This is an optimization exercise on Yosys and OpenROAD, whose aim is small area, not a production implementation.
In this exercise RTL edits were held to simulation tests only and were not proved equivalent to the original.
The series may have gaps, and a smaller design here may also do less where the tests do not look.
The clock cells of run 9 come from the design's own scripts or RTL, not from TritonCTS.
The clock port is modelled as an ideal driver, which makes a skipped or thinned clock tree look cheaper than it is; a real chip needs a root buffer or a tree.
Power is estimated from default activity; no workload was simulated.

==> run_1/m4.png <==
The bar under the picture is 50 µm long. Cells faint in the background.
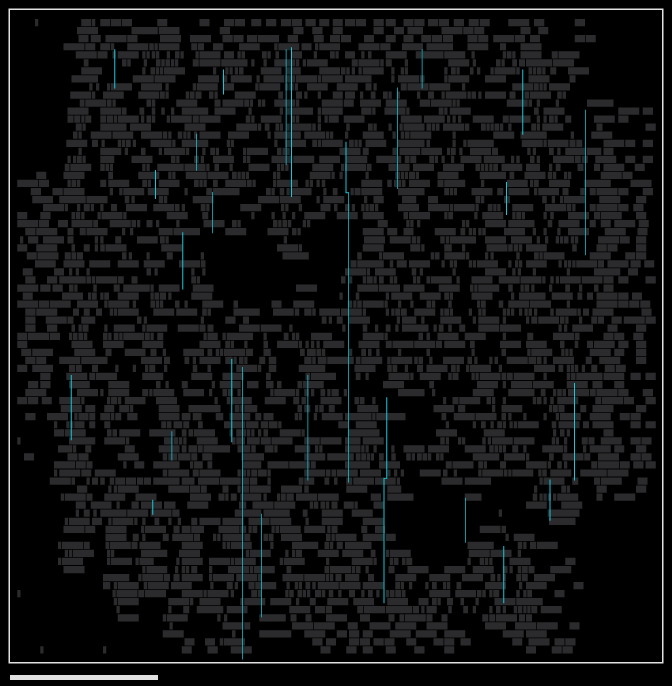
==> run_1/m2.png <==
The bar under the picture is 50 µm long.
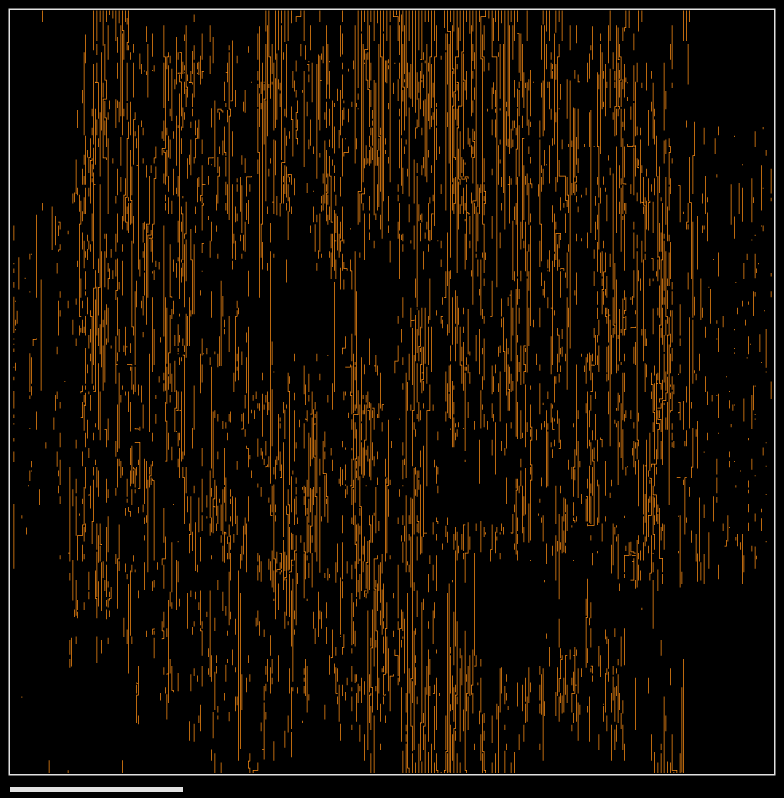
==> run_1/m3.png <==
Cells faint in the background.
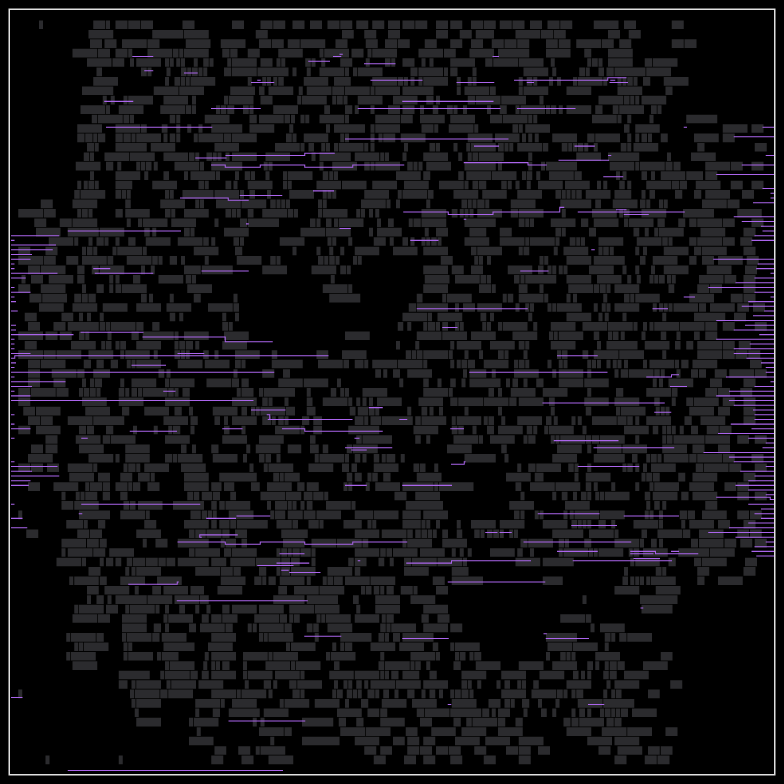
File: flow/run.sh
#!/bin/bash
# synth_recipe.tcl (not shown) runs the flow's synth.tcl, then flattens the netlist and writes it again
# the make line also repeats each setting of config.mk as NAME=value (left out here)
make -C /OpenROAD-flow-scripts/flow DESIGN_CONFIG=/design/flow/config.mk WORK_HOME=/design/flow/orfs CLKGATE_MAP_FILE= SYNTH_SCRIPT=/design/flow/synth_recipe.tcl finish
File: flow/config.mk
export PLATFORM = sky130hd
export DESIGN_NAME = quad_game_top
export DESIGN_NICKNAME = quad_game_top
export VERILOG_FILES = /design/flow/design.v
export SDC_FILE = /design/flow/constraint.sdc
export NUM_CORES = 4
export LEC_CHECK = 0
export CAP_MARGIN = 20
export CORE_MARGIN = 2
export CORE_UTILIZATION = 40
export SLEW_MARGIN = 20
File: flow/constraint.sdc
create_clock -name core_clock -period 10.0 [get_ports {clk_in}]
set_input_delay 2.0000 -clock core_clock [delete_from_list [all_inputs] [get_ports {clk_in}]]
set_output_delay 2.0000 -clock core_clock [all_outputs]
set_load 0.01 [all_outputs]
File: flow/design.v
`timescale 1ns / 1ps
module clk_manager(
			input clk_i,
			input rst_i,
			output reg clk_o,
			output tick_o
    );
parameter DIVIDED_BY =200;
	reg [31:0] count;
	assign tick_o = (count > DIVIDED_BY) && !clk_o;
	always@(posedge (clk_i)) begin
		if(!rst_i) begin
			clk_o<=1'b0;
			count<=32'b0;
		end
		else begin
			if(count<=DIVIDED_BY) begin
				count<=count+32'b1;
			end else begin
				clk_o<=!clk_o;
				count<=32'b0;
			end
		end
	end
endmodule
`timescale 1ns / 1ps
module quadenc(
			input clk_in,
			input en_in,
			input rst_in,
			input a_in,
			input b_in,
			input c_in,
			output cw_out,
			output acw_out
    );
	reg [7:0] a_buff,b_buff;
	reg a_valid,b_valid;
	reg [1:0] a_reg,b_reg;
	always@(posedge (clk_in)) begin
		if(!rst_in) begin
			a_buff<=8'd0;
			b_buff<=8'd0;
			a_valid<=1'b0;
			b_valid<=1'b0;
		end
		else if(en_in) begin
			a_buff[7:1]<=a_buff[6:0];
			a_buff[0]<=a_in;
			b_buff[7:1]<=b_buff[6:0];
			b_buff[0]<=b_in;
			if(a_buff==8'b11111111) begin
				a_valid<=1;
			end
			else begin
				if(a_buff==8'b00000000) begin
					a_valid<=0;
				end
			end
			if(b_buff==8'b11111111) begin
				b_valid<=1;
			end
			else begin
				if(b_buff==8'b00000000) begin
					b_valid<=0;
				end
			end
		end
	end
	always@(posedge (clk_in)) begin
		if(!rst_in) begin
			a_reg<=2'd0;
			b_reg<=2'd0;
		end
		else if(en_in) begin
			a_reg[1]<=a_reg[0];
			a_reg[0]<=a_valid;
			b_reg[1]<=b_reg[0];
			b_reg[0]<=b_valid;
		end
	end
	assign  cw_out = (a_reg==2'b00)&&(b_reg==2'b01);
	assign acw_out = (a_reg==2'b01)&&(b_reg==2'b00);
endmodule
`timescale 1ns / 1ps
module game_engine(
		input clk_in,
		input rst_in,
		input cw_in,
		input acw_in,
		output [127:0] line1_out,
		output [127:0] line2_out
    );
	parameter VEL_DIV = 6000000;
	reg clk_vel;
	reg [32:0] count_vel;
	wire vel_tick;
	reg [7:0] line1_buff [15:0];
	reg [7:0] line2_buff [15:0];
	wire [7:0] env1_arr [15:0];
	wire [7:0] env2_arr [15:0];
	reg [1:0] cw_buff,acw_buff;
	reg [4:0]load_count ;
	reg [7:0]car_left;
	reg [7:0] car_right;
	reg [7:0] line1_mix [15:0];
	reg [7:0] line2_mix [15:0];
	reg game_over;
	wire [7:0] msg_game_over[15:0];
	assign msg_game_over[15] = " ";
	assign msg_game_over[14] = " ";
	assign msg_game_over[13] = "G";
	assign msg_game_over[12] = "a";
	assign msg_game_over[11] = "m";
	assign msg_game_over[10] = "e";
	assign msg_game_over[9] =  " ";
	assign msg_game_over[8] = " ";
	assign msg_game_over[7] = "O";
	assign msg_game_over[6] = "v";
	assign msg_game_over[5] = "e";
	assign msg_game_over[4] = "r";
	assign msg_game_over[3] = " ";
	assign msg_game_over[2] = " ";
	assign msg_game_over[1] = " ";
	assign msg_game_over[0] = " ";
	assign env1_arr[15] = " ";
	assign env1_arr[14] = " ";
	assign env1_arr[13] = ">";
	assign env1_arr[12] = " ";
	assign env1_arr[11] = " ";
	assign env1_arr[10] = " ";
	assign env1_arr[9] = " ";
	assign env1_arr[8] = " ";
	assign env1_arr[7] = " ";
	assign env1_arr[6] = " ";
	assign env1_arr[5] = " ";
	assign env1_arr[4] = ">";
	assign env1_arr[3] = " ";
	assign env1_arr[2] = " ";
	assign env1_arr[1] = " ";
	assign env1_arr[0] = " ";
	assign env2_arr[15] = " ";
	assign env2_arr[14] = " ";
	assign env2_arr[13] = " ";
	assign env2_arr[12] = " ";
	assign env2_arr[11] = " ";
	assign env2_arr[10] = " ";
	assign env2_arr[9] = ">";
	assign env2_arr[8] = " ";
	assign env2_arr[7] = " ";
	assign env2_arr[6] = " ";
	assign env2_arr[5] = " ";
	assign env2_arr[4] = " ";
	assign env2_arr[3] = " ";
	assign env2_arr[2] = " ";
	assign env2_arr[1] = ">";
	assign env2_arr[0] = " ";
	always@(posedge clk_in) begin
		if(!rst_in) begin
			cw_buff<=2'b0;
			acw_buff<=2'b0;
			car_left<=8'h20;
			car_right<=8'h60;
		end else begin
			cw_buff[0]<=cw_buff[1];
			cw_buff[1]<=cw_in;
			acw_buff[0]<=acw_buff[1];
			acw_buff[1]<=acw_in;
			if(acw_buff==2'b01) begin
				car_left<=" ";
				car_right<="<";
			end else begin
				if(cw_buff==2'b01) begin
					car_left<="<";
					car_right<=" ";
				end
			end
		end
	end
	always@(posedge clk_in) begin
		if(!rst_in) begin
			game_over<=0;
		end else begin
			if((line2_buff[0]==">" && car_right=="<")|(line1_buff[0]==">" && car_left=="<")) begin
				game_over<=1'b1;
			end
		end
	end
	genvar b;
	generate
	for(b=15;b>0;b=b-1) begin : GameMix
		always@(posedge clk_in) begin
			if(!rst_in) begin
				line1_mix[b]<=0;
				line2_mix[b]<=0;
			end else begin
				if(!game_over) begin
					line1_mix[b]<=line1_buff[b];
					line2_mix[b]<=line2_buff[b];
				end else begin
					line1_mix[b]<=msg_game_over[b];
					line2_mix[b]<=msg_game_over[b];
				end
			end
		end
	end
	endgenerate
		always@(posedge clk_in) begin
			if(!rst_in) begin
				line1_mix[0]<=0;
				line2_mix[0]<=0;
			end else begin
				if(!game_over) begin
					line1_mix[0]<=car_left;
					line2_mix[0]<=car_right;
				end else begin
					line1_mix[0]<=msg_game_over[0];
					line2_mix[0]<=msg_game_over[0];
				end
			end
		end
	always @(posedge clk_in) begin
		if(!rst_in) begin
			clk_vel<=0;
			count_vel<=0;
		end else begin
			if(count_vel<=VEL_DIV) begin
				count_vel<=count_vel+1;
			end
			else begin
				clk_vel<=!clk_vel;
				count_vel<=0;
			end
		end
	end
	assign vel_tick = (count_vel > VEL_DIV) && !clk_vel;
	genvar c;
	generate
	for (c=15;c>0;c=c-1) begin : GameMem
		always @(posedge clk_in) begin
			if(!rst_in) begin
				line1_buff[c-1]<=0;
				line2_buff[c-1]<=0;
			end
			else if(vel_tick) begin
				line1_buff[c-1]<=line1_buff[c];
				line2_buff[c-1]<=line2_buff[c];
			end
		end
	end
	endgenerate
	always@(posedge clk_in) begin
		if(!rst_in) begin
			load_count<=0;
			line1_buff[15]<=0;
			line2_buff[15]<=0;
		end else if(vel_tick) begin		
			if(load_count<5'd16) begin
				line1_buff[15]<=env1_arr[load_count];
				line2_buff[15]<=env2_arr[load_count];
				load_count<=load_count+1;
			end else begin
				line1_buff[15]<=line1_buff[0];
				line2_buff[15]<=line2_buff[0];
			end
		end
	end
		assign line1_out[7:0]=line1_mix[0];
		assign line1_out[15:8]=line1_mix[1];
		assign line1_out[23:16]=line1_mix[2];
		assign line1_out[31:24]=line1_mix[3];
		assign line1_out[39:32]=line1_mix[4];
		assign line1_out[47:40]=line1_mix[5];
		assign line1_out[55:48]=line1_mix[6];
		assign line1_out[63:56]=line1_mix[7];
		assign line1_out[71:64]=line1_mix[8];
		assign line1_out[79:72]=line1_mix[9];
		assign line1_out[87:80]=line1_mix[10];
		assign line1_out[95:88]=line1_mix[11];
		assign line1_out[103:96]=line1_mix[12];
		assign line1_out[111:104]=line1_mix[13];
		assign line1_out[119:112]=line1_mix[14];
		assign line1_out[127:120]=line1_mix[15];
		assign line2_out[7:0]=line2_mix[0];
		assign line2_out[15:8]=line2_mix[1];
		assign line2_out[23:16]=line2_mix[2];
		assign line2_out[31:24]=line2_mix[3];
		assign line2_out[39:32]=line2_mix[4];
		assign line2_out[47:40]=line2_mix[5];
		assign line2_out[55:48]=line2_mix[6];
		assign line2_out[63:56]=line2_mix[7];
		assign line2_out[71:64]=line2_mix[8];
		assign line2_out[79:72]=line2_mix[9];
		assign line2_out[87:80]=line2_mix[10];
		assign line2_out[95:88]=line2_mix[11];
		assign line2_out[103:96]=line2_mix[12];
		assign line2_out[111:104]=line2_mix[13];
		assign line2_out[119:112]=line2_mix[14];
		assign line2_out[127:120]=line2_mix[15];
endmodule
`timescale 1ns / 1ps
module quad_game_top(
			input clk_in,
			input rst_in,
			input a_in,
			input b_in,
			output [127:0] line1_out,
			output [127:0] line2_out
    );
wire rst;
wire enc_tick;
wire cw, acw;
assign rst = !rst_in;
		clk_manager #(.DIVIDED_BY (3)) clkdiv (
				.clk_i(clk_in),
				.rst_i(rst),
				.clk_o(),
				.tick_o(enc_tick)
				);
		quadenc qenc (
				.clk_in(clk_in),
				.en_in(enc_tick),
				.rst_in(rst),
				.a_in(a_in),
				.b_in(b_in),
				.c_in(1'b0),
				.cw_out(cw),
				.acw_out(acw)
		);
game_engine #(.VEL_DIV (250)) gameEngine(
		.clk_in(clk_in),
		.rst_in(rst),
		.cw_in(cw),
		.acw_in(acw),
		.line1_out(line1_out),
		.line2_out(line2_out)
    );
endmodule
==> key figures, run 1 <==
Clocking
  • TritonCTS clock tree: done
  • Sink Count: 602
  • Count of hold buffers inserted by post-cts repair: 0
  • CTS resizes: 0
  • Reg clk slew, reported paths: about 0.06 ns
  • Later-pin clock latency in the skew report: 0.63 ns
  • Post-CTS setup buffer count: 0
  • H-tree levels: 2
  • Clock tree buffer depth: 3
  • Clk root buf: clkbuf_16
  • CTS Buf Count: 60

STA
  • Setup-failing EPs final: 0
  • Post-route setup TNS: 0 ns
  • Max Freq: 259.8 MHz
  • Setup Skew: 0.03428 ns
  • Tmin final: 3.850 ns
  • Slew @ Worst Pin: 0.9887 ns
  • Endpoints failing hold: 0
  • Unrepaired setup endpoints after global routing: no
  • Slew HR: 0.3409
  • Final Max Slew Viols: 0
  • Final worst-path cycle share: 0.3850

Yosys
  • Netlist cell types: 43
  • Mapped Avg Cell Area: 9.347 µm²
  • Post-synth EDFFs: 0
  • Share of flip-flops with an asynchronous set or reset: 0
  • Synth top area share: 0.6427
  • Synth warnings: 7
  • Seq/Total Area, Yosys: 0.6427
  • Area leader, netlist: dfxtp_1
  • Synth Register Bits: between 600 and 700
  • Post-Syn Area: 0.01875 mm²
  • Mapped Cells: between 2000 and 2500
  • Synth top area cells: dfxtp_1 64%, nand2_1 9.9%, a21oi_1 6.7%
  • Post-synth top flop: dfxtp_1

Floorplanning
  • Die width: 220.5 µm
  • Ports: 260
  • Row cnt: 79
  • Initial Utilization: 0.4036
  • Core ar.: approximately 0.046 mm²
  • Total die area: 0.04862 mm²
  • Vert. Die Dim: 220.5 µm

Cells and area
  • Nets: roughly 2300
  • Final Non-Filler Cells: 2899
  • Area Overhead vs Synth: 26.28%
  • Share of layout cells above drive strength 1: 0.04976
  • Commonest cells after routing, fill and taps aside: 601 x dfxtp_1, 496 x nand2_1, 252 x a21oi_1
  • Biggest regs: gameEngine.line1_buff (128), gameEngine.line2_buff (128)
  • Core Util, Final: 0.5097
  • Leading cell type in the layout, fill and taps excluded: dfxtp_1

GRT
  • Largest net degree at the start of global routing: around 260
  • GRT Residual Overflow: 0
  • Initial antenna violation count: 0
  • Met1 Track Usage GR: 0.2508
  • Global-route usage over all layers: 0.1767
  • Met3 Usage GRT: 0.03931
  • Vias in the first global route: 12760
  • Global-route wire length before repair: 68.40 mm
  • Gr busiest metal: met2

Setup path
  • Largest stage delay on the critical path: ~0.67 ns
  • CP required: roughly 11 ns
  • Largest fanout on the critical path: 118
  • Buffers and inverters on the worst path: 3
  • Crit Path Category: in2reg
  • Reg-to-reg slack, setup: 7.06 ns
  • Crit-path slowest cell: buf_4
  • Top delay family on crit path: buffers and inverters
  • Worst-path cell chain: buf_8 -> nor2_4 -> buf_4 -> buf_4 -> and2_1
  • CP Data Arrival Time: about 4.4 ns
  • Crit. End Element: flip-flop
  • Kind of start point of the critical path: input port
  • Most common cell on crit path: buf_4

Run
  • MaxCap Viol Count: 0

Routing
  • TritonRoute pass-1 iters: 5
  • Routed wire per std cell: 15.12 µm
  • Antenna Violating Nets Remaining: 0
  • Drc violations: 0
  • Vias/cell: 4.655
  • DR iter-0 viols: slightly above 900

Run status
  • Status: no timing/DRC/antenna violations

Pwr
  • Peak VDD IR: around 110 µV
  • Leakage Power: 0.008567 µW
  • Pwr dens: 203.8 mW/mm²

Place
  • Port bufs: 252
  • Dpl cells: 2791
  • Routability cong.: 0.7789
  • HPWL Detailed: approximately 27 mm

Min path
  • Hold Path Class: reg2reg
About m4.png:
nets with wire on the layer: 9
longest straight run: 98.6 µm
share of all routed wire: 1.8%

About m2.png:
wire length on this layer: 19500 µm
main direction: vertical
share of all routed wire: 45%
nets with wire on the layer: 1755
grt met2 use: 0.2705
final WL: 43.83 mm
Via Count: 13490

About m3.png:
longest straight run: 90.4 µm
share of all routed wire: 6.2%

run 1: layout make-up:
class,instances,area [µm²]
clock buffer,88,1769
inverter,12,45.04
timing repair buffer,262,2648
multi-input combinational,1309,6191
clock inverter,18,209.0
fill,4329,22780
sequential,602,12060
antenna,1,2.502
tap,607,759.5
run 1: report_power, final:
part,internal (µW),total (µW),switching (µW)
Combinational,38.7,149,110
Sequential,2430,2450,17.5
Clock,1320,2230,910
run 1: stage by stage:
stage | power [µW] | area, µm² | worst slack, ns | hold WS (ns)
3_5_place_dp | 2649 | 21670 | 5.561 | 0.4265
4_1_cts | 4881 | 23650 | 6.211 | 0.4316
2_1_floorplan | 2610 | 18980 | 6.986 | 0.4080
3_3_place_gp | 2646 | 21660 | 5.647 | 0.4206
5_1_grt | 5002 | 23680 | 6.035 | 0.4540
6_report | 4826 | 23680 | 6.150 | 0.4264
run 1: worst paths after layout:
check | startpoint | to | cells after the start
worst min-delay path | clkdiv.count[0] | clkdiv.count[0] | 1
worst max register to register | gameEngine.count_vel[0] | gameEngine.line2_buff[5][0] | 8
worst max-delay path | rst_in | gameEngine.line1_mix[13][3] | 5
worst min register to register | clkdiv.count[0] | clkdiv.count[0] | 1
run 1: routing by layer:
layer	vias to the layer above	part of all wire	routed length (µm)
met2	336	0.45	19540
li1	6817	-	-
met3	63	0.061	2693
met1	6278	0.47	20800
met5	-	0	0
met4	0	0.018	792
run 1: logic make-up after synthesis:
family          count (synthesis)  synth area share
flops                         602            0.6427
other cells                     1         0.0002000
simple gates                  932            0.2161
mux                            22           0.01174
xor+xnor                        9          0.004204
compound gates                278           0.07988
buf+inv                       155           0.04044
fa+ha+maj                       7          0.004671
run 1: synth_stat cells, drive strengths merged, types with 2 or more instances:
master and number:
nor3 19, clkbuf 77, or3 5, or4 2
nor2b 4, nor4 18, mux2i 22, nand3 11
dfxtp 602, nor2 204, and3 2, nand2 496
a311oi 2, nor3b 2, a211oi 6, o211a 2
buf 66, inv 12, and2 156, o31ai 2
a21oi 252, xor2 5, ha 7, xnor2 4
nand4 10, o21ai 3, a221oi 4
--- run 2 (changed files replaced; the others as in run 1) ---
removed: flow/run.sh
==> flow/design.v <==
`timescale 1ns / 1ps
module clk_manager(
			input clk_i,
			input rst_i,           
			output tick_o,         
			output car_o,          
			output step_o,         
			output clr_o           
    );
	reg [2:0] c8;
	reg [2:0] c5;
	reg [5:0] c63;
	always @(posedge clk_i) begin
		if (rst_i) begin
			c8  <= 3'd0;
			c5  <= 3'b000;
			c63 <= 6'b000001;
		end else begin
			c8  <= {c8[2] ^ (c8[1] & c8[0]), c8[1] ^ c8[0], !c8[0]};
			c5  <= {c5[1], c5[0], !(c5[2] & (c5[1] | c5[0]))};
			c63 <= {c63[4:0], c63[5] ^ c63[4]};
		end
	end
	assign tick_o = !c8[0] &&  c5[1] && !c5[0];             
	assign car_o  =  c8[0] && !c5[2] &&  c5[1];             
	assign step_o = c8[2] && !c8[1] && !c8[0] && (c63 == 6'b000001);
	assign clr_o  = !c5[2] && !c5[0];                       
endmodule
`timescale 1ns / 1ps
module quadenc(
			input clk_in,
			input en_in,
			input rst_in,          
			input a_in,
			input b_in,
			output mv_cw_o,
			output mv_acw_o
    );
	reg a_s, b_s;              
	reg [2:0] a_r, b_r;        
	reg a_v, b_v;              
	reg a_u, b_u;              
	reg [1:0] mv;              
	wire a_same = (a_in == a_s);
	wire b_same = (b_in == b_s);
	wire a_sat = &a_r;
	wire b_sat = &b_r;
	wire a_f = a_r[0] ? (a_r[1] | a_r[2]) : !a_r[2];
	wire b_f = b_r[0] ? (b_r[1] | b_r[2]) : !b_r[2];
	wire [2:0] a_rn = a_same ? {a_r[1:0], a_f} : 3'b110;
	wire [2:0] b_rn = b_same ? {b_r[1:0], b_f} : 3'b110;
	always @(posedge clk_in) begin
		if (rst_in) begin
			a_s <= 1'b0; b_s <= 1'b0;
			a_r <= 3'd7; b_r <= 3'd7;
			a_v <= 1'b0; b_v <= 1'b0;
			a_u <= 1'b0; b_u <= 1'b0;
		end else if (en_in) begin
			a_s <= a_in;
			b_s <= b_in;
			a_r <= a_rn;
			b_r <= b_rn;
			if (a_sat) a_v <= a_s;
			if (b_sat) b_v <= b_s;
			a_u <= a_v;
			b_u <= b_v;
		end
	end
	always @(posedge clk_in) begin
		if (en_in) begin
			mv[1] <= !mv[1] && !mv[0] && (a_u ^ b_u);
			mv[0] <= a_u | ((mv[1] | mv[0]) && b_u);
		end
	end
	assign mv_cw_o  = mv[1] & !mv[0];
	assign mv_acw_o = mv[1] &  mv[0];
endmodule
`timescale 1ns / 1ps
module game_engine(
		input clk_in,
		input rst_in,          
		input step_in,         
		input car_in,          
		input mv_cw_in,
		input mv_acw_in,
		input clr_in,          
		output [127:0] line1_out,
		output [127:0] line2_out
    );
	localparam [127:0] MSG  = "  Game  Over    ";
	localparam [15:0] ENV1 = 16'b0010_0000_0001_0000;  
	localparam [15:0] ENV2 = 16'b0000_0010_0000_0010;  
	reg [3:0] q;               
	reg loaded;                
	reg [1:0] st;              
	wire over = st[1] & st[0];
	wire [3:0] dlo = {q[1] & q[0], q[1] & !q[0], !q[1] & q[0], !q[1] & !q[0]};
	wire [3:0] dhi = {4{!over}} & {q[3] & q[2], q[3] & !q[2], !q[3] & q[2], !q[3] & !q[2]};
	wire [3:0] dhl = {4{loaded}} & dhi;
	wire [15:0] m, ml;         
	genvar j;
	generate
	for (j = 0; j < 16; j = j + 1) begin : dec
		assign m[j]  = dlo[j % 4] & dhi[j / 4];
		assign ml[j] = dlo[j % 4] & dhl[j / 4];
	end
	endgenerate
	wire hit1 = ml[4] | ml[13];
	wire hit2 = ml[1] | ml[9];
	always @(posedge clk_in) begin
		if (rst_in) begin
			q <= 4'd0;
			loaded <= 1'b0;
			st <= 2'd0;
		end else begin
			if (step_in) begin
				q <= {q[3] ^ (q[2] & q[1] & q[0]), q[2] ^ (q[1] & q[0]), q[1] ^ q[0], !q[0]};
				loaded <= loaded | (&q);
			end
			if ((st == 2'd1 && hit1) || (st == 2'd2 && hit2)) st <= 2'd3;
			else if (!over && car_in) begin
				if (mv_acw_in) st <= 2'd2;
				else if (mv_cw_in) st <= 2'd1;
			end
		end
	end
	wire [15:1] ge;
	assign ge[8]  = q[3];
	assign ge[4]  = q[3] | q[2];
	assign ge[12] = q[3] & q[2];
	assign ge[2]  = ge[4] | q[1];
	assign ge[6]  = q[3] | (q[2] & q[1]);
	assign ge[10] = q[3] & (q[2] | q[1]);
	assign ge[14] = ge[12] & q[1];
	assign ge[1]  = ge[2] | q[0];
	assign ge[3]  = ge[4] | (q[1] & q[0]);
	assign ge[5]  = q[3] | (q[2] & (q[1] | q[0]));
	assign ge[7]  = q[3] | (q[2] & q[1] & q[0]);
	assign ge[9]  = q[3] & (q[2] | q[1] | q[0]);
	assign ge[11] = q[3] & (q[2] | (q[1] & q[0]));
	assign ge[13] = ge[12] & (q[1] | q[0]);
	assign ge[15] = ge[14] & q[0];
	genvar i;
	generate
	for (i = 1; i < 16; i = i + 1) begin : pos
		wire g1 = (i > 4  ? m[(20 - i) % 16] : ml[(20 - i) % 16]) |
		          (i > 13 ? m[(29 - i) % 16] : ml[(29 - i) % 16]);
		wire g2 = (i > 1  ? m[(17 - i) % 16] : ml[(17 - i) % 16]) |
		          (i > 9  ? m[(25 - i) % 16] : ml[(25 - i) % 16]);
		wire vis = loaded | ge[16 - i];
		wire b5 = MSG[8*i+5] ? (over | vis) : (!over & vis);
		wire [7:0] msg = MSG[8*i+7:8*i];
		assign line1_out[8*i+7:8*i] = {1'b0, msg[6] & over, b5,
		                               msg[4] ? (over | g1) : g1, msg[3] ? (over | g1) : g1,
		                               msg[2] ? (over | g1) : g1, msg[1] ? (over | g1) : g1,
		                               msg[0] & over};
		assign line2_out[8*i+7:8*i] = {1'b0, msg[6] & over, b5,
		                               msg[4] ? (over | g2) : g2, msg[3] ? (over | g2) : g2,
		                               msg[2] ? (over | g2) : g2, msg[1] ? (over | g2) : g2,
		                               msg[0] & over};
	end
	endgenerate
	assign line1_out[7:0] = clr_in ? 8'h00 : (st == 2'd1) ? "<" : " ";
	assign line2_out[7:0] = clr_in ? 8'h00 : (st == 2'd2) ? "<" : (st == 2'd0) ? 8'h60 : " ";
endmodule
`timescale 1ns / 1ps
module quad_game_top(
			input clk_in,
			input rst_in,
			input a_in,
			input b_in,
			output [127:0] line1_out,
			output [127:0] line2_out
    );
wire enc_tick, car_slot, step, clr;
wire mv_cw, mv_acw;
		clk_manager clkdiv (
				.clk_i(clk_in),
				.rst_i(rst_in),
				.tick_o(enc_tick),
				.car_o(car_slot),
				.step_o(step),
				.clr_o(clr)
				);
		quadenc qenc (
				.clk_in(clk_in),
				.en_in(enc_tick),
				.rst_in(rst_in),
				.a_in(a_in),
				.b_in(b_in),
				.mv_cw_o(mv_cw),
				.mv_acw_o(mv_acw)
		);
game_engine gameEngine(
		.clk_in(clk_in),
		.rst_in(rst_in),
		.step_in(step),
		.car_in(car_slot),
		.mv_cw_in(mv_cw),
		.mv_acw_in(mv_acw),
		.clr_in(clr),
		.line1_out(line1_out),
		.line2_out(line2_out)
    );
endmodule
==> flow/flow/run.sh <==
#!/bin/bash
# Own layout flow: the standard synthesis and layout, except that every
# port buffer is a buf_1 and each output port that carries a constant gets
# a buf_1 of its own too, fed from shared tie cells (see const_ports.tcl).
set -euo pipefail
W=$(pwd)
bash standard.sh synth > "$W/synth.log" 2>&1
bash standard.sh SKIP_REPAIR_TIE_FANOUT=1 \
  "PRE_GLOBAL_PLACE_TCL=$W/flow/const_ports.tcl" \
  "BUFFER_PORTS_ARGS=-buffer_cell sky130_fd_sc_hd__buf_1" \
  finish > "$W/layout.log" 2>&1
==> flow/flow/const_ports.tcl <==
# PRE_GLOBAL_PLACE hook (tie fanout repair in floorplan is skipped).
# The standard global placement removes synthesis buffers and then gives
# every non-constant port a buffer; ports that carry a constant keep one
# tie cell each there. Here those ports get a buf_1 of their own instead,
# fed from shared tie cells, so that no tie cell is left with only a
# dangling output.
remove_buffers
set db [ord::get_db]
set block [ord::get_db_block]
set buf_master [$db findMaster sky130_fd_sc_hd__buf_1]
set tie_name sky130_fd_sc_hd__conb_1
set n 0
set new_bufs {}
foreach inst [$block getInsts] {
  if { [[$inst getMaster] getName] ne $tie_name } { continue }
  foreach iterm [$inst getITerms] {
    if { ![$iterm isOutputSignal] } { continue }
    set net [$iterm getNet]
    if { $net == "NULL" } { continue }
    foreach bterm [$net getBTerms] {
      if { [$bterm getIoType] ne "OUTPUT" } { continue }
      set buf [odb::dbInst_create $block $buf_master "const_port_buf_$n"]
      set onet [odb::dbNet_create $block "const_port_net_$n"]
      $bterm disconnect
      $bterm connect $onet
      [$buf findITerm A] connect $net
      [$buf findITerm X] connect $onet
      lappend new_bufs $buf
      incr n
    }
  }
}
puts "const_ports: buffered $n constant output ports"
# power and ground pins of the new cells, by the platform's global connection rules
add_global_connection -net {VDD} -inst_pattern {.*} -pin_pattern {^VDD$} -power
add_global_connection -net {VDD} -inst_pattern {.*} -pin_pattern {^VDDPE$}
add_global_connection -net {VDD} -inst_pattern {.*} -pin_pattern {^VDDCE$}
add_global_connection -net {VDD} -inst_pattern {.*} -pin_pattern {VPWR}
add_global_connection -net {VDD} -inst_pattern {.*} -pin_pattern {VPB}
add_global_connection -net {VSS} -inst_pattern {.*} -pin_pattern {^VSS$} -ground
add_global_connection -net {VSS} -inst_pattern {.*} -pin_pattern {^VSSE$}
add_global_connection -net {VSS} -inst_pattern {.*} -pin_pattern {VGND}
add_global_connection -net {VSS} -inst_pattern {.*} -pin_pattern {VNB}
global_connect
# keep them through the buffer removal of global placement
foreach buf $new_bufs { $buf setDoNotTouch 1 }
set lib [get_name [get_property [lindex [get_lib_cell $tie_name] 0] library]]
foreach port {LO HI} {
  repair_tie_fanout -max_fanout 12 $lib/$tie_name/$port
}
==> flow/standard.sh <==
#!/bin/bash
# synth_recipe.tcl (not shown) runs the flow's synth.tcl, then flattens the netlist and writes it again
# the make line also repeats each setting of config.mk as NAME=value (left out here)
make -C /OpenROAD-flow-scripts/flow DESIGN_CONFIG=/design/flow/config.mk WORK_HOME=/design/flow/orfs CLKGATE_MAP_FILE= SYNTH_SCRIPT=/design/flow/synth_recipe.tcl "${@:-finish}"
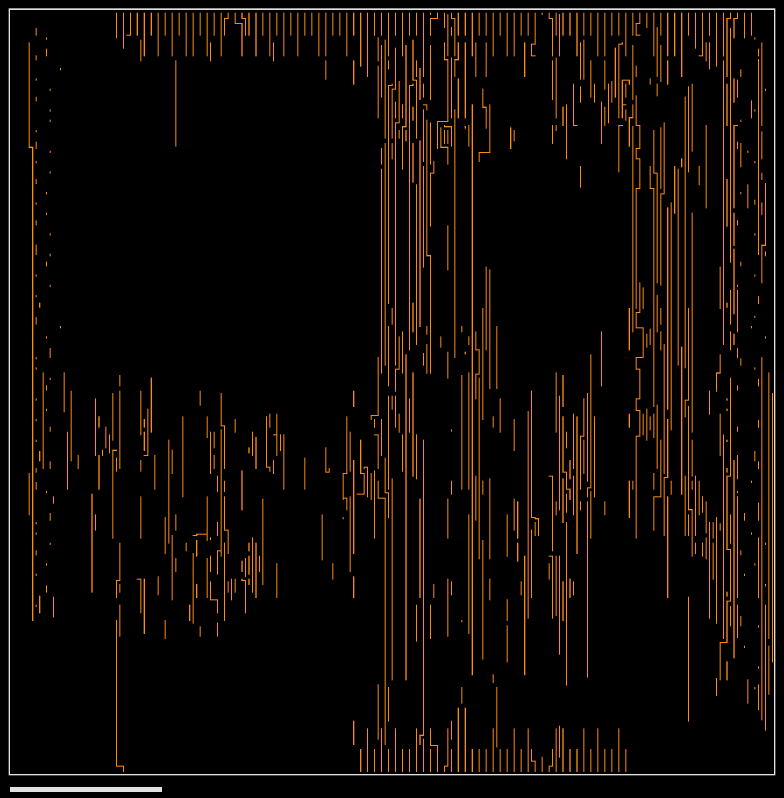
(run_2/m2.png)
The bar under the picture is 20 µm long.
wire length on this layer: 3930 µm
longest straight run: 75.1 µm

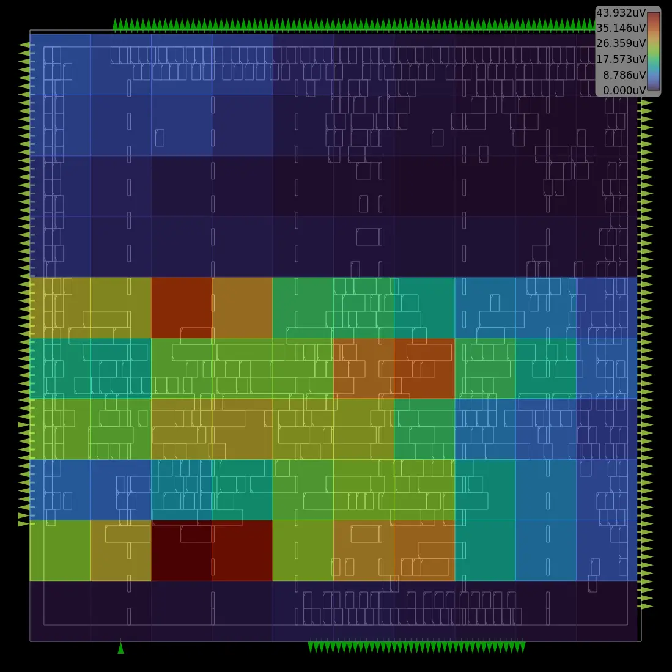
(run_2/ir_map.png)
final total power: 270.1 µW
Switching Power: 75.47 µW
cell-internal power: 194.6 µW

==> run 2 against run 1 <==
Die area down 79%. Total power down 94%. Register-to-register slack better by 1.1 ns. First-iteration DRC count down 90%. Critical path depth unchanged. Routed wire length down 82%. Core utilization down 17 points. Cell area down 87%. Largest power group unchanged.
==> key figures, run 2 <==
Run status
  • Status: no timing/DRC/antenna violations

Setup path
  • CP required: 8.00 ns
  • Worst reg2reg endpoint: qenc.b_r[0]
  • Kind of start point of the critical path: flip-flop
  • Worst reg2reg startpoint: clkdiv.c8[0]
  • Crit. End Element: primary output

Yosys
  • Area leader, netlist: buf_4
  • Top cells by count, synth: 239 x buf_4, 31 x dfxtp_1, 30 x nor2_1
  • Synth top area share: 0.4794
  • Share of flip-flops with an asynchronous set or reset: 0
  • Synth Register Bits: 33
  • Post-synth EDFFs: 2
  • Synth top area cells: buf_4 48%, dfxtp_1 17%, o21ai_0 3.5%
  • Post-synth top flop: dfxtp_1
  • Mapped Avg Cell Area: 7.515 µm²
  • Most common cell in the netlist: buf_4

GRT
  • Global-route usage over all layers: 0.1345

STA
  • Unrepaired setup endpoints after global routing: no
  • Setup ws final: 5.292 ns
  • Hold slack: between 0.4 and 0.5 ns
  • Max Freq: about 210 MHz
  • Endpoints failing hold: 0
  • Setup Skew: 0.002246 ns

Routing
  • Antenna Violating Nets Remaining: 0
  • Drc violations: 0
  • Vias/cell: 4.507
  • Via Count: 2799

Clocking
  • Reg clk slew, reported paths: 0.07 ns
  • Post-CTS setup buffer count: 0
  • Count of hold buffers inserted by post-cts repair: 0
  • Clk root buf: clkbuf_8
  • Clock tree buffer depth: 2
  • TritonCTS clock tree: done
  • Sink Count: 33
  • CTS resizes: 0

Place
  • Routability cong.: 0.7248
  • Dpl cells: 613

Cells and area
  • # fillers: 1014
  • Commonest cells after routing, fill and taps aside: 258 x buf_1, 31 x dfxtp_1, 30 x nor2_1
  • Nets: roughly 520
  • Area Overhead vs Synth: -17.75%
  • Core Util, Final: 0.3363
  • Share of layout cells above drive strength 1: 0.02353
  • Biggest regs: clkdiv.c63 (6), gameEngine.q (4)

Floorplanning
  • Die width: 100.7 µm
  • Core ar.: 0.009153 mm²
  • Ports: between 200 and 300
  • Initial Utilization: 0.4089
  • Vert. Die Dim: 100.7 µm

Run
  • MaxCap Viol Count: 0

Pwr
  • Peak VDD IR: a little under 70 µV
  • Pwr dens: between 80 and 90 mW/mm²
  • Net Sw Frac: 0.2794
  • Clk pwr share: 0.352
  • Leakage Power: 0.001152 µW

Min path
  • Hold worst-path end: clkdiv.c63[5]
  • Hold Path Class: reg2reg
  • Hold path startpoint: clkdiv.c63[4]
==> run 2: changes by cell type in the layout (fill, tap and decap cells not counted), sizes merged, moves of 83 or more <==
cell           delta
clkdlybuf4s50   -251
dfxtp           -571
and2            -152
nand2           -472
buf             +249
a21oi           -239
clkbuf           -83
nor2            -174
==> run 2: worst max-delay path: stages, from the launching register on <==
cell     delay (ns)
dfxtp_1        0.39
nand2_1        0.51
inv_1          0.56
nor2_1         0.51
o21ai_0        0.26
buf_1          0.18
==> run 2: metrics by stage <==
step / area (µm²) / total power [µW]
4_1_cts: 3078 / 272.5
6_report: 3078 / 270.1
5_1_grt: 3078 / 283.1
3_5_place_dp: 2997 / 177.2
3_3_place_gp: 2995 / 176.4
2_1_floorplan: 3742 / 185.1
==> run 2: how the worst max path moves through the flow <==
| stage | from | end | slack, ns | depth (start not counted) |
|---|---|---|---|---|
| 2_1_floorplan | gameEngine.st[0] | line1_out[106] | 6.31 | 6 |
| 3_3_place_gp | gameEngine.st[0] | line2_out[45] | 5.71 | 5 |
| 3_5_place_dp | gameEngine.st[0] | line1_out[45] | 5.57 | 5 |
| 4_1_cts | gameEngine.st[0] | line1_out[45] | 5.25 | 5 |
| 5_1_grt | gameEngine.st[0] | line1_out[29] | 4.97 | 5 |
| 6_report | gameEngine.st[0] | line1_out[45] | 5.29 | 5 |
==> run 2: cell families after synthesis <==
logic type / after synthesis / synth area share
AO/OA/AOI/OAI: 65 / 0.1043
XOR/XNOR: 4 / 0.009363
adder cells (fa/ha/maj): 8 / 0.02675
buffers and inverters: 273 / 0.5155
flip-flops: 33 / 0.1819
multiplexers: 5 / 0.01337
other: 1 / 0.001002
AND/OR/NAND/NOR: 109 / 0.1478
==> run 2: final cells by class <==
| cell class | count | area [µm²] | area share |
|---|---|---|---|
| plain buffers | 69 | 259.0 | 0.08415 |
| clock buffers | 5 | 68.82 | 0.02236 |
| clock inverters | 3 | 12.51 | 0.004065 |
| inverters | 17 | 63.81 | 0.02073 |
| multi-input cells | 192 | 1132 | 0.3679 |
| flip-flops and latches | 33 | 680.7 | 0.2211 |
| well taps | 111 | 138.9 | 0.04512 |
| repair buffers | 191 | 721.9 | 0.2346 |
==> run 2: routing by layer <==
layer	track usage	vias up	wire [µm]
met3	0.02080	10	563
met1	0.1619	1259	3177
met5	0	-	0
met4	0.04004	0	93
li1	-	1385	-
met2	0.2446	145	3932
==> run 2: power by group through the flow <==
stage	registers (µW)	logic, µW	clock network, µW
global placement	142	34.6	0
floorplan	141	43.9	0
detailed placement	142	35.0	0
CTS	139	35.1	98.2
finish	139	35.7	95.1
global route	140	39.1	104
==> run 3, diff against run 2 <==
==> flow/flow/run.sh (replaced) <==
#!/bin/bash
# Own layout flow.
# Synthesis: the standard synthesis script (synth_recipe.tcl), with two
# changes to the combinational mapping only: no adder extraction
# (ADDER_MAP_FILE empty) and an area-oriented ABC script (abc_area.script).
# Registers, their names and their cells are those of the standard synthesis.
# Layout: the standard layout, except that every port buffer is a buf_1
# and each output port that carries a constant gets a buf_1 of its own too,
# fed from shared tie cells (see const_ports.tcl).
set -euo pipefail
W=$(pwd)
{
  head -n 1 synth_recipe.tcl
  cat <<EOT
set ::env(ADDER_MAP_FILE) ""
proc abc {args} {
  set i [lsearch -exact \$args -script]
  if { \$i >= 0 } { lset args [expr {\$i + 1}] $W/flow/abc_area.script }
  yosys abc {*}\$args
}
EOT
  tail -n +2 synth_recipe.tcl
} > "$W/own_synth.tcl"
bash standard.sh "SYNTH_SCRIPT=$W/own_synth.tcl" synth > "$W/synth.log" 2>&1
bash standard.sh SKIP_REPAIR_TIE_FANOUT=1 \
  "PRE_GLOBAL_PLACE_TCL=$W/flow/const_ports.tcl" \
  "BUFFER_PORTS_ARGS=-buffer_cell sky130_fd_sc_hd__buf_1" \
  finish > "$W/layout.log" 2>&1
==> flow/flow/abc_area.script (new file) <==
strash
dch -f
amap
topo
dnsize
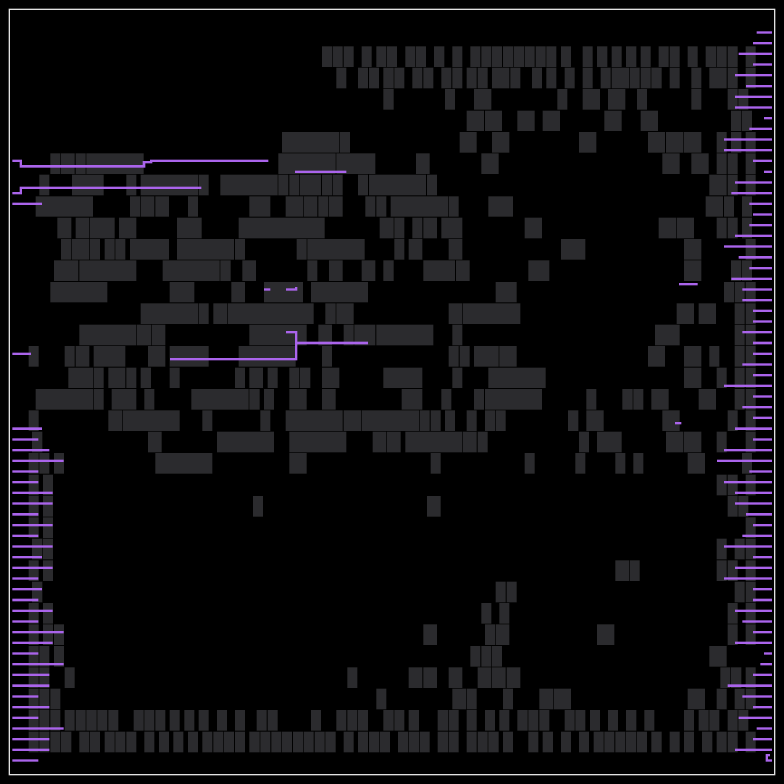
(run_3/m3.png)
Cells faint in the background.
share of all routed wire: 6.7%
longest straight run: 22.8 µm
wire length on this layer: 464 µm
nets with wire on the layer: 107
main direction: horizontal
Via Count: 2627
final WL: 6.897 mm
met3 Usage GRT: 0.02168

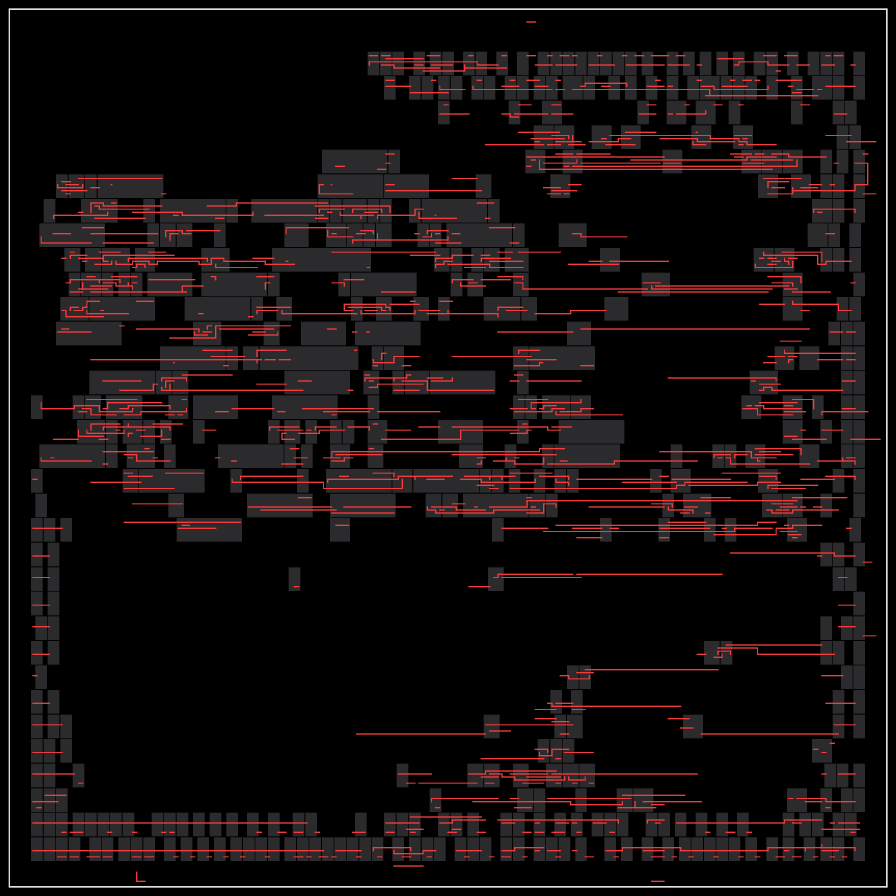
(run_3/m1.png)
Cells faint in the background.
longest straight run: 32.2 µm
wire length on this layer: 2730 µm
share of all routed wire: 40%
main direction: horizontal

==> run 3 against run 2 <==
Sequential power is essentially flat. Area after synthesis shrank 7.5%. Routed wire length shrank 11%. Worst setup slack lost 0.36 ns. Critical path type unchanged.
==> key figures, run 3 <==
Setup path
  • Largest stage delay on the critical path: 0.60 ns
  • Reg2Reg Depth: 10
  • Reg-to-reg slack, setup: between 7 and 8 ns
  • CP required: ~8.0 ns
  • Largest fanout on the critical path: 40
  • Crit. End Element: primary output
  • Top delay family on crit path: simple AND/OR/NAND/NOR gates
  • Crit-path slowest cell: nor2_4
  • Kind of start point of the critical path: flip-flop
  • Worst reg2reg endpoint: gameEngine.st[0]
  • Worst reg2reg startpoint: gameEngine.st[0]
  • Most common cell on crit path: or2_0
  • Buffers and inverters on the worst path: 3
  • CP Data Arrival Time: 3.06 ns

Yosys
  • Top cells by count, synth: 238 x buf_4, 41 x nor2_1, 31 x dfxtp_1
  • Synth warnings: 3
  • Synth Area in Compound Gates: 0.1301
  • Mux cell area share after synthesis: 0
  • Post-synth top flop: dfxtp_1
  • Post-synth EDFFs: 2
  • Synth Register Bits: 33
  • Area leader, netlist: buf_4
  • Post-Syn Area: 0.003462 mm²
  • Mapped Avg Cell Area: 7.477 µm²
  • Synth top area cells: buf_4 52%, dfxtp_1 18%, o22ai_1 4.7%
  • Share of flip-flops with an asynchronous set or reset: 0
  • Seq/Total Area, Yosys: 0.1966
  • Post-synthesis adder-cell area fraction: 0
  • Mapped Cells: ~460
  • Netlist cell types: 27
  • Most common cell in the netlist: buf_4
  • Synth Area in Simple Gates: 0.1258
  • Synth top area share: 0.5161

Floorplanning
  • Initial Utilization: 0.4172
  • Vert. Die Dim: between 90 and 100 µm
  • Row cnt: 33
  • Die width: 97.04 µm
  • Total die area: 0.009416 mm²
  • Ports: 260
  • Core ar.: between 0.008 and 0.009 mm²

STA
  • Slew HR: 0.4109
  • Endpoints failing hold: 0
  • Tmin final: 5.064 ns
  • Final Max Slew Viols: 0
  • Setup-failing EPs final: 0
  • Unrepaired setup endpoints after global routing: no
  • Post-route setup TNS: 0 ns
  • Max Freq: around 200 MHz
  • Setup ws final: between 4 and 5 ns
  • Slew @ Worst Pin: 0.8836 ns
  • Setup Skew: 0.009342 ns
  • Final worst-path cycle share: 0.5064

Cells and area
  • Final Non-Filler Cells: 600
  • Area Overhead vs Synth: -16.52%
  • # diodes: 0
  • Nets: between 400 and 500
  • Biggest regs: clkdiv.c63 (6), gameEngine.q (4)
  • Register area: 680.7 µm²
  • Max reg flops: 6
  • Share of layout cells above drive strength 1: 0.02020
  • Commonest cells after routing, fill and taps aside: 259 x buf_1, 40 x nor2_1, 31 x dfxtp_1
  • Footprint of the multi-input gates: 897.1 µm²
  • # fillers: roughly 920
  • Leading cell type in the layout, fill and taps excluded: buf_1

Clocking
  • Reg clk slew, reported paths: 0.06 ns
  • Later-pin clock latency in the skew report: 0.28 ns
  • CTS resizes: 0
  • Clock tree buffer depth: 2
  • CTS Buf Count: 5
  • Sink Count: 33
  • H-tree levels: 2
  • TritonCTS clock tree: done
  • Clk root buf: clkbuf_8
  • Post-CTS setup buffer count: 0

Routing
  • DR iter-0 viols: 66
  • TritonRoute pass-1 iters: 4
  • Vias/cell: 4.378
  • Drc violations: 0
  • Routed wire per std cell: ~11 µm
  • Antenna Violating Nets Remaining: 0

Run status
  • Status: no timing/DRC/antenna violations

Min path
  • Hold path startpoint: clkdiv.c63[0]
  • WHS Path Cells: 2
  • Hold Path Class: reg2reg
  • Hold worst-path end: clkdiv.c63[1]

GRT
  • Initial antenna violation count: 0
  • Largest net degree at the start of global routing: 70
  • Global-route wire length before repair: roughly 10 mm
  • Vias in the first global route: between 2000 and 2500
  • Global-route usage over all layers: 0.1311
  • GRT Residual Overflow: 0

Pwr
  • Net Sw Frac: 0.2718
  • Peak VDD IR: a little under 90 µV
  • Leakage Power: approximately 0.00093 µW
  • Switching Power: 74.03 µW
  • Pwr dens: 94.23 mW/mm²
  • Clk pwr share: 0.344
  • Flop pwr share: 0.518
  • Cell-internal power: between 150 and 200 µW
  • Gate power share: 0.139

Place
  • Dpl cells: 592
  • Worst slack at placement: roughly 5.2 ns
  • HPWL Detailed: 5.464 mm
  • Routability cong.: 0.7639

Run
  • MaxCap Viol Count: 0
## run 3: cell types whose count changed after synthesis, moves of 7 or more
| cell | before | now |
|---|---|---|
| nor2_1 | 30 | 41 |
| ha_1 | 8 | 0 |
| clkinv_1 | 0 | 28 |
| inv_1 | 17 | 0 |
| o22ai_1 | 2 | 26 |
| clkbuf_1 | 10 | 0 |
| nand2_1 | 24 | 9 |
| or2_0 | 0 | 16 |
| nand3_1 | 12 | 5 |
| o21ai_0 | 26 | 16 |
## run 3: stage by stage
stage | util | area (µm²) | hold slack (ns) | power [µW]
after floorplan | - | 3462 | 0.4016 | 187.4
after global placement | 0.3385 | 2809 | 0.4199 | 180.4
after detailed placement | 0.3385 | 2809 | 0.4219 | 180.9
after CTS | 0.3483 | 2890 | 0.4329 | 274.6
after global routing | 0.3483 | 2890 | 0.4566 | 287.9
final | 0.3483 | 2890 | 0.4284 | 272.3
## run 3: final cells by class
type	count	share of cell area
multi-input cells	164	0.3104
well taps	105	0.04545
inverters	28	0.03636
clock inverters	1	0.001732
plain buffers	69	0.08961
repair buffers	193	0.2545
clock buffers	7	0.02641
flip-flops and latches	33	0.2355
## run 3: kinds of logic (layout without fill, tap and decap cells)
family | Yosys count | after routing
AND/OR/NAND/NOR | 93 | 93
buffers and inverters | 266 | 298
AO/OA/AOI/OAI | 70 | 70
other | 1 | 1
flip-flops | 33 | 33
## run 3: power by group through the flow
stage,registers [µW],clock network (µW),logic [µW]
3_5_place_dp,144,0,37.0
5_1_grt,142,104,42.2
2_1_floorplan,143,0,44.1
4_1_cts,141,96.5,37.1
6_report,141,93.6,37.7
3_3_place_gp,144,0,36.6
## run 3: worst max path at each step
stage | start | to | slack, ns | depth (start not counted)
2_1_floorplan | gameEngine.st[0] | line1_out[50] | 4.60 | 7
3_3_place_gp | gameEngine.st[0] | line1_out[49] | 5.35 | 8
3_5_place_dp | gameEngine.st[0] | line1_out[49] | 5.19 | 8
4_1_cts | gameEngine.st[0] | line1_out[49] | 4.89 | 8
5_1_grt | gameEngine.st[0] | line1_out[49] | 4.62 | 8
6_report | gameEngine.st[0] | line1_out[49] | 4.94 | 8
## run 3: worst reg2reg max path, stage by stage, from the launching register on
cell and delay [ns]:
dfxtp_1 0.39, clkinv_1 0.18, nor2_4 0.60, buf_4 0.33, or3_1 0.26, or2_0 0.45, o32ai_1 0.16, nand3_1 0.11
o31ai_1 0.09, nor3_1 0.19, nor2_1 0.05
## run 3: per-layer routing
layer / vias to the layer above / GRT usage / routed length [µm] / part of all wire
met5: - / 0 / 0 / 0
met4: 0 / 0.03359 / 48 / 0.0070
met3: 6 / 0.02168 / 463 / 0.067
met2: 112 / 0.2452 / 3656 / 0.53
met1: 1147 / 0.1540 / 2728 / 0.40
li1: 1362 / - / - / -
==> run 4, diff against run 3 <==
--- a/flow/flow/run.sh
+++ b/flow/flow/run.sh
@@ -25,4 +25,5 @@
 bash standard.sh SKIP_REPAIR_TIE_FANOUT=1 \
   "PRE_GLOBAL_PLACE_TCL=$W/flow/const_ports.tcl" \
   "BUFFER_PORTS_ARGS=-buffer_cell sky130_fd_sc_hd__buf_1" \
+  "CTS_ARGS=-sink_clustering_enable -buf_list sky130_fd_sc_hd__clkbuf_4 -root_buf sky130_fd_sc_hd__clkbuf_4 -dont_use_dummy_load -repair_clock_nets" \
   finish > "$W/layout.log" 2>&1
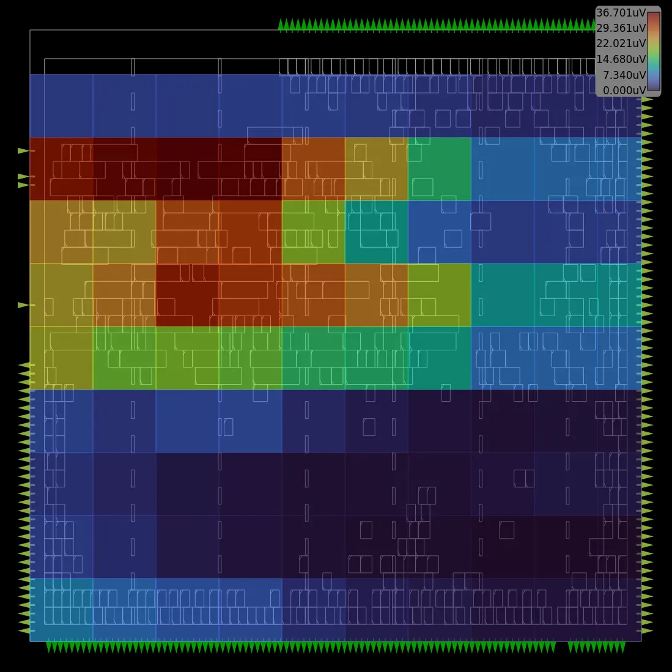
(run_4/ir_map.png)
Switching Power: 68.04 µW
final total power: 240.9 µW
pwr dens: 84.63 mW/mm²
cell-internal power: 172.9 µW

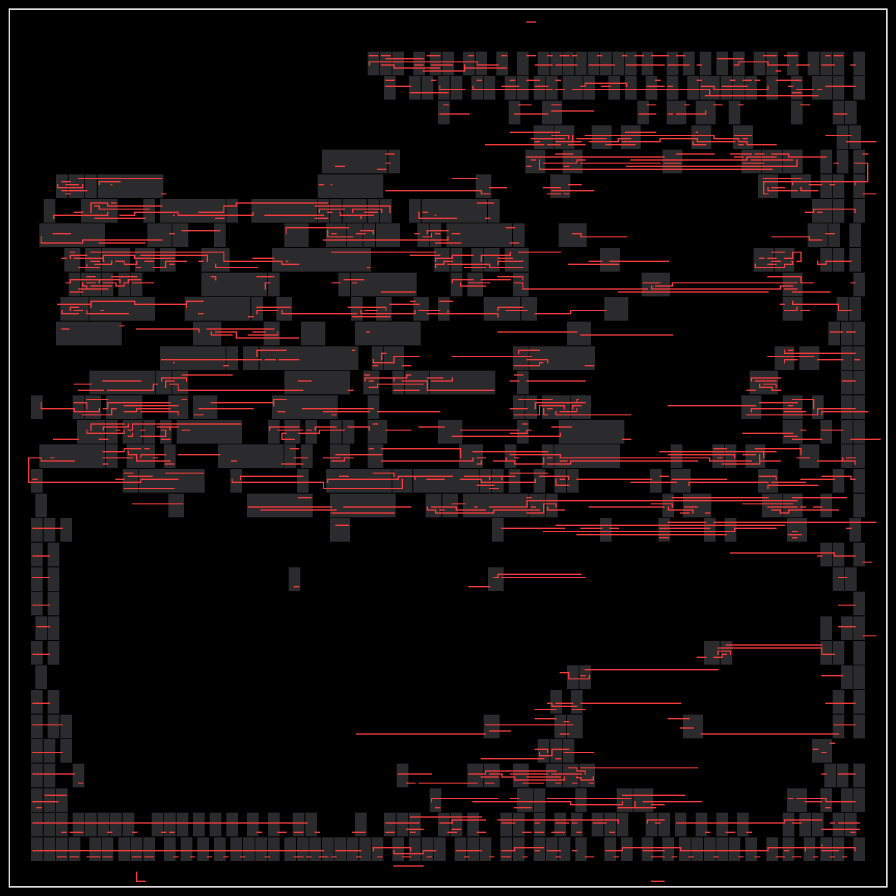
(run_4/m1.png)
Cells faint in the background.
main direction: horizontal
nets with wire on the layer: 352

==> run 4 against run 3 <==
Still clean on timing, DRC and antenna. Non-clock buffer count did not move. Total power down 12%. Sequential power barely moved. Register-to-register slack gained 0.02 ns. Highest routed layer unchanged.
==> key figures, run 4 <==
Routing
  • DR iter-0 viols: about 70
  • Final WL: between 6 and 7 mm
  • Routed wire per std cell: 11.57 µm
  • Via Count: 2635
  • Antenna Violating Nets Remaining: 0
  • Vias/cell: ~4.4

Cells and area
  • Nets: 498
  • Commonest cells after routing, fill and taps aside: 259 x buf_1, 40 x nor2_1, 31 x dfxtp_1
  • Share of layout cells above drive strength 1: 0.01829
  • Area Overhead vs Synth: -17.78%
  • Leading cell type in the layout, fill and taps excluded: buf_1
  • Biggest regs: clkdiv.c63 (6), gameEngine.q (4)
  • Max reg flops: 6
  • Final Non-Filler Cells: between 500 and 600

Yosys
  • Synth top area cells: buf_4 52%, dfxtp_1 18%, o22ai_1 4.7%
  • Seq/Total Area, Yosys: 0.1966
  • Post-Syn Area: 0.003462 mm²
  • Mapped Cells: 463
  • Mux cell area share after synthesis: 0
  • Post-Synth XOR/XNOR Area: 0
  • Post-synth top flop: dfxtp_1
  • Area leader, netlist: buf_4
  • Mapped Avg Cell Area: 7.477 µm²
  • Synth warnings: 3
  • Synth top area share: 0.5161
  • Netlist cell types: 27
  • Share of flip-flops with an asynchronous set or reset: 0
  • Most common cell in the netlist: buf_4
  • Synth Register Bits: 33
  • Post-synthesis adder-cell area fraction: 0
  • Largest family of logic cells by synthesized area: buffers and inverters
  • Synth Area in Simple Gates: 0.1258

Setup path
  • CP Data Arrival Time: 3.08 ns
  • CP required: 8.00 ns
  • Kind of start point of the critical path: flip-flop
  • Crit-path slowest cell: nor2_4
  • Most common cell on crit path: or2_0
  • Crit. End Element: primary output
  • Largest fanout on the critical path: 40

GRT
  • GRT Residual Overflow: 0
  • Vias in the first global route: 2030
  • Global-route wire length before repair: 10.25 mm
  • Global-route usage over all layers: 0.1303
  • Largest net degree at the start of global routing: 70

STA
  • Slew HR: 0.4248
  • Unrepaired setup endpoints after global routing: no
  • Slew @ Worst Pin: between 0.8 and 0.9 ns
  • Final worst-path cycle share: 0.5077
  • Setup-failing EPs final: 0
  • Setup Skew: around 0.025 ns

Floorplanning
  • Core ar.: 0.008299 mm²
  • Total die area: 0.009416 mm²
  • Ports: 260
  • Die width: 97.04 µm
  • Initial Utilization: 0.4172

Place
  • Dpl cells: around 600
  • HPWL Detailed: 5.464 mm
  • Routability cong.: 0.7639

Clocking
  • H-tree levels: 2
  • Count of hold buffers inserted by post-cts repair: 0
  • Post-CTS setup buffer count: 0
  • Clk root buf: clkbuf_4
  • CTS resizes: 0
  • Clock tree buffer depth: 2
  • Reg clk slew, reported paths: about 0.090 ns
  • Later-pin clock latency in the skew report: 0.33 ns

Pwr
  • Gate power share: 0.156
  • Leakage Power: about 0.00091 µW
  • Clk pwr share: 0.259

Run status
  • Status: no timing/DRC/antenna violations

Min path
  • Hold path startpoint: clkdiv.c63[0]
[run 4: cell counts after synthesis]
No cell type changed its count.
[run 4: logic make-up (layout without fill, tap and decap cells)]
group / count (synthesis) / after routing
other: 1 / 1
AOI/OAI and AO/OA: 70 / 70
DFF: 33 / 33
buffers and inverters: 266 / 295
and+or+nand+nor: 93 / 93
[run 4: area by class of cell]
type                            count  area [µm²]  share of cell area
Multi-Input combinational cell    164       897.1              0.3152
Timing Repair Buffer              193       735.7              0.2585
Sequential cell                    33       680.7              0.2391
Buffer                             69       259.0             0.09099
Tap cell                          105       131.4             0.04615
Inverter                           28       105.1             0.03692
Clock buffer                        5       37.54             0.01319
[run 4: worst paths after layout]
check,slack (ns),cells past startpoint,endpoint
max reg2reg,7.07,10,gameEngine.st[0]
max,4.92,8,line1_out[49]
min reg2reg,0.43,2,clkdiv.c63[1]
min,0.43,2,clkdiv.c63[1]
[run 4: power groups by stage]
stage          sequential [µW]  clock, µW  combinational (µW)
2_1_floorplan              143          0                44.1
3_3_place_gp               144          0                36.6
3_5_place_dp               144          0                37.0
4_1_cts                    141       64.8                37.1
5_1_grt                    142       71.2                42.3
6_report                   141       62.4                37.7
[run 4: layer usage]
layer,share of wire,global-route usage
met4,0.0072,0.02384
met5,0,0
met1,0.39,0.1519
met2,0.53,0.2468
met3,0.071,0.02601
[run 4: worst max-delay path: cells and delay by family (launching register included)]
family,cells,cell delay [ns]
buf+inv,3,0.67
flops,1,0.39
compound gates,1,0.16
simple gates,4,1.55
[run 4: stage by stage]
stage          total power, µW  instance area, µm²  setup slack, ns  hold slack, ns  utilization
2_1_floorplan            187.4                3462            4.603          0.4016            -
3_3_place_gp             180.4                2809            5.353          0.4199       0.3385
3_5_place_dp             180.9                2809            5.194          0.4219       0.3385
4_1_cts                  242.8                2846            4.850          0.4366       0.3430
5_1_grt                  255.1                2846            4.578          0.4639       0.3430
6_report                 240.9                2846            4.923          0.4303       0.3430
==> run 5, diff against run 4 <==
--- a/flow/design.v
+++ b/flow/design.v
@@ -95,7 +95,7 @@
 	reg [1:0] st;              
 	wire over = st[1] & st[0];
 	wire [3:0] dlo = {q[1] & q[0], q[1] & !q[0], !q[1] & q[0], !q[1] & !q[0]};
-	wire [3:0] dhi = {4{!over}} & {q[3] & q[2], q[3] & !q[2], !q[3] & q[2], !q[3] & !q[2]};
+	wire [3:0] dhi = {q[3] & q[2], q[3] & !q[2], !q[3] & q[2], !q[3] & !q[2]};
 	wire [3:0] dhl = {4{loaded}} & dhi;
 	wire [15:0] m, ml;         
 	genvar j;
@@ -107,17 +107,21 @@
 	endgenerate
 	wire hit1 = ml[4] | ml[13];
 	wire hit2 = ml[1] | ml[9];
-	always @(posedge clk_in) begin
-		if (rst_in) begin
+	wire hit = (st == 2'd1 && hit1) || (st == 2'd2 && hit2);
+	always @(posedge clk_in) begin
+		if (rst_in || hit) begin
 			q <= 4'd0;
 			loaded <= 1'b0;
+		end else if (step_in && !over) begin
+			q <= {q[3] ^ (q[2] & q[1] & q[0]), q[2] ^ (q[1] & q[0]), q[1] ^ q[0], !q[0]};
+			loaded <= loaded | (&q);
+		end
+	end
+	always @(posedge clk_in) begin
+		if (rst_in) begin
 			st <= 2'd0;
 		end else begin
-			if (step_in) begin
-				q <= {q[3] ^ (q[2] & q[1] & q[0]), q[2] ^ (q[1] & q[0]), q[1] ^ q[0], !q[0]};
-				loaded <= loaded | (&q);
-			end
-			if ((st == 2'd1 && hit1) || (st == 2'd2 && hit2)) st <= 2'd3;
+			if (hit) st <= 2'd3;
 			else if (!over && car_in) begin
 				if (mv_acw_in) st <= 2'd2;
 				else if (mv_cw_in) st <= 2'd1;
@@ -148,7 +152,7 @@
 		wire g2 = (i > 1  ? m[(17 - i) % 16] : ml[(17 - i) % 16]) |
 		          (i > 9  ? m[(25 - i) % 16] : ml[(25 - i) % 16]);
 		wire vis = loaded | ge[16 - i];
-		wire b5 = MSG[8*i+5] ? (over | vis) : (!over & vis);
+		wire b5 = MSG[8*i+5] ? (over | vis) : vis;
 		wire [7:0] msg = MSG[8*i+7:8*i];
 		assign line1_out[8*i+7:8*i] = {1'b0, msg[6] & over, b5,
 		                               msg[4] ? (over | g1) : g1, msg[3] ? (over | g1) : g1,
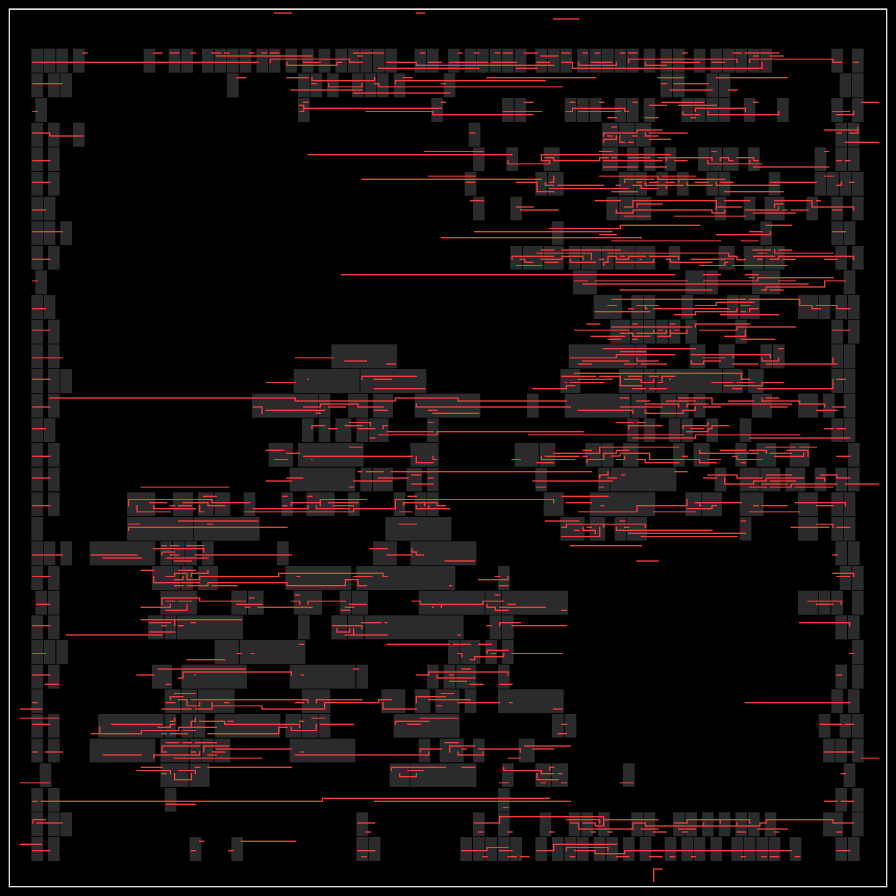
(run_5/m1.png)
Cells faint in the background.
main direction: horizontal
longest straight run: 36.8 µm
nets with wire on the layer: 335
share of all routed wire: 40%

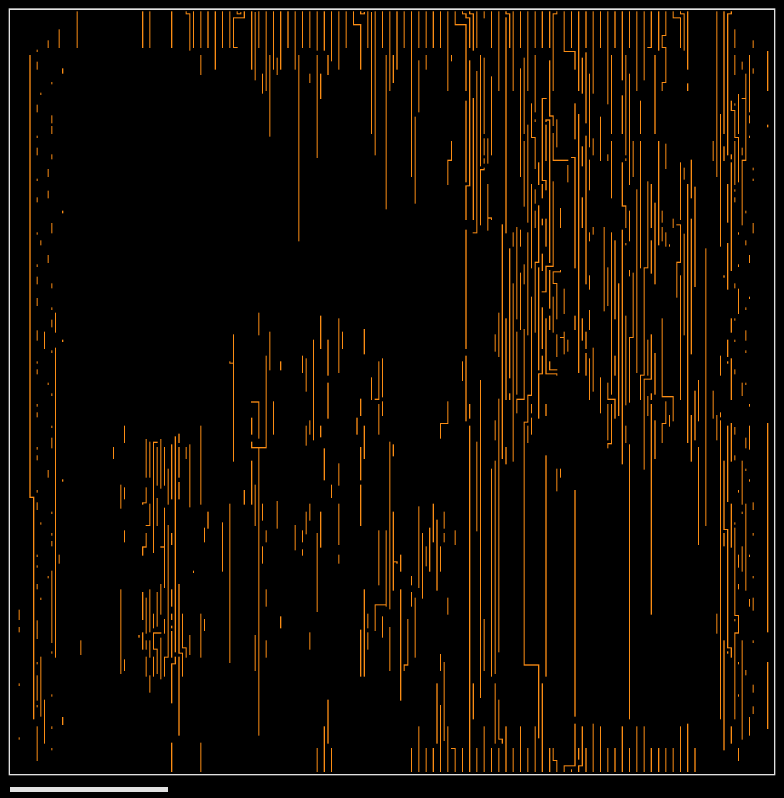
(run_5/m2.png)
The bar under the picture is 20 µm long.
main direction: vertical
longest straight run: 55.9 µm
share of all routed wire: 51%
nets with wire on the layer: 472
wire length on this layer: 3790 µm

==> run 5 against run 4 <==
Worst setup slack improved by 0.40 ns. Clock skew increased by 0.011 ns. Sequential share of layout area increased by 0.31 points. Register-to-register slack gained 0.37 ns. Core utilization decreased by 0.27 points. Combinational power down 1%. Synthesized cell count rose by 1.3%. Non-clock buffer count fell by 1. Hold slack lost 0.0096 ns. Sequential cell count did not move. Routed wire length increased by 8.2%. Via count is 3.2% higher.
==> key figures, run 5 <==
Routing
  • Vias/cell: 4.517
  • Final WL: 7.470 mm
  • TritonRoute pass-1 iters: 4
  • Antenna Violating Nets Remaining: 0
  • Routed wire per std cell: 12.41 µm
  • Met2 Wirelength: between 3 and 4 mm
  • Drc violations: 0
  • DR top layer: met4
  • WL met3: 632 µm
  • DR iter-0 viols: 69
  • Post-Route M1 WL: 3.002 mm
  • Via Count: 2719

Setup path
  • Worst-path cell chain: clkinv_1 -> nor2_1 -> clkinv_1 -> nor2_1 -> clkinv_1 -> o22ai_1 -> buf_1
  • CP Data Arrival Time: 2.68 ns
  • CP required: 8.00 ns
  • Most common cell on crit path: clkinv_1
  • Largest fanout on the critical path: 7
  • Crit. End Element: primary output
  • Crit Path Category: reg2out
  • Largest stage delay on the critical path: 0.49 ns
  • Crit-path slowest cell: o22ai_1
  • Kind of start point of the critical path: flip-flop

Yosys
  • Seq/Total Area, Yosys: 0.1980
  • Top cells by count, synth: 238 x buf_4, 55 x nor2_1, 37 x clkinv_1
  • Share of flip-flops with an asynchronous set or reset: 0
  • Mux cell area share after synthesis: 0
  • Synth Area in Compound Gates: 0.1121
  • Post-synthesis adder-cell area fraction: 0
  • Post-synth EDFFs: 2
  • Post-synth top flop: dfxtp_1
  • Post-Synth XOR/XNOR Area: 0
  • Netlist cell types: 26
  • Synth warnings: 3
  • Synth top area share: 0.5197
  • Post-Syn Area: 0.003438 mm²
  • Most common cell in the netlist: buf_4
  • Area leader, netlist: buf_4
  • Mapped Avg Cell Area: between 7 and 8 µm²
  • Synth Register Bits: 33
  • Synth Area in Simple Gates: 0.1288
  • Mapped Cells: 469
  • Largest family of logic cells by synthesized area: buffers and inverters
  • Synth top area cells: buf_4 52%, dfxtp_1 18%, nor2_1 6.0%

Clocking
  • TritonCTS clock tree: done
  • Later-pin clock latency in the skew report: 0.35 ns
  • Reg clk slew, reported paths: 0.08 ns
  • CTS resizes: 0
  • Clock tree buffer depth: 2
  • CTS Buf Count: 5
  • Count of hold buffers inserted by post-cts repair: 0
  • H-tree levels: 2
  • Post-CTS setup buffer count: 0
  • Clk root buf: clkbuf_4
  • Sink Count: 33

STA
  • Hold slack: 0.4207 ns
  • Tmin final: 4.677 ns
  • Slew @ Worst Pin: between 0.8 and 0.9 ns
  • Slew HR: 0.4618
  • Setup Skew: 0.03577 ns
  • Unrepaired setup endpoints after global routing: no
  • Max Freq: 213.8 MHz
  • Setup-failing EPs final: 0
  • Endpoints failing hold: 0
  • Post-route setup TNS: 0 ns
  • Final worst-path cycle share: 0.4677
  • Final Max Slew Viols: 0

Floorplanning
  • Die width: 96.72 µm
  • Ports: 260
  • Initial Utilization: 0.4164
  • Total die area: around 0.0094 mm²
  • Core ar.: between 0.008 and 0.009 mm²
  • Vert. Die Dim: 96.72 µm
  • Row cnt: 33

Place
  • HPWL Detailed: 6.111 mm
  • Port bufs: 190
  • Cell Area, Placed: roughly 0.0028 mm²
  • Routability cong.: ~0.84

GRT
  • Largest net degree at the start of global routing: 70
  • Initial antenna violation count: 0
  • Global-route usage over all layers: 0.1449
  • Global-route wire length before repair: 11.09 mm
  • Vias in the first global route: 2060
  • GRT Residual Overflow: 0

Cells and area
  • Design Area, Final: 0.002810 mm²
  • # diodes: 0
  • Biggest regs: clkdiv.c63 (6), gameEngine.q (4)
  • Register area: 680.7 µm²
  • Commonest cells after routing, fill and taps aside: 259 x buf_1, 54 x nor2_1, 37 x clkinv_1
  • Share of layout cells above drive strength 1: 0.01610
  • Footprint of the multi-input gates: 834.6 µm²
  • Biggest register: clkdiv.c63
  • Area Overhead vs Synth: -18.27%
  • Nets: just over 500
  • # fillers: ~950
  • Max reg flops: 6

Min path
  • Hold Path Class: reg2reg

Run status
  • Status: no timing/DRC/antenna violations

Pwr
  • Leakage Power: about 0.00089 µW
  • Peak VDD IR: 52.37 µV
  • Pwr dens: 86.03 mW/mm²
-- run 5: changes by cell type after synthesis, sizes merged, moves of 2 or more --
cell and change:
nor4 +2, or3 -2, nor2 +14, clkinv +9
o22ai -8, or2 -7
-- run 5: final cells by class --
| class | count | share of cell area |
|---|---|---|
| timing repair buffer | 192 | 0.2591 |
| tap | 105 | 0.04675 |
| clock buffer | 5 | 0.01336 |
| sequential | 33 | 0.2422 |
| inverter | 37 | 0.04942 |
| buffer | 69 | 0.09216 |
| multi-input combinational | 161 | 0.2970 |
-- run 5: critical path: cells and delay by family (launching register included) --
family,cells,cell delay [ns]
buffers and inverters,4,0.83
AND/OR/NAND/NOR,2,0.63
AO/OA/AOI/OAI,1,0.49
flip-flops,1,0.39
-- run 5: stage by stage --
step	power [µW]	cells	setup slack, ns	utilization
floorplan	186.9	469	5.595	-
global placement	179.6	597	5.661	0.3358
detailed placement	180.4	597	5.592	0.3358
CTS	243.9	602	5.226	0.3403
global route	254.6	602	4.984	0.3403
finish	241.8	602	5.323	0.3403
-- run 5: logic make-up after synthesis --
family | Yosys count
compound gates | 60
buf+inv | 275
flops | 33
other cells | 1
simple gates | 100
-- run 5: final timing paths --
check / start / to / slack, ns / depth (start not counted)
setup / recovery: gameEngine.q[1] / line1_out[74] / 5.32 / 7
hold / removal: clkdiv.c63[3] / clkdiv.c63[4] / 0.42 / 2
setup reg to reg: gameEngine.q[3] / gameEngine.q[0] / 7.44 / 8
hold reg to reg: clkdiv.c63[3] / clkdiv.c63[4] / 0.42 / 2
-- run 5: where the power goes --
part	internal, µW	leakage [µW]	switching (µW)
logic	11.6	0.000599	25.6
registers	138	0.000272	3.21
clock network	23.5	0.0000230	40.2
-- run 5: metal layers --
layer / vias to the layer above / global-route usage
met3: 5 / 0.02673
met1: 1206 / 0.1774
met2: 160 / 0.2655
met5: - / 0
li1: 1348 / -
met4: 0 / 0.02709
==> run 6, diff against run 5 <==
--- a/flow/design.v
+++ b/flow/design.v
@@ -90,10 +90,13 @@
 	localparam [127:0] MSG  = "  Game  Over    ";
 	localparam [15:0] ENV1 = 16'b0010_0000_0001_0000;  
 	localparam [15:0] ENV2 = 16'b0000_0010_0000_0010;  
-	reg [3:0] q;               
+	reg [3:0] qs;              
+	localparam [3:0] QPOL = 4'd6;
+	wire [3:0] q = qs ^ QPOL;
 	reg loaded;                
 	reg [1:0] st;              
-	wire over = st[1] & st[0];
+	localparam [1:0] S_INIT = 2'd1, S_L1 = 2'd3, S_L2 = 2'd2, S_OVER = 2'd0;
+	wire over = (st == S_OVER);
 	wire [3:0] dlo = {q[1] & q[0], q[1] & !q[0], !q[1] & q[0], !q[1] & !q[0]};
 	wire [3:0] dhi = {q[3] & q[2], q[3] & !q[2], !q[3] & q[2], !q[3] & !q[2]};
 	wire [3:0] dhl = {4{loaded}} & dhi;
@@ -107,24 +110,24 @@
 	endgenerate
 	wire hit1 = ml[4] | ml[13];
 	wire hit2 = ml[1] | ml[9];
-	wire hit = (st == 2'd1 && hit1) || (st == 2'd2 && hit2);
+	wire hit = (st == S_L1 && hit1) || (st == S_L2 && hit2);
 	always @(posedge clk_in) begin
 		if (rst_in || hit) begin
-			q <= 4'd0;
+			qs <= QPOL;
 			loaded <= 1'b0;
 		end else if (step_in && !over) begin
-			q <= {q[3] ^ (q[2] & q[1] & q[0]), q[2] ^ (q[1] & q[0]), q[1] ^ q[0], !q[0]};
+			qs <= {q[3] ^ (q[2] & q[1] & q[0]), q[2] ^ (q[1] & q[0]), q[1] ^ q[0], !q[0]} ^ QPOL;
 			loaded <= loaded | (&q);
 		end
 	end
 	always @(posedge clk_in) begin
 		if (rst_in) begin
-			st <= 2'd0;
+			st <= S_INIT;
 		end else begin
-			if (hit) st <= 2'd3;
+			if (hit) st <= S_OVER;
 			else if (!over && car_in) begin
-				if (mv_acw_in) st <= 2'd2;
-				else if (mv_cw_in) st <= 2'd1;
+				if (mv_acw_in) st <= S_L2;
+				else if (mv_cw_in) st <= S_L1;
 			end
 		end
 	end
@@ -164,8 +167,8 @@
 		                               msg[0] & over};
 	end
 	endgenerate
-	assign line1_out[7:0] = clr_in ? 8'h00 : (st == 2'd1) ? "<" : " ";
-	assign line2_out[7:0] = clr_in ? 8'h00 : (st == 2'd2) ? "<" : (st == 2'd0) ? 8'h60 : " ";
+	assign line1_out[7:0] = clr_in ? 8'h00 : (st == S_L1) ? "<" : " ";
+	assign line2_out[7:0] = clr_in ? 8'h00 : (st == S_L2) ? "<" : (st == S_INIT) ? 8'h60 : " ";
 endmodule
 `timescale 1ns / 1ps
 module quad_game_top(
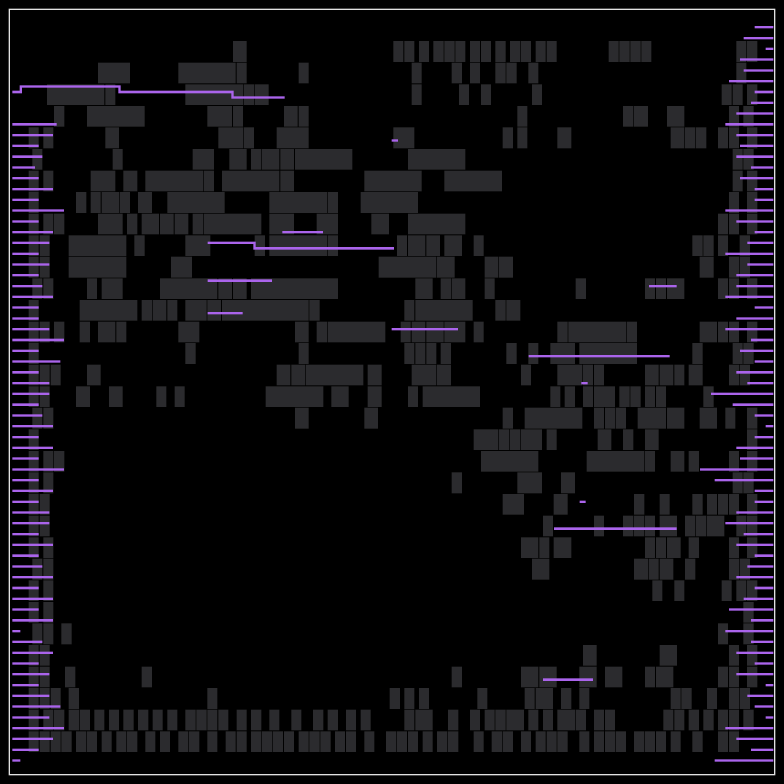
(run_6/m3.png)
Cells faint in the background.
nets with wire on the layer: 137
wire length on this layer: 618 µm
share of all routed wire: 8.1%
longest straight run: 17.5 µm
Via Count: 2685
final WL: 7.591 mm
met3 Usage GRT: 0.02428

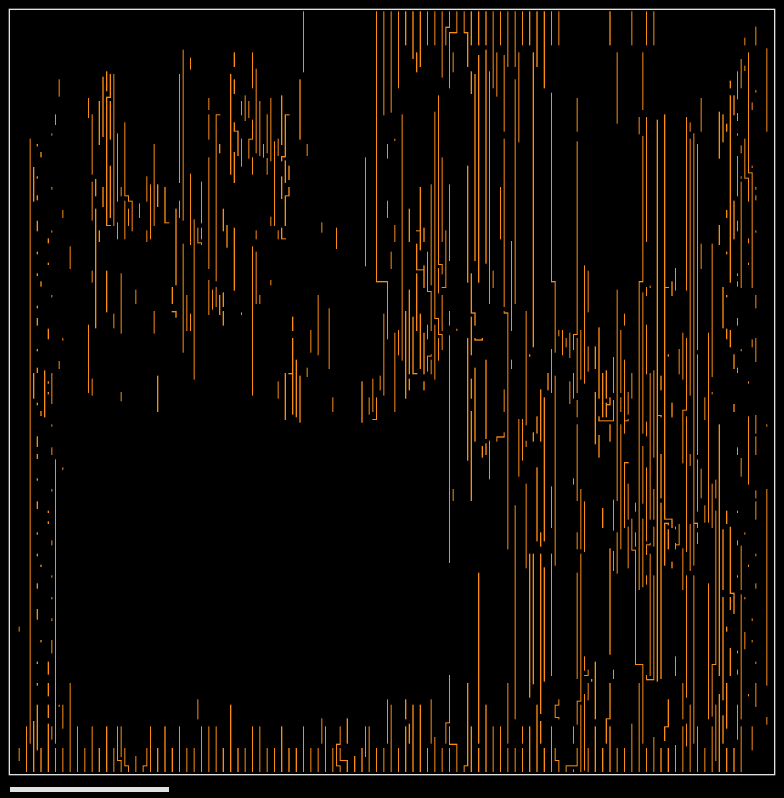
(run_6/m2.png)
The bar under the picture is 20 µm long.
nets with wire on the layer: 474
longest straight run: 76.2 µm
share of all routed wire: 52%

==> run 6 against run 5 <==
Combinational power is 120% higher. Core utilization is 0.32 points lower. Clock skew is 0.012 ns lower. Area after synthesis is 0.76% lower. Global-route usage is 0.58 points higher. Largest power group unchanged.
==> key figures, run 6 <==
Place
  • HPWL Detailed: 6.142 mm
  • Port bufs: 190
  • Cell Area, Placed: 0.002746 mm²
  • Routability cong.: 0.8654
  • Worst slack at placement: about 5.7 ns

STA
  • Setup ws final: 5.323 ns
  • Setup Skew: 0.02346 ns
  • Max Freq: 213.8 MHz
  • Unrepaired setup endpoints after global routing: no
  • Slew @ Worst Pin: 0.8209 ns
  • Endpoints failing hold: 0
  • Setup-failing EPs final: 0
  • Final worst-path cycle share: 0.4677
  • Final Max Slew Viols: 0
  • Post-route setup TNS: 0 ns
  • Tmin final: 4.677 ns

Setup path
  • CP Data Arrival Time: 2.68 ns
  • Crit. End Element: primary output
  • Worst reg2reg startpoint: gameEngine.qs[3]
  • Worst-path cell chain: clkinv_1 -> nor2_1 -> clkinv_1 -> nor2_1 -> clkinv_1 -> o22ai_1 -> buf_1
  • Reg-to-reg slack, setup: 7.32 ns
  • Buffers and inverters on the worst path: 4
  • Crit-path slowest cell: dfxtp_1
  • Top delay family on crit path: buffers and inverters
  • Kind of start point of the critical path: flip-flop
  • Crit Path Category: reg2out
  • Most common cell on crit path: clkinv_1
  • Worst reg2reg endpoint: gameEngine.qs[0]
  • Largest fanout on the critical path: 9
  • Largest stage delay on the critical path: 0.44 ns

Run
  • MaxCap Viol Count: 0

GRT
  • Initial antenna violation count: 0
  • Largest net degree at the start of global routing: 70
  • Vias in the first global route: 2051
  • Global-route wire length before repair: 10.72 mm
  • GRT Residual Overflow: 0

Yosys
  • Seq/Total Area, Yosys: 0.1995
  • Mapped Avg Cell Area: 7.385 µm²
  • Top cells by count, synth: 238 x buf_4, 41 x nor2_1, 34 x clkinv_1
  • Mapped Cells: 462
  • Synth top area cells: buf_4 52%, dfxtp_1 18%, nor2_1 4.5%
  • Post-synth top flop: dfxtp_1
  • Area leader, netlist: buf_4
  • Post-synth EDFFs: 2
  • Synth Register Bits: 33
  • Post-Syn Area: 0.003412 mm²
  • Synth top area share: 0.5237
  • Synth warnings: 3
  • Netlist cell types: 25
  • Most common cell in the netlist: buf_4

Pwr
  • Clk pwr share: 0.220
  • Flop pwr share: 0.495
  • Net Sw Frac: 0.3518
  • Gate power share: 0.285
  • Final total power: 286.2 µW
  • Switching Power: 100.7 µW
  • Pwr dens: 102.8 mW/mm²
  • Leakage Power: roughly 0.0009 µW

Min path
  • Hold Path Class: reg2reg
  • Hold path startpoint: clkdiv.c63[0]
  • WHS Path Cells: 2
  • Hold worst-path end: clkdiv.c63[1]

Cells and area
  • Share of layout cells above drive strength 1: 0.01633
  • Area Overhead vs Synth: -18.41%
  • Biggest register: clkdiv.c63
  • Biggest regs: clkdiv.c63 (6), gameEngine.qs (4)
  • Leading cell type in the layout, fill and taps excluded: buf_1
  • Design Area, Final: 0.002784 mm²
  • Nets: 496
  • Footprint of the multi-input gates: 819.5 µm²
  • # diodes: 0
  • Register area: just under 700 µm²
  • Commonest cells after routing, fill and taps aside: 259 x buf_1, 40 x nor2_1, 34 x clkinv_1
  • # fillers: around 940

Clocking
  • CTS Buf Count: 5
  • Reg clk slew, reported paths: 0.10 ns
  • Sink Count: 33
  • Count of hold buffers inserted by post-cts repair: 0
  • CTS resizes: 0
  • Clk root buf: clkbuf_4
  • Post-CTS setup buffer count: 0
  • H-tree levels: 2

Floorplanning
  • Ports: 260
  • Die width: around 96 µm
  • Core ar.: 0.008258 mm²
  • Vert. Die Dim: 96.36 µm
  • Initial Utilization: 0.4132
  • Total die area: 0.009285 mm²

Routing
  • Routed wire per std cell: between 10 and 15 µm
  • Vias/cell: 4.513
  • DR iter-0 viols: between 70 and 80
  • Drc violations: 0
  • TritonRoute pass-1 iters: 4
  • Antenna Violating Nets Remaining: 0

Run status
  • Status: no timing/DRC/antenna violations
run 6: changes by cell type after synthesis, sizes merged, moves of 3 or more:
| cell | before | now |
|---|---|---|
| a21oi | 8 | 11 |
| clkinv | 37 | 34 |
| nand2 | 9 | 19 |
| nor2 | 55 | 41 |
| o21ai | 16 | 21 |
| o22ai | 18 | 13 |
run 6: worst max path at each step:
stage,cells after the start,from,slack (ns),endpoint
floorplan,6,gameEngine.st[0],5.40,line1_out[85]
global placement,7,gameEngine.qs[1],5.72,line1_out[65]
detailed placement,7,gameEngine.qs[1],5.66,line1_out[67]
CTS,7,gameEngine.qs[1],5.25,line1_out[67]
global route,7,gameEngine.qs[1],4.96,line1_out[65]
finish,7,gameEngine.qs[1],5.32,line1_out[67]
run 6: metal layers:
metal | vias to the layer above | GRT usage | wire length (µm)
met4 | 0 | 0.03521 | 55
met5 | - | 0 | 0
met2 | 149 | 0.2789 | 3911
li1 | 1322 | - | -
met1 | 1207 | 0.1809 | 3006
met3 | 7 | 0.02428 | 617
run 6: cells by family (layout without fill, tap and decap cells):
group | Yosys count | in the layout | share of synthesized area
AND/OR/NAND/NOR | 92 | 92 | 0.1195
AO/OA/AOI/OAI | 64 | 64 | 0.1188
buffers and inverters | 272 | 300 | 0.5611
other | 1 | 1 | 0.001099
flip-flops | 33 | 33 | 0.1995
run 6: cell type report:
type,count,share of cell area
Tap cell,105,0.04719
Sequential cell,33,0.2445
Buffer,69,0.09303
Clock buffer,5,0.01348
Multi-Input combinational cell,157,0.2944
Inverter,34,0.04584
Timing Repair Buffer,192,0.2616
run 6: power groups by stage:
stage / combinational, µW / clock [µW] / sequential (µW)
4_1_cts: 81.6 / 66.9 / 142
6_report: 81.6 / 62.9 / 142
5_1_grt: 91.2 / 72.0 / 142
2_1_floorplan: 96.6 / 0 / 144
3_3_place_gp: 81.2 / 0 / 144
3_5_place_dp: 81.4 / 0 / 145
run 6: metrics by stage:
step,cells,util,hold WS (ns)
after global placement,590,0.3326,0.4214
after floorplan,462,-,0.3987
after global routing,595,0.3371,0.4501
after CTS,595,0.3371,0.4341
final,595,0.3371,0.4302
after detailed placement,590,0.3326,0.4219
run 6: worst register-to-register path: stages, from the launching register on:
cell      delay, ns
dfxtp_1        0.50
clkinv_1       0.39
nand3_1        0.44
o22a_1         0.24
nor3_1         0.05
nor3_1         0.40
clkinv_1       0.29
a211oi_1       0.27
==> run 7, diff against run 6 <==
--- a/flow/design.v
+++ b/flow/design.v
@@ -7,18 +7,23 @@
 			output step_o,         
 			output clr_o           
     );
-	reg [2:0] c8;
-	reg [2:0] c5;
-	reg [5:0] c63;
+	localparam [2:0] P8 = 3'd0, P5 = 3'd0;
+	localparam [5:0] P63 = 6'd54;
+	reg [2:0] c8s;
+	reg [2:0] c5s;
+	reg [5:0] c63s;
+	wire [2:0] c8 = c8s ^ P8;
+	wire [2:0] c5 = c5s ^ P5;
+	wire [5:0] c63 = c63s ^ P63;
 	always @(posedge clk_i) begin
 		if (rst_i) begin
-			c8  <= 3'd0;
-			c5  <= 3'b000;
-			c63 <= 6'b000001;
+			c8s  <= 3'd0 ^ P8;
+			c5s  <= 3'b000 ^ P5;
+			c63s <= 6'b000001 ^ P63;
 		end else begin
-			c8  <= {c8[2] ^ (c8[1] & c8[0]), c8[1] ^ c8[0], !c8[0]};
-			c5  <= {c5[1], c5[0], !(c5[2] & (c5[1] | c5[0]))};
-			c63 <= {c63[4:0], c63[5] ^ c63[4]};
+			c8s  <= {c8[2] ^ (c8[1] & c8[0]), c8[1] ^ c8[0], !c8[0]} ^ P8;
+			c5s  <= {c5[1], c5[0], !(c5[2] & (c5[1] | c5[0]))} ^ P5;
+			c63s <= {c63[4:0], c63[5] ^ c63[4]} ^ P63;
 		end
 	end
 	assign tick_o = !c8[0] &&  c5[1] && !c5[0];             
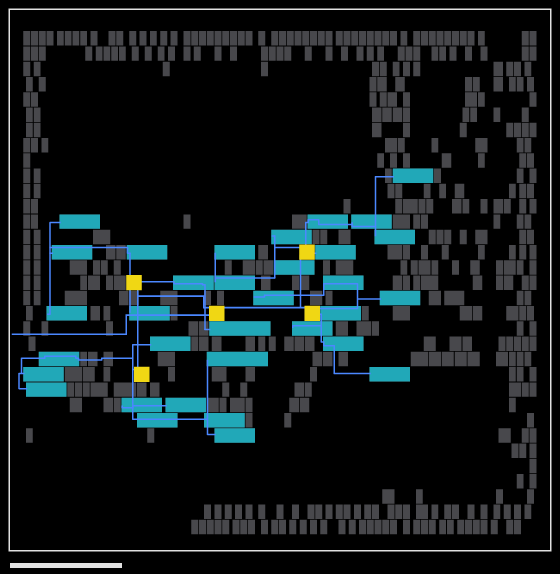
(run_7/clock_wires.png)
The bar under the picture is 20 µm long.
[cyan] flip-flops | count: 33
[blue] clock wires | length: 376 µm
[yellow] clock-net drivers | count: 5
routed clock nets: 6
Clk pwr share: 0.218
clock network power: 61.8 µW

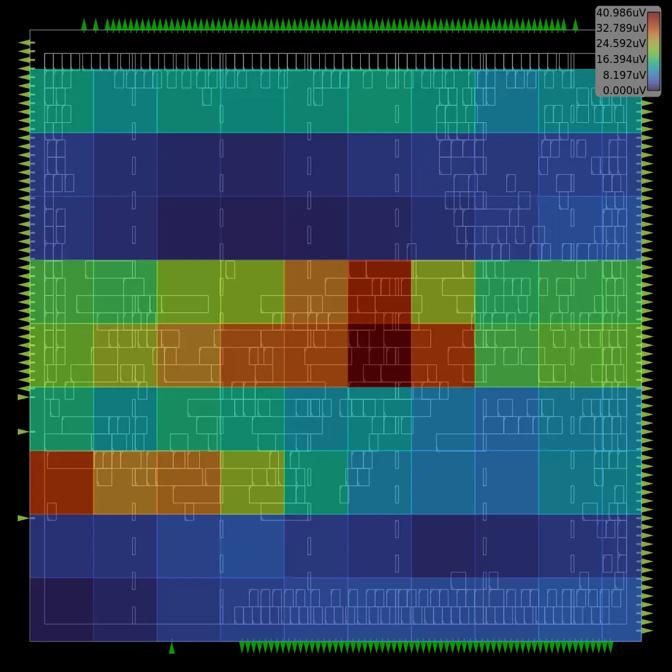
(run_7/ir_map.png)
Switching Power: 98.24 µW
final total power: 283.4 µW
cell-internal power: 185.2 µW
pwr dens: 102.3 mW/mm²

==> run 7 against run 6 <==
Core utilization about the same. Cell count is 0.34% lower. Cell area shrank 0.49%. Routed wire length is 6.5% lower. Clock skew shrank 0.0084 ns. Largest cell class unchanged.
==> key figures, run 7 <==
Cells and area
  • Design Area, Final: around 0.0028 mm²
  • Max reg flops: 6
  • # diodes: 0
  • Share of layout cells above drive strength 1: 0.01639
  • Biggest regs: clkdiv.c63s (6), gameEngine.qs (4)
  • Biggest register: clkdiv.c63s
  • Commonest cells after routing, fill and taps aside: 259 x buf_1, 39 x nor2_1, 32 x clkinv_1

Clocking
  • H-tree levels: 2
  • Count of hold buffers inserted by post-cts repair: 0
  • CTS resizes: 0
  • Reg clk slew, reported paths: 0.09 ns
  • CTS Buf Count: 5
  • Post-CTS setup buffer count: 0
  • Later-pin clock latency in the skew report: 0.32 ns
  • TritonCTS clock tree: done

Yosys
  • Area leader, netlist: buf_4
  • Synth top area share: 0.5258
  • Seq/Total Area, Yosys: 0.2003
  • Post-Syn Area: 0.003398 mm²
  • Mapped Cells: 460
  • Top cells by count, synth: 238 x buf_4, 40 x nor2_1, 32 x clkinv_1
  • Synth warnings: 3
  • Post-synth top flop: dfxtp_1
  • Post-synth EDFFs: 2
  • Synth Register Bits: 33
  • Synth top area cells: buf_4 53%, dfxtp_1 18%, nor2_1 4.4%
  • Netlist cell types: 26

Run status
  • Status: no timing/DRC/antenna violations

Setup path
  • Crit Path Category: reg2out
  • Kind of start point of the critical path: flip-flop
  • Worst reg2reg startpoint: gameEngine.qs[3]
  • Crit. End Element: primary output
  • Largest stage delay on the critical path: 0.39 ns
  • Largest fanout on the critical path: 8
  • CP required: ~8 ns
  • Crit-path slowest cell: dfxtp_1
  • CP Data Arrival Time: approximately 2.5 ns
  • Worst-path cell chain: clkinv_1 -> nor2_1 -> clkinv_1 -> nor2_1 -> clkinv_1 -> o22ai_1 -> or2_0 -> buf_1
  • Crit path launch: gameEngine.qs[0]
  • Reg2Reg Depth: 7

STA
  • Endpoints failing hold: 0
  • Slew @ Worst Pin: 0.7424 ns
  • Unrepaired setup endpoints after global routing: no
  • Setup-failing EPs final: 0
  • Tmin final: 4.463 ns
  • Setup Skew: 0.01501 ns
  • Final worst-path cycle share: 0.4463
  • Max Freq: 224.1 MHz
  • Setup ws final: about 5.5 ns

GRT
  • Global-route usage over all layers: 0.1317
  • Global-route wire length before repair: 9.425 mm
  • GRT Residual Overflow: 0

Floorplanning
  • Row cnt: 33
  • Ports: 260

Routing
  • Via Count: 2595
  • Final WL: 7.101 mm
  • Antenna Violating Nets Remaining: 0
  • Routed wire per std cell: 11.97 µm

Place
  • HPWL Detailed: around 5.9 mm
  • Cell Area, Placed: 0.002733 mm²
  • Worst slack at placement: between 5 and 6 ns
  • Routability cong.: 0.9289

Min path
  • Hold path startpoint: clkdiv.c63s[3]
  • WHS Path Cells: 1

Pwr
  • Peak VDD IR: 65.75 µV
  • Leakage Power: 0.0008888 µW
[run 7: per-layer routing]
layer | routed length (µm) | up-vias | track usage
met5 | 0 | - | 0
met4 | 14 | 0 | 0.02143
met3 | 498 | 2 | 0.02114
met2 | 3826 | 127 | 0.2500
met1 | 2762 | 1146 | 0.1561
li1 | - | 1320 | -
[run 7: path summary, 6_finish.rpt]
path / slack, ns / to
setup / recovery: 5.54 / line1_out[105]
hold / removal: 0.38 / clkdiv.c63s[4]
setup reg to reg: 7.34 / gameEngine.qs[3]
hold reg to reg: 0.38 / clkdiv.c63s[4]
[run 7: report_power, final]
group          leakage, µW  total, µW  internal, µW  switching (µW)
sequential        0.000273        142           138            3.60
combinational     0.000593       80.1          23.8            56.4
clock            0.0000230       61.8          23.5            38.3
[run 7: metrics by stage]
stage | instances | hold WS [ns] | utilization
finish | 593 | 0.3760 | 0.3371
global route | 593 | 0.4000 | 0.3371
CTS | 593 | 0.3771 | 0.3371
detailed placement | 588 | 0.3709 | 0.3326
global placement | 588 | 0.3712 | 0.3326
floorplan | 460 | 0.3581 | -
[run 7: worst max-delay path: cells and delay by family, from the launching register on]
kind | cells | cell delay, ns
AOI/OAI and AO/OA | 1 | 0.27
DFF | 1 | 0.39
buffers and inverters | 4 | 0.84
and+or+nand+nor | 3 | 0.66
[run 7: cells by family (layout without fill, tap and decap cells)]
| logic type | count (synthesis) | after routing | share of synthesized area |
|---|---|---|---|
| buf+inv | 270 | 298 | 0.5611 |
| simple gates | 91 | 91 | 0.1171 |
| compound gates | 65 | 65 | 0.1204 |
| flops | 33 | 33 | 0.2003 |
| other cells | 1 | 1 | 0.001104 |
[run 7: cell type report]
type,instances,area (µm²)
inverter,32,120.1
buffer,69,259.0
timing repair buffer,192,728.2
clock buffer,5,37.54
tap,105,131.4
multi-input combinational,157,813.3
sequential,33,680.7
fill,907,5446
==> run 8, diff against run 7 <==
--- a/flow/design.v
+++ b/flow/design.v
@@ -43,8 +43,10 @@
     );
 	reg a_s, b_s;              
 	reg [2:0] a_r, b_r;        
-	reg a_v, b_v;              
-	reg a_u, b_u;              
+	reg a_vn, b_vn;            
+	reg a_un, b_un;            
+	wire a_v = !a_vn, b_v = !b_vn;
+	wire a_u = !a_un, b_u = !b_un;
 	reg [1:0] mv;              
 	wire a_same = (a_in == a_s);
 	wire b_same = (b_in == b_s);
@@ -58,17 +60,17 @@
 		if (rst_in) begin
 			a_s <= 1'b0; b_s <= 1'b0;
 			a_r <= 3'd7; b_r <= 3'd7;
-			a_v <= 1'b0; b_v <= 1'b0;
-			a_u <= 1'b0; b_u <= 1'b0;
+			a_vn <= 1'b1; b_vn <= 1'b1;
+			a_un <= 1'b1; b_un <= 1'b1;
 		end else if (en_in) begin
 			a_s <= a_in;
 			b_s <= b_in;
 			a_r <= a_rn;
 			b_r <= b_rn;
-			if (a_sat) a_v <= a_s;
-			if (b_sat) b_v <= b_s;
-			a_u <= a_v;
-			b_u <= b_v;
+			if (a_sat) a_vn <= !a_s;
+			if (b_sat) b_vn <= !b_s;
+			a_un <= a_vn;
+			b_un <= b_vn;
 		end
 	end
 	always @(posedge clk_in) begin
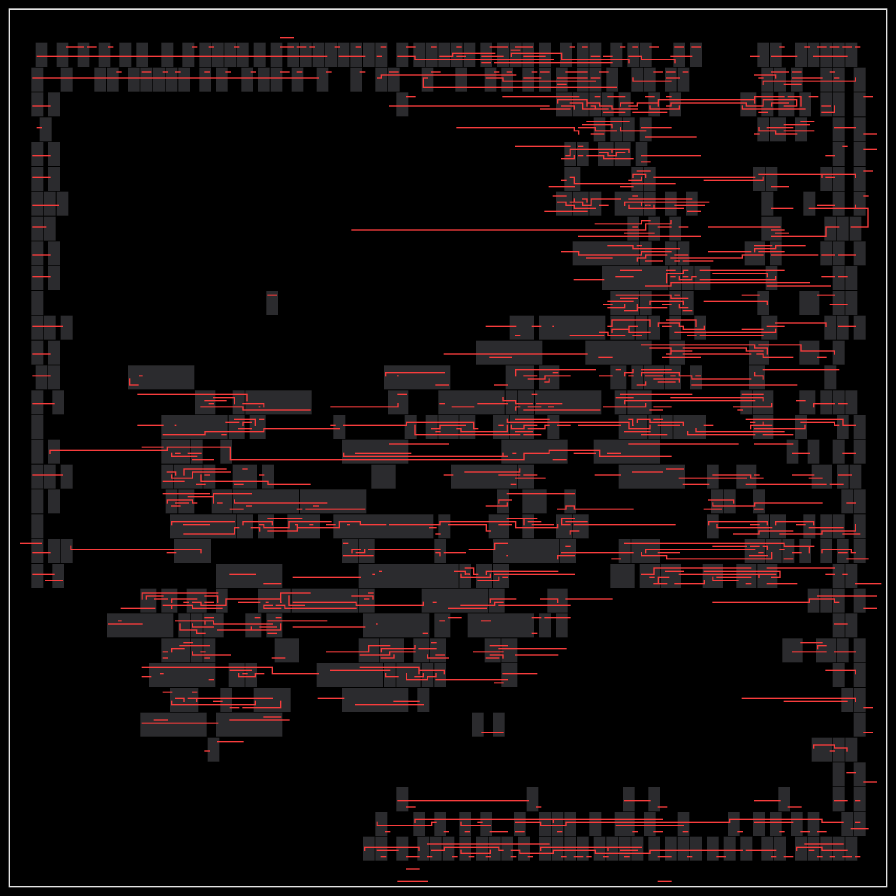
(run_8/m1.png)
Cells faint in the background.
share of all routed wire: 38%
main direction: horizontal
met1 Track Usage GR: 0.1519
Via Count: 2566
final WL: 7.127 mm

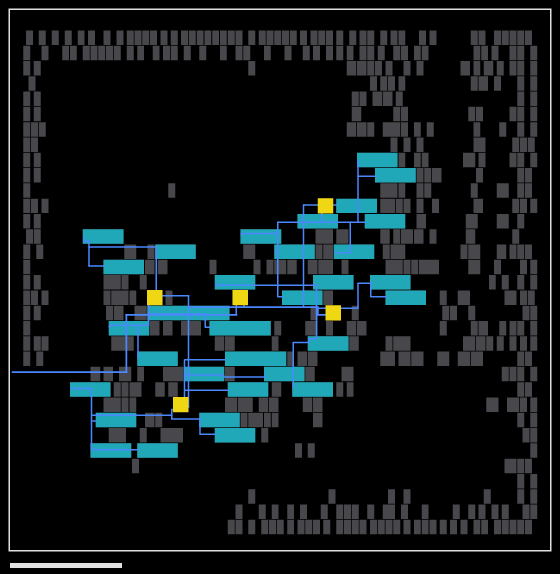
(run_8/clock_wires.png)
The bar under the picture is 20 µm long.
[yellow] clock-net drivers | count: 5
[blue] clock wires | length: 404 µm
[cyan] flip-flops | count: 33
routed clock nets: 6

==> run 8 against run 7 <==
Synthesized cell count down 0.87%. Die area down 0.28%. Sequential cell count did not move. Area after synthesis decreased by 0.29%.
==> key figures, run 8 <==
Run status
  • Status: no timing/DRC/antenna violations

Floorplanning
  • Core ar.: 0.008217 mm²
  • Vert. Die Dim: 96.04 µm

Yosys
  • Top cells by count, synth: 238 x buf_4, 42 x nor2_1, 31 x dfxtp_1
  • Post-synth top flop: dfxtp_1
  • Synth warnings: 3
  • Most common cell in the netlist: buf_4
  • Share of flip-flops with an asynchronous set or reset: 0
  • Largest family of logic cells by synthesized area: buffers and inverters
  • Synth Register Bits: 33
  • Synth top area cells: buf_4 53%, dfxtp_1 18%, nor2_1 4.7%
  • Post-Synth XOR/XNOR Area: 0
  • Mux cell area share after synthesis: 0
  • Post-Syn Area: 0.003388 mm²

STA
  • Hold slack: 0.3891 ns
  • Final Max Slew Viols: 0
  • Setup Skew: 0.01864 ns
  • Endpoints failing hold: 0
  • Setup-failing EPs final: 0
  • Final worst-path cycle share: 0.4504
  • Slew HR: 0.5118
  • Max Freq: ~220 MHz

Setup path
  • Crit Path Category: reg2out
  • Largest fanout on the critical path: 12
  • Kind of start point of the critical path: flip-flop
  • Top delay family on crit path: buffers and inverters
  • CP Data Arrival Time: 2.50 ns
  • Worst-path cell chain: clkinv_1 -> nor2_1 -> clkinv_1 -> o22ai_1 -> or2_0 -> buf_1
  • Most common cell on crit path: clkinv_1

Routing
  • Met2 Wirelength: 3.841 mm
  • Vias/cell: 4.357

Cells and area
  • Share of layout cells above drive strength 1: 0.01653
  • Area Overhead vs Synth: -18.54%
  • Biggest register: clkdiv.c63s
  • Leading cell type in the layout, fill and taps excluded: buf_1
  • Nets: a little under 500

Clocking
  • Post-CTS setup buffer count: 0
  • CTS Buf Count: 5
  • Count of hold buffers inserted by post-cts repair: 0
  • Clock tree buffer depth: 2
  • TritonCTS clock tree: done
  • Later-pin clock latency in the skew report: roughly 0.33 ns
  • CTS resizes: 0

Place
  • Cell Area, Placed: 0.002723 mm²
  • HPWL Detailed: 5.800 mm
  • Routability cong.: 0.9016

Run
  • MaxCap Viol Count: 0

Pwr
  • Gate power share: 0.279
  • Switching Power: just under 100 µW
  • Final total power: 283.3 µW
  • Net Sw Frac: 0.3465

GRT
  • Vias in the first global route: 1885
run 8: cell types whose count changed after synthesis, sizes merged, moves of 2 or more:
cell	previous run	this run
nand2	22	20
a221oi	3	1
clkinv	32	27
nor2	40	42
a221o	0	2
run 8: final cells by class:
class,count,area (µm²),area share
Buffer,69,259.0,0.09383
Clock buffer,5,37.54,0.01360
Inverter,27,101.3,0.03672
Multi-Input combinational cell,158,822.0,0.2978
Sequential cell,33,680.7,0.2466
Tap cell,105,131.4,0.04760
Timing Repair Buffer,192,728.2,0.2638
run 8: final timing paths:
path / depth (start not counted) / startpoint / slack [ns] / end
worst min register to register: 1 / clkdiv.c63s[0] / 0.39 / clkdiv.c63s[1]
worst min-delay path: 1 / clkdiv.c63s[0] / 0.39 / clkdiv.c63s[1]
worst max-delay path: 6 / gameEngine.qs[2] / 5.50 / line1_out[82]
worst max register to register: 7 / gameEngine.qs[3] / 7.49 / gameEngine.qs[0]
run 8: cells by family after synthesis:
| family | count (synthesis) |
|---|---|
| buffers and inverters | 265 |
| and+or+nand+nor | 93 |
| other | 1 |
| DFF | 33 |
| AOI/OAI and AO/OA | 64 |
run 8: stage by stage:
| step | instances | utilization | setup WS (ns) |
|---|---|---|---|
| after global placement | 584 | 0.3314 | 5.886 |
| after global routing | 589 | 0.3359 | 5.186 |
| final | 589 | 0.3359 | 5.496 |
| after CTS | 589 | 0.3359 | 5.497 |
| after floorplan | 456 | - | 5.403 |
| after detailed placement | 584 | 0.3314 | 5.858 |
run 8: routing by layer:
metal,up-vias,track usage
li1,1314,-
met1,1117,0.1519
met2,128,0.2552
met3,7,0.02506
met4,0,0.03452
met5,-,0
run 8: worst reg2reg max path: cells and delay by family (launching register included):
kind	cells	cell delay, ns
buffers and inverters	2	0.62
AND/OR/NAND/NOR	3	0.84
flip-flops	1	0.49
AO/OA/AOI/OAI	2	0.48
run 8: power groups by stage:
stage / logic (µW) / clock network [µW] / registers (µW)
2_1_floorplan: 95.7 / 0 / 144
3_3_place_gp: 78.7 / 0 / 145
3_5_place_dp: 79.1 / 0 / 145
4_1_cts: 79.2 / 65.7 / 142
5_1_grt: 89.7 / 72.4 / 143
6_report: 79.0 / 62.4 / 142
==> run 9, diff against run 8 <==
--- a/flow/flow/run.sh
+++ b/flow/flow/run.sh
@@ -4,9 +4,12 @@
 # changes to the combinational mapping only: no adder extraction
 # (ADDER_MAP_FILE empty) and an area-oriented ABC script (abc_area.script).
 # Registers, their names and their cells are those of the standard synthesis.
-# Layout: the standard layout, except that every port buffer is a buf_1
-# and each output port that carries a constant gets a buf_1 of its own too,
-# fed from shared tie cells (see const_ports.tcl).
+# Layout: the standard layout, except that
+# - every port buffer is a buf_1, and each output port that carries a
+#   constant gets a buf_1 of its own too, fed from shared tie cells
+#   (const_ports.tcl);
+# - the clock tree is one level of four clkbuf_4, one per quadrant of the
+#   registers, driven by the clock port (clock_buffers.tcl).
 set -euo pipefail
 W=$(pwd)
 {
@@ -25,5 +28,5 @@
 bash standard.sh SKIP_REPAIR_TIE_FANOUT=1 \
   "PRE_GLOBAL_PLACE_TCL=$W/flow/const_ports.tcl" \
   "BUFFER_PORTS_ARGS=-buffer_cell sky130_fd_sc_hd__buf_1" \
-  "CTS_ARGS=-sink_clustering_enable -buf_list sky130_fd_sc_hd__clkbuf_4 -root_buf sky130_fd_sc_hd__clkbuf_4 -dont_use_dummy_load -repair_clock_nets" \
+  "PRE_CTS_TCL=$W/flow/clock_buffers.tcl" CLOCK_BUFFER_CELL=sky130_fd_sc_hd__clkbuf_4 \
   finish > "$W/layout.log" 2>&1
==> flow/flow/clock_buffers.tcl (new file) <==
# PRE_CTS hook. The design has few registers, so its clock tree is one
# level: the clock port drives four clock buffers of type CLOCK_BUFFER_CELL,
# each driving the clock pins of one group of registers (the registers split
# into quadrants: halves by x, each half split by y) and placed at its
# group's centre. Every register is one buffer away from the port, and the
# port feeds exactly four cell pins. Clock tree synthesis itself is then
# skipped; the rest of the CTS step (placement legalisation, timing repair)
# runs as usual.
set db [ord::get_db]
set block [ord::get_db_block]
set clk_net [[$block findBTerm clk_in] getNet]
set master [$db findMaster $::env(CLOCK_BUFFER_CELL)]
set sinks {}
foreach it [$clk_net getITerms] {
  set loc [[$it getInst] getLocation]
  lappend sinks [list [lindex $loc 0] [lindex $loc 1] $it]
}
set sinks [lsort -integer -index 0 $sinks]
set n [llength $sinks]
set half [expr { $n / 2 }]
set groups {}
foreach part [list [lrange $sinks 0 [expr { $half - 1 }]] [lrange $sinks $half end]] {
  set part [lsort -integer -index 1 $part]
  set m [llength $part]
  set mh [expr { $m / 2 }]
  lappend groups [lrange $part 0 [expr { $mh - 1 }]] [lrange $part $mh end]
}
set g 0
foreach group $groups {
  set buf [odb::dbInst_create $block $master "clkbuf_regs_$g"]
  set net [odb::dbNet_create $block "clknet_regs_$g"]
  $net setSigType CLOCK
  set sx 0
  set sy 0
  foreach s $group {
    set sx [expr { $sx + [lindex $s 0] }]
    set sy [expr { $sy + [lindex $s 1] }]
    set it [lindex $s 2]
    $it disconnect
    $it connect $net
  }
  set m [llength $group]
  [$buf findITerm A] connect $clk_net
  [$buf findITerm X] connect $net
  $buf setLocation [expr { $sx / $m }] [expr { $sy / $m }]
  $buf setPlacementStatus PLACED
  puts "clock_buffers: clkbuf_regs_$g drives $m clock pins"
  incr g
}
add_global_connection -net {VDD} -inst_pattern {.*} -pin_pattern {VPWR}
add_global_connection -net {VDD} -inst_pattern {.*} -pin_pattern {VPB}
add_global_connection -net {VSS} -inst_pattern {.*} -pin_pattern {VGND}
add_global_connection -net {VSS} -inst_pattern {.*} -pin_pattern {VNB}
global_connect
proc clock_tree_synthesis { args } { puts "clock tree synthesis skipped: one level of clock buffers" }
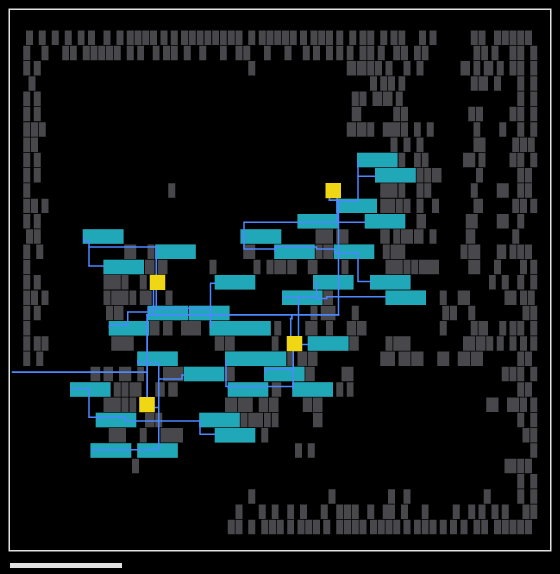
(run_9/clock_wires.png)
The bar under the picture is 20 µm long.
[cyan] flip-flops | count: 33
[blue] clock wires | length: 380 µm
[yellow] clock-net drivers | count: 4
routed clock nets: 5

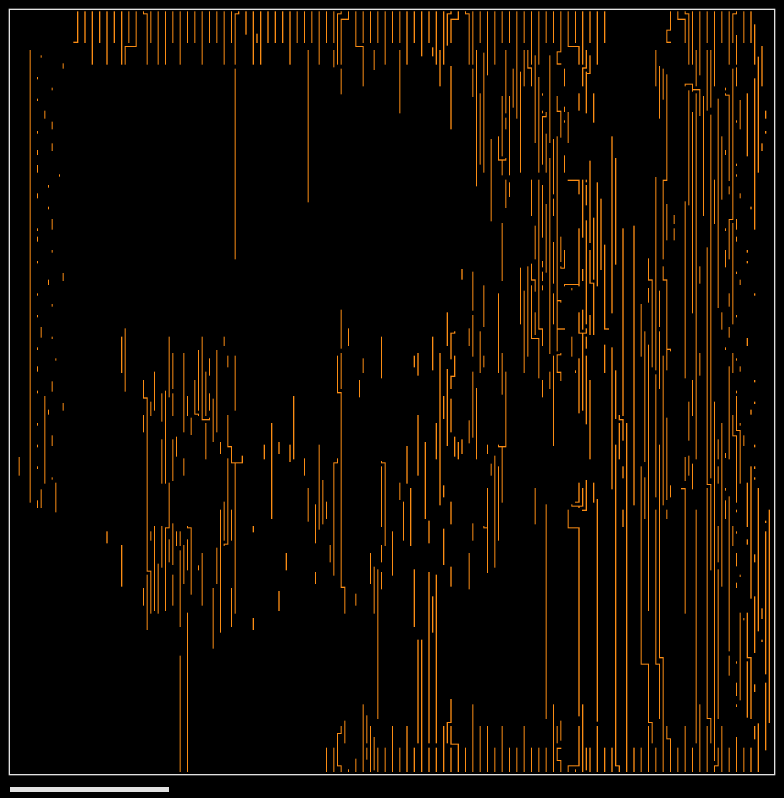
(run_9/m2.png)
The bar under the picture is 20 µm long.
main direction: vertical
longest straight run: 56.8 µm
grt met2 use: 0.2517
final WL: 7.071 mm

==> run 9 against run 8 <==
Clock skew shrank 0.011 ns. Die area is the same. First-iteration DRC count shrank 10%. Clock power shrank 17%. Via count grew 0.12%. Critical path type unchanged. Largest cell class unchanged.
==> key figures, run 9 <==
Run status
  • Status: no timing/DRC/antenna violations

Clocking
  • Post-CTS setup buffer count: 0
  • CTS resizes: 0
  • Later-pin clock latency in the skew report: approximately 0.15 ns
  • Count of hold buffers inserted by post-cts repair: 0
  • Reg clk slew, reported paths: 0.09 ns

Yosys
  • Mapped Avg Cell Area: between 7 and 8 µm²
  • Top cells by count, synth: 238 x buf_4, 42 x nor2_1, 31 x dfxtp_1
  • Synth top area share: 0.5273
  • Synth warnings: 3
  • Synth Register Bits: 33
  • Post-Syn Area: 0.003388 mm²
  • Synth top area cells: buf_4 53%, dfxtp_1 18%, nor2_1 4.7%
  • Post-synth top flop: dfxtp_1
  • Share of flip-flops with an asynchronous set or reset: 0
  • Seq/Total Area, Yosys: 0.2009
  • Netlist cell types: 27
  • Most common cell in the netlist: buf_4
  • Mapped Cells: 456
  • Area leader, netlist: buf_4
  • Post-synth EDFFs: 2

Setup path
  • CP required: approximately 8.0 ns
  • Kind of start point of the critical path: flip-flop
  • Worst reg2reg startpoint: gameEngine.qs[3]
  • Reg-to-reg slack, setup: 7.50 ns
  • Largest fanout on the critical path: 12
  • Reg2Reg Depth: 7
  • Crit Path Category: reg2out
  • Crit-path slowest cell: dfxtp_1
  • CP Data Arrival Time: 2.34 ns
  • Worst reg2reg endpoint: gameEngine.qs[0]
  • Worst-path cell chain: clkinv_1 -> nor2_1 -> clkinv_1 -> o22ai_1 -> or2_0 -> buf_1
  • Crit. End Element: primary output
  • Largest stage delay on the critical path: about 0.60 ns
  • Most common cell on crit path: clkinv_1

Routing
  • TritonRoute pass-1 iters: 4
  • Routed wire per std cell: between 10 and 15 µm
  • Antenna Violating Nets Remaining: 0
  • Via Count: ~2600
  • Vias/cell: between 4 and 5
  • DR iter-0 viols: 44
  • Drc violations: 0

Floorplanning
  • Initial Utilization: 0.4124
  • Total die area: just over 0.009 mm²
  • Core ar.: 0.008217 mm²
  • Die width: 96.04 µm
  • Vert. Die Dim: 96.04 µm
  • Ports: 260
  • Row cnt: 33

STA
  • Slew @ Worst Pin: 0.7333 ns
  • Slew HR: 0.5093
  • Setup ws final: 5.659 ns
  • Post-route setup TNS: 0 ns
  • Tmin final: about 4.3 ns
  • Final worst-path cycle share: 0.4341
  • Unrepaired setup endpoints after global routing: no
  • Setup Skew: about 0.0074 ns
  • Max Freq: 230.3 MHz
  • Setup-failing EPs final: 0
  • Final Max Slew Viols: 0
  • Endpoints failing hold: 0

GRT
  • Global-route usage over all layers: 0.1272
  • Vias in the first global route: about 1900
  • Global-route wire length before repair: 9.480 mm
  • Initial antenna violation count: 0
  • Largest net degree at the start of global routing: 70
  • GRT Residual Overflow: 0

Min path
  • WHS Path Cells: 1
  • Hold worst-path end: clkdiv.c63s[1]
  • Hold Path Class: reg2reg
  • Hold path startpoint: clkdiv.c63s[0]

Cells and area
  • Core Util, Final: 0.3350
  • # diodes: 0
  • Area Overhead vs Synth: -18.76%
  • Max reg flops: 6
  • Biggest regs: clkdiv.c63s (6), gameEngine.qs (4)
  • Commonest cells after routing, fill and taps aside: 259 x buf_1, 41 x nor2_1, 31 x dfxtp_1
  • Share of layout cells above drive strength 1: 0.01449
  • Nets: around 500
  • Leading cell type in the layout, fill and taps excluded: buf_1
  • Biggest register: clkdiv.c63s

Pwr
  • Leakage Power: 0.0008798 µW
  • Final total power: about 270 µW
  • Pwr dens: 98.94 mW/mm²
  • Peak VDD IR: ~38 µV

Place
  • Routability cong.: 0.9016
  • HPWL Detailed: 5.800 mm
  • Port bufs: 190
  • Worst slack at placement: 5.858 ns

Run
  • MaxCap Viol Count: 0
## run 9: worst max-delay path, delay by kind of cell, from the launching register on
family / cells / cell delay, ns
buf+inv: 3 / 0.72
simple gates: 2 / 0.58
flops: 1 / 0.60
compound gates: 1 / 0.30
## run 9: power by group
part	internal (µW)	switching [µW]	leakage [µW]
logic	23.7	55.2	0.000588
registers	138	3.88	0.000273
clock network	19.1	32.4	0.0000184
## run 9: cell families (layout without fill, tap and decap cells)
family,count (synthesis),count (layout),synth area share
compound gates,64,64,0.1200
buf+inv,265,292,0.5572
flops,33,33,0.2009
other cells,1,1,0.001107
simple gates,93,93,0.1207
## run 9: worst max-delay path by stage
stage,from,to,cells after the start,slack [ns]
3_5_place_dp,gameEngine.qs[2],line1_out[82],6,5.86
4_1_cts,gameEngine.qs[2],line1_out[82],6,5.85
6_report,gameEngine.qs[2],line1_out[82],6,5.66
3_3_place_gp,gameEngine.qs[2],line1_out[82],6,5.89
2_1_floorplan,gameEngine.st[0],line1_out[85],6,5.40
5_1_grt,gameEngine.qs[0],line1_out[106],8,5.36
## run 9: metrics by stage
step                      hold slack (ns)  std cells  area (µm²)
after detailed placement           0.3705        584        2723
after global placement             0.3655        584        2723
final                              0.3915        588        2753
after floorplan                    0.3581        456        3388
after CTS                          0.3718        588        2753
after global routing               0.4173        588        2753
## run 9: layout make-up
class | count | area, µm²
buffer | 73 | 289.0
tap | 105 | 131.4
inverter | 27 | 101.3
timing repair buffer | 192 | 728.2
multi-input combinational | 158 | 822.0
sequential | 33 | 680.7
fill | 949 | 5464
## run 9: metal layers
metal | global-route usage | vias up | part of all wire
met2 | 0.2517 | 132 | 0.53
met4 | 0.01786 | 0 | 0.013
met1 | 0.1514 | 1117 | 0.38
met3 | 0.007831 | 9 | 0.071
met5 | 0 | - | 0
li1 | - | 1311 | -

## Gallery

Clock distribution.
The bar under the picture is 20 µm long.
picture 1
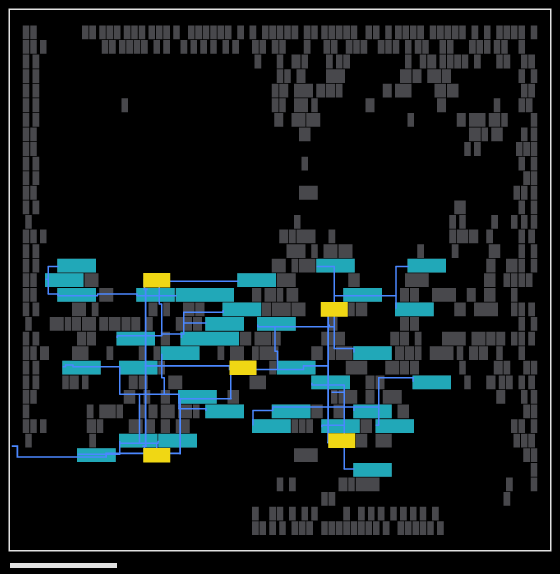
picture 2
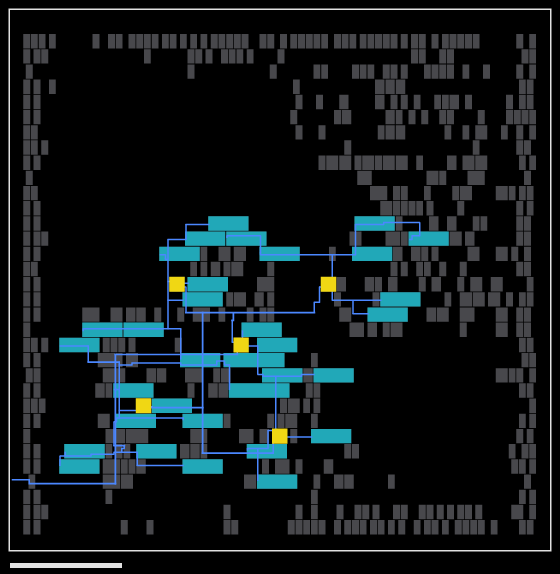
picture 3
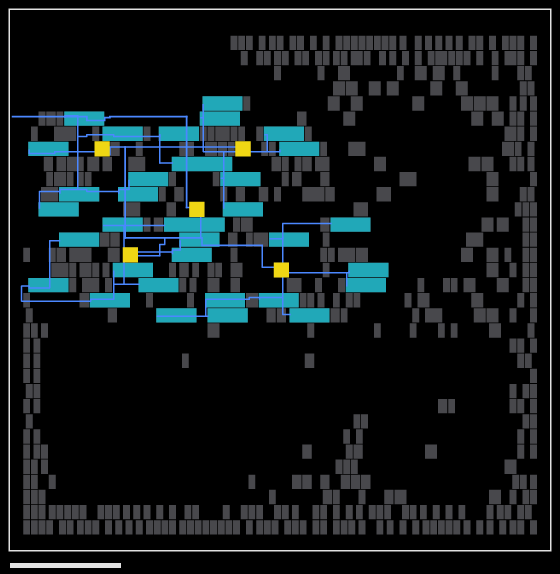
picture 4
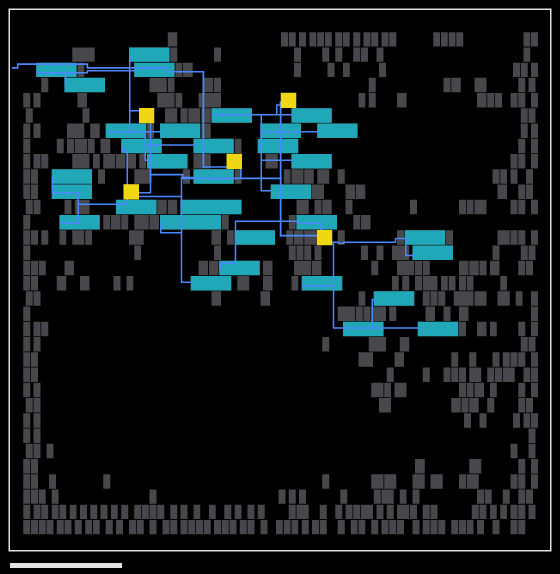
For run 2, see picture 1.
For run 4, see picture 3.
For run 6, see picture 4.
For run 5, see picture 2.

Key to picture 2:
[cyan] flip-flops | count: 33
[yellow] clock-net drivers | count: 5
[blue] clock wires | length: 446 µm
routed clock nets: 6

-- re-timing with driven ports --
No port has a modelled driver above. Below, the same layouts with a new extraction and two added sets of constraints.
Step 1: set_driving_cell puts a clkbuf_16 on clk_in and a buf_2 on each other input, an assumption about the parent block.
Step 2, shift: input delay + t, output delay - t, t = (earliest + latest rising clock arrival at the registers) / 2. This alone moves slack from input paths to output paths.
a / b / c = no drivers / after step 1 / after step 2; a / b = the first two.
| run | t (ns) | setup WS [ns] | cell pins on the clock port's net |
|---|---|---|---|
| run 1 | 0.661 | 6.150 / 6.161 / 5.499 | 1 |
| run 2 | 0.309 | 5.292 / 5.267 / 5.576 | 1 |
| run 3 | 0.299 | 4.936 / 4.912 / 5.212 | 1 |
| run 4 | 0.340 | 4.923 / 4.901 / 5.241 | 1 |
| run 5 | 0.356 | 5.323 / 5.296 / 5.652 | 1 |
| run 6 | 0.343 | 5.323 / 5.298 / 5.641 | 1 |
| run 7 | 0.330 | 5.537 / 5.517 / 5.847 | 1 |
| run 8 | 0.341 | 5.496 / 5.472 / 5.813 | 1 |
| run 9 | 0.194 | 5.659 / 5.615 / 5.809 | 4 |
After both steps every run listed still meets setup and hold. For run 1, which loses most, drivers alone change the setup slack by +0.011 ns; drivers and shift together by -0.651 ns.
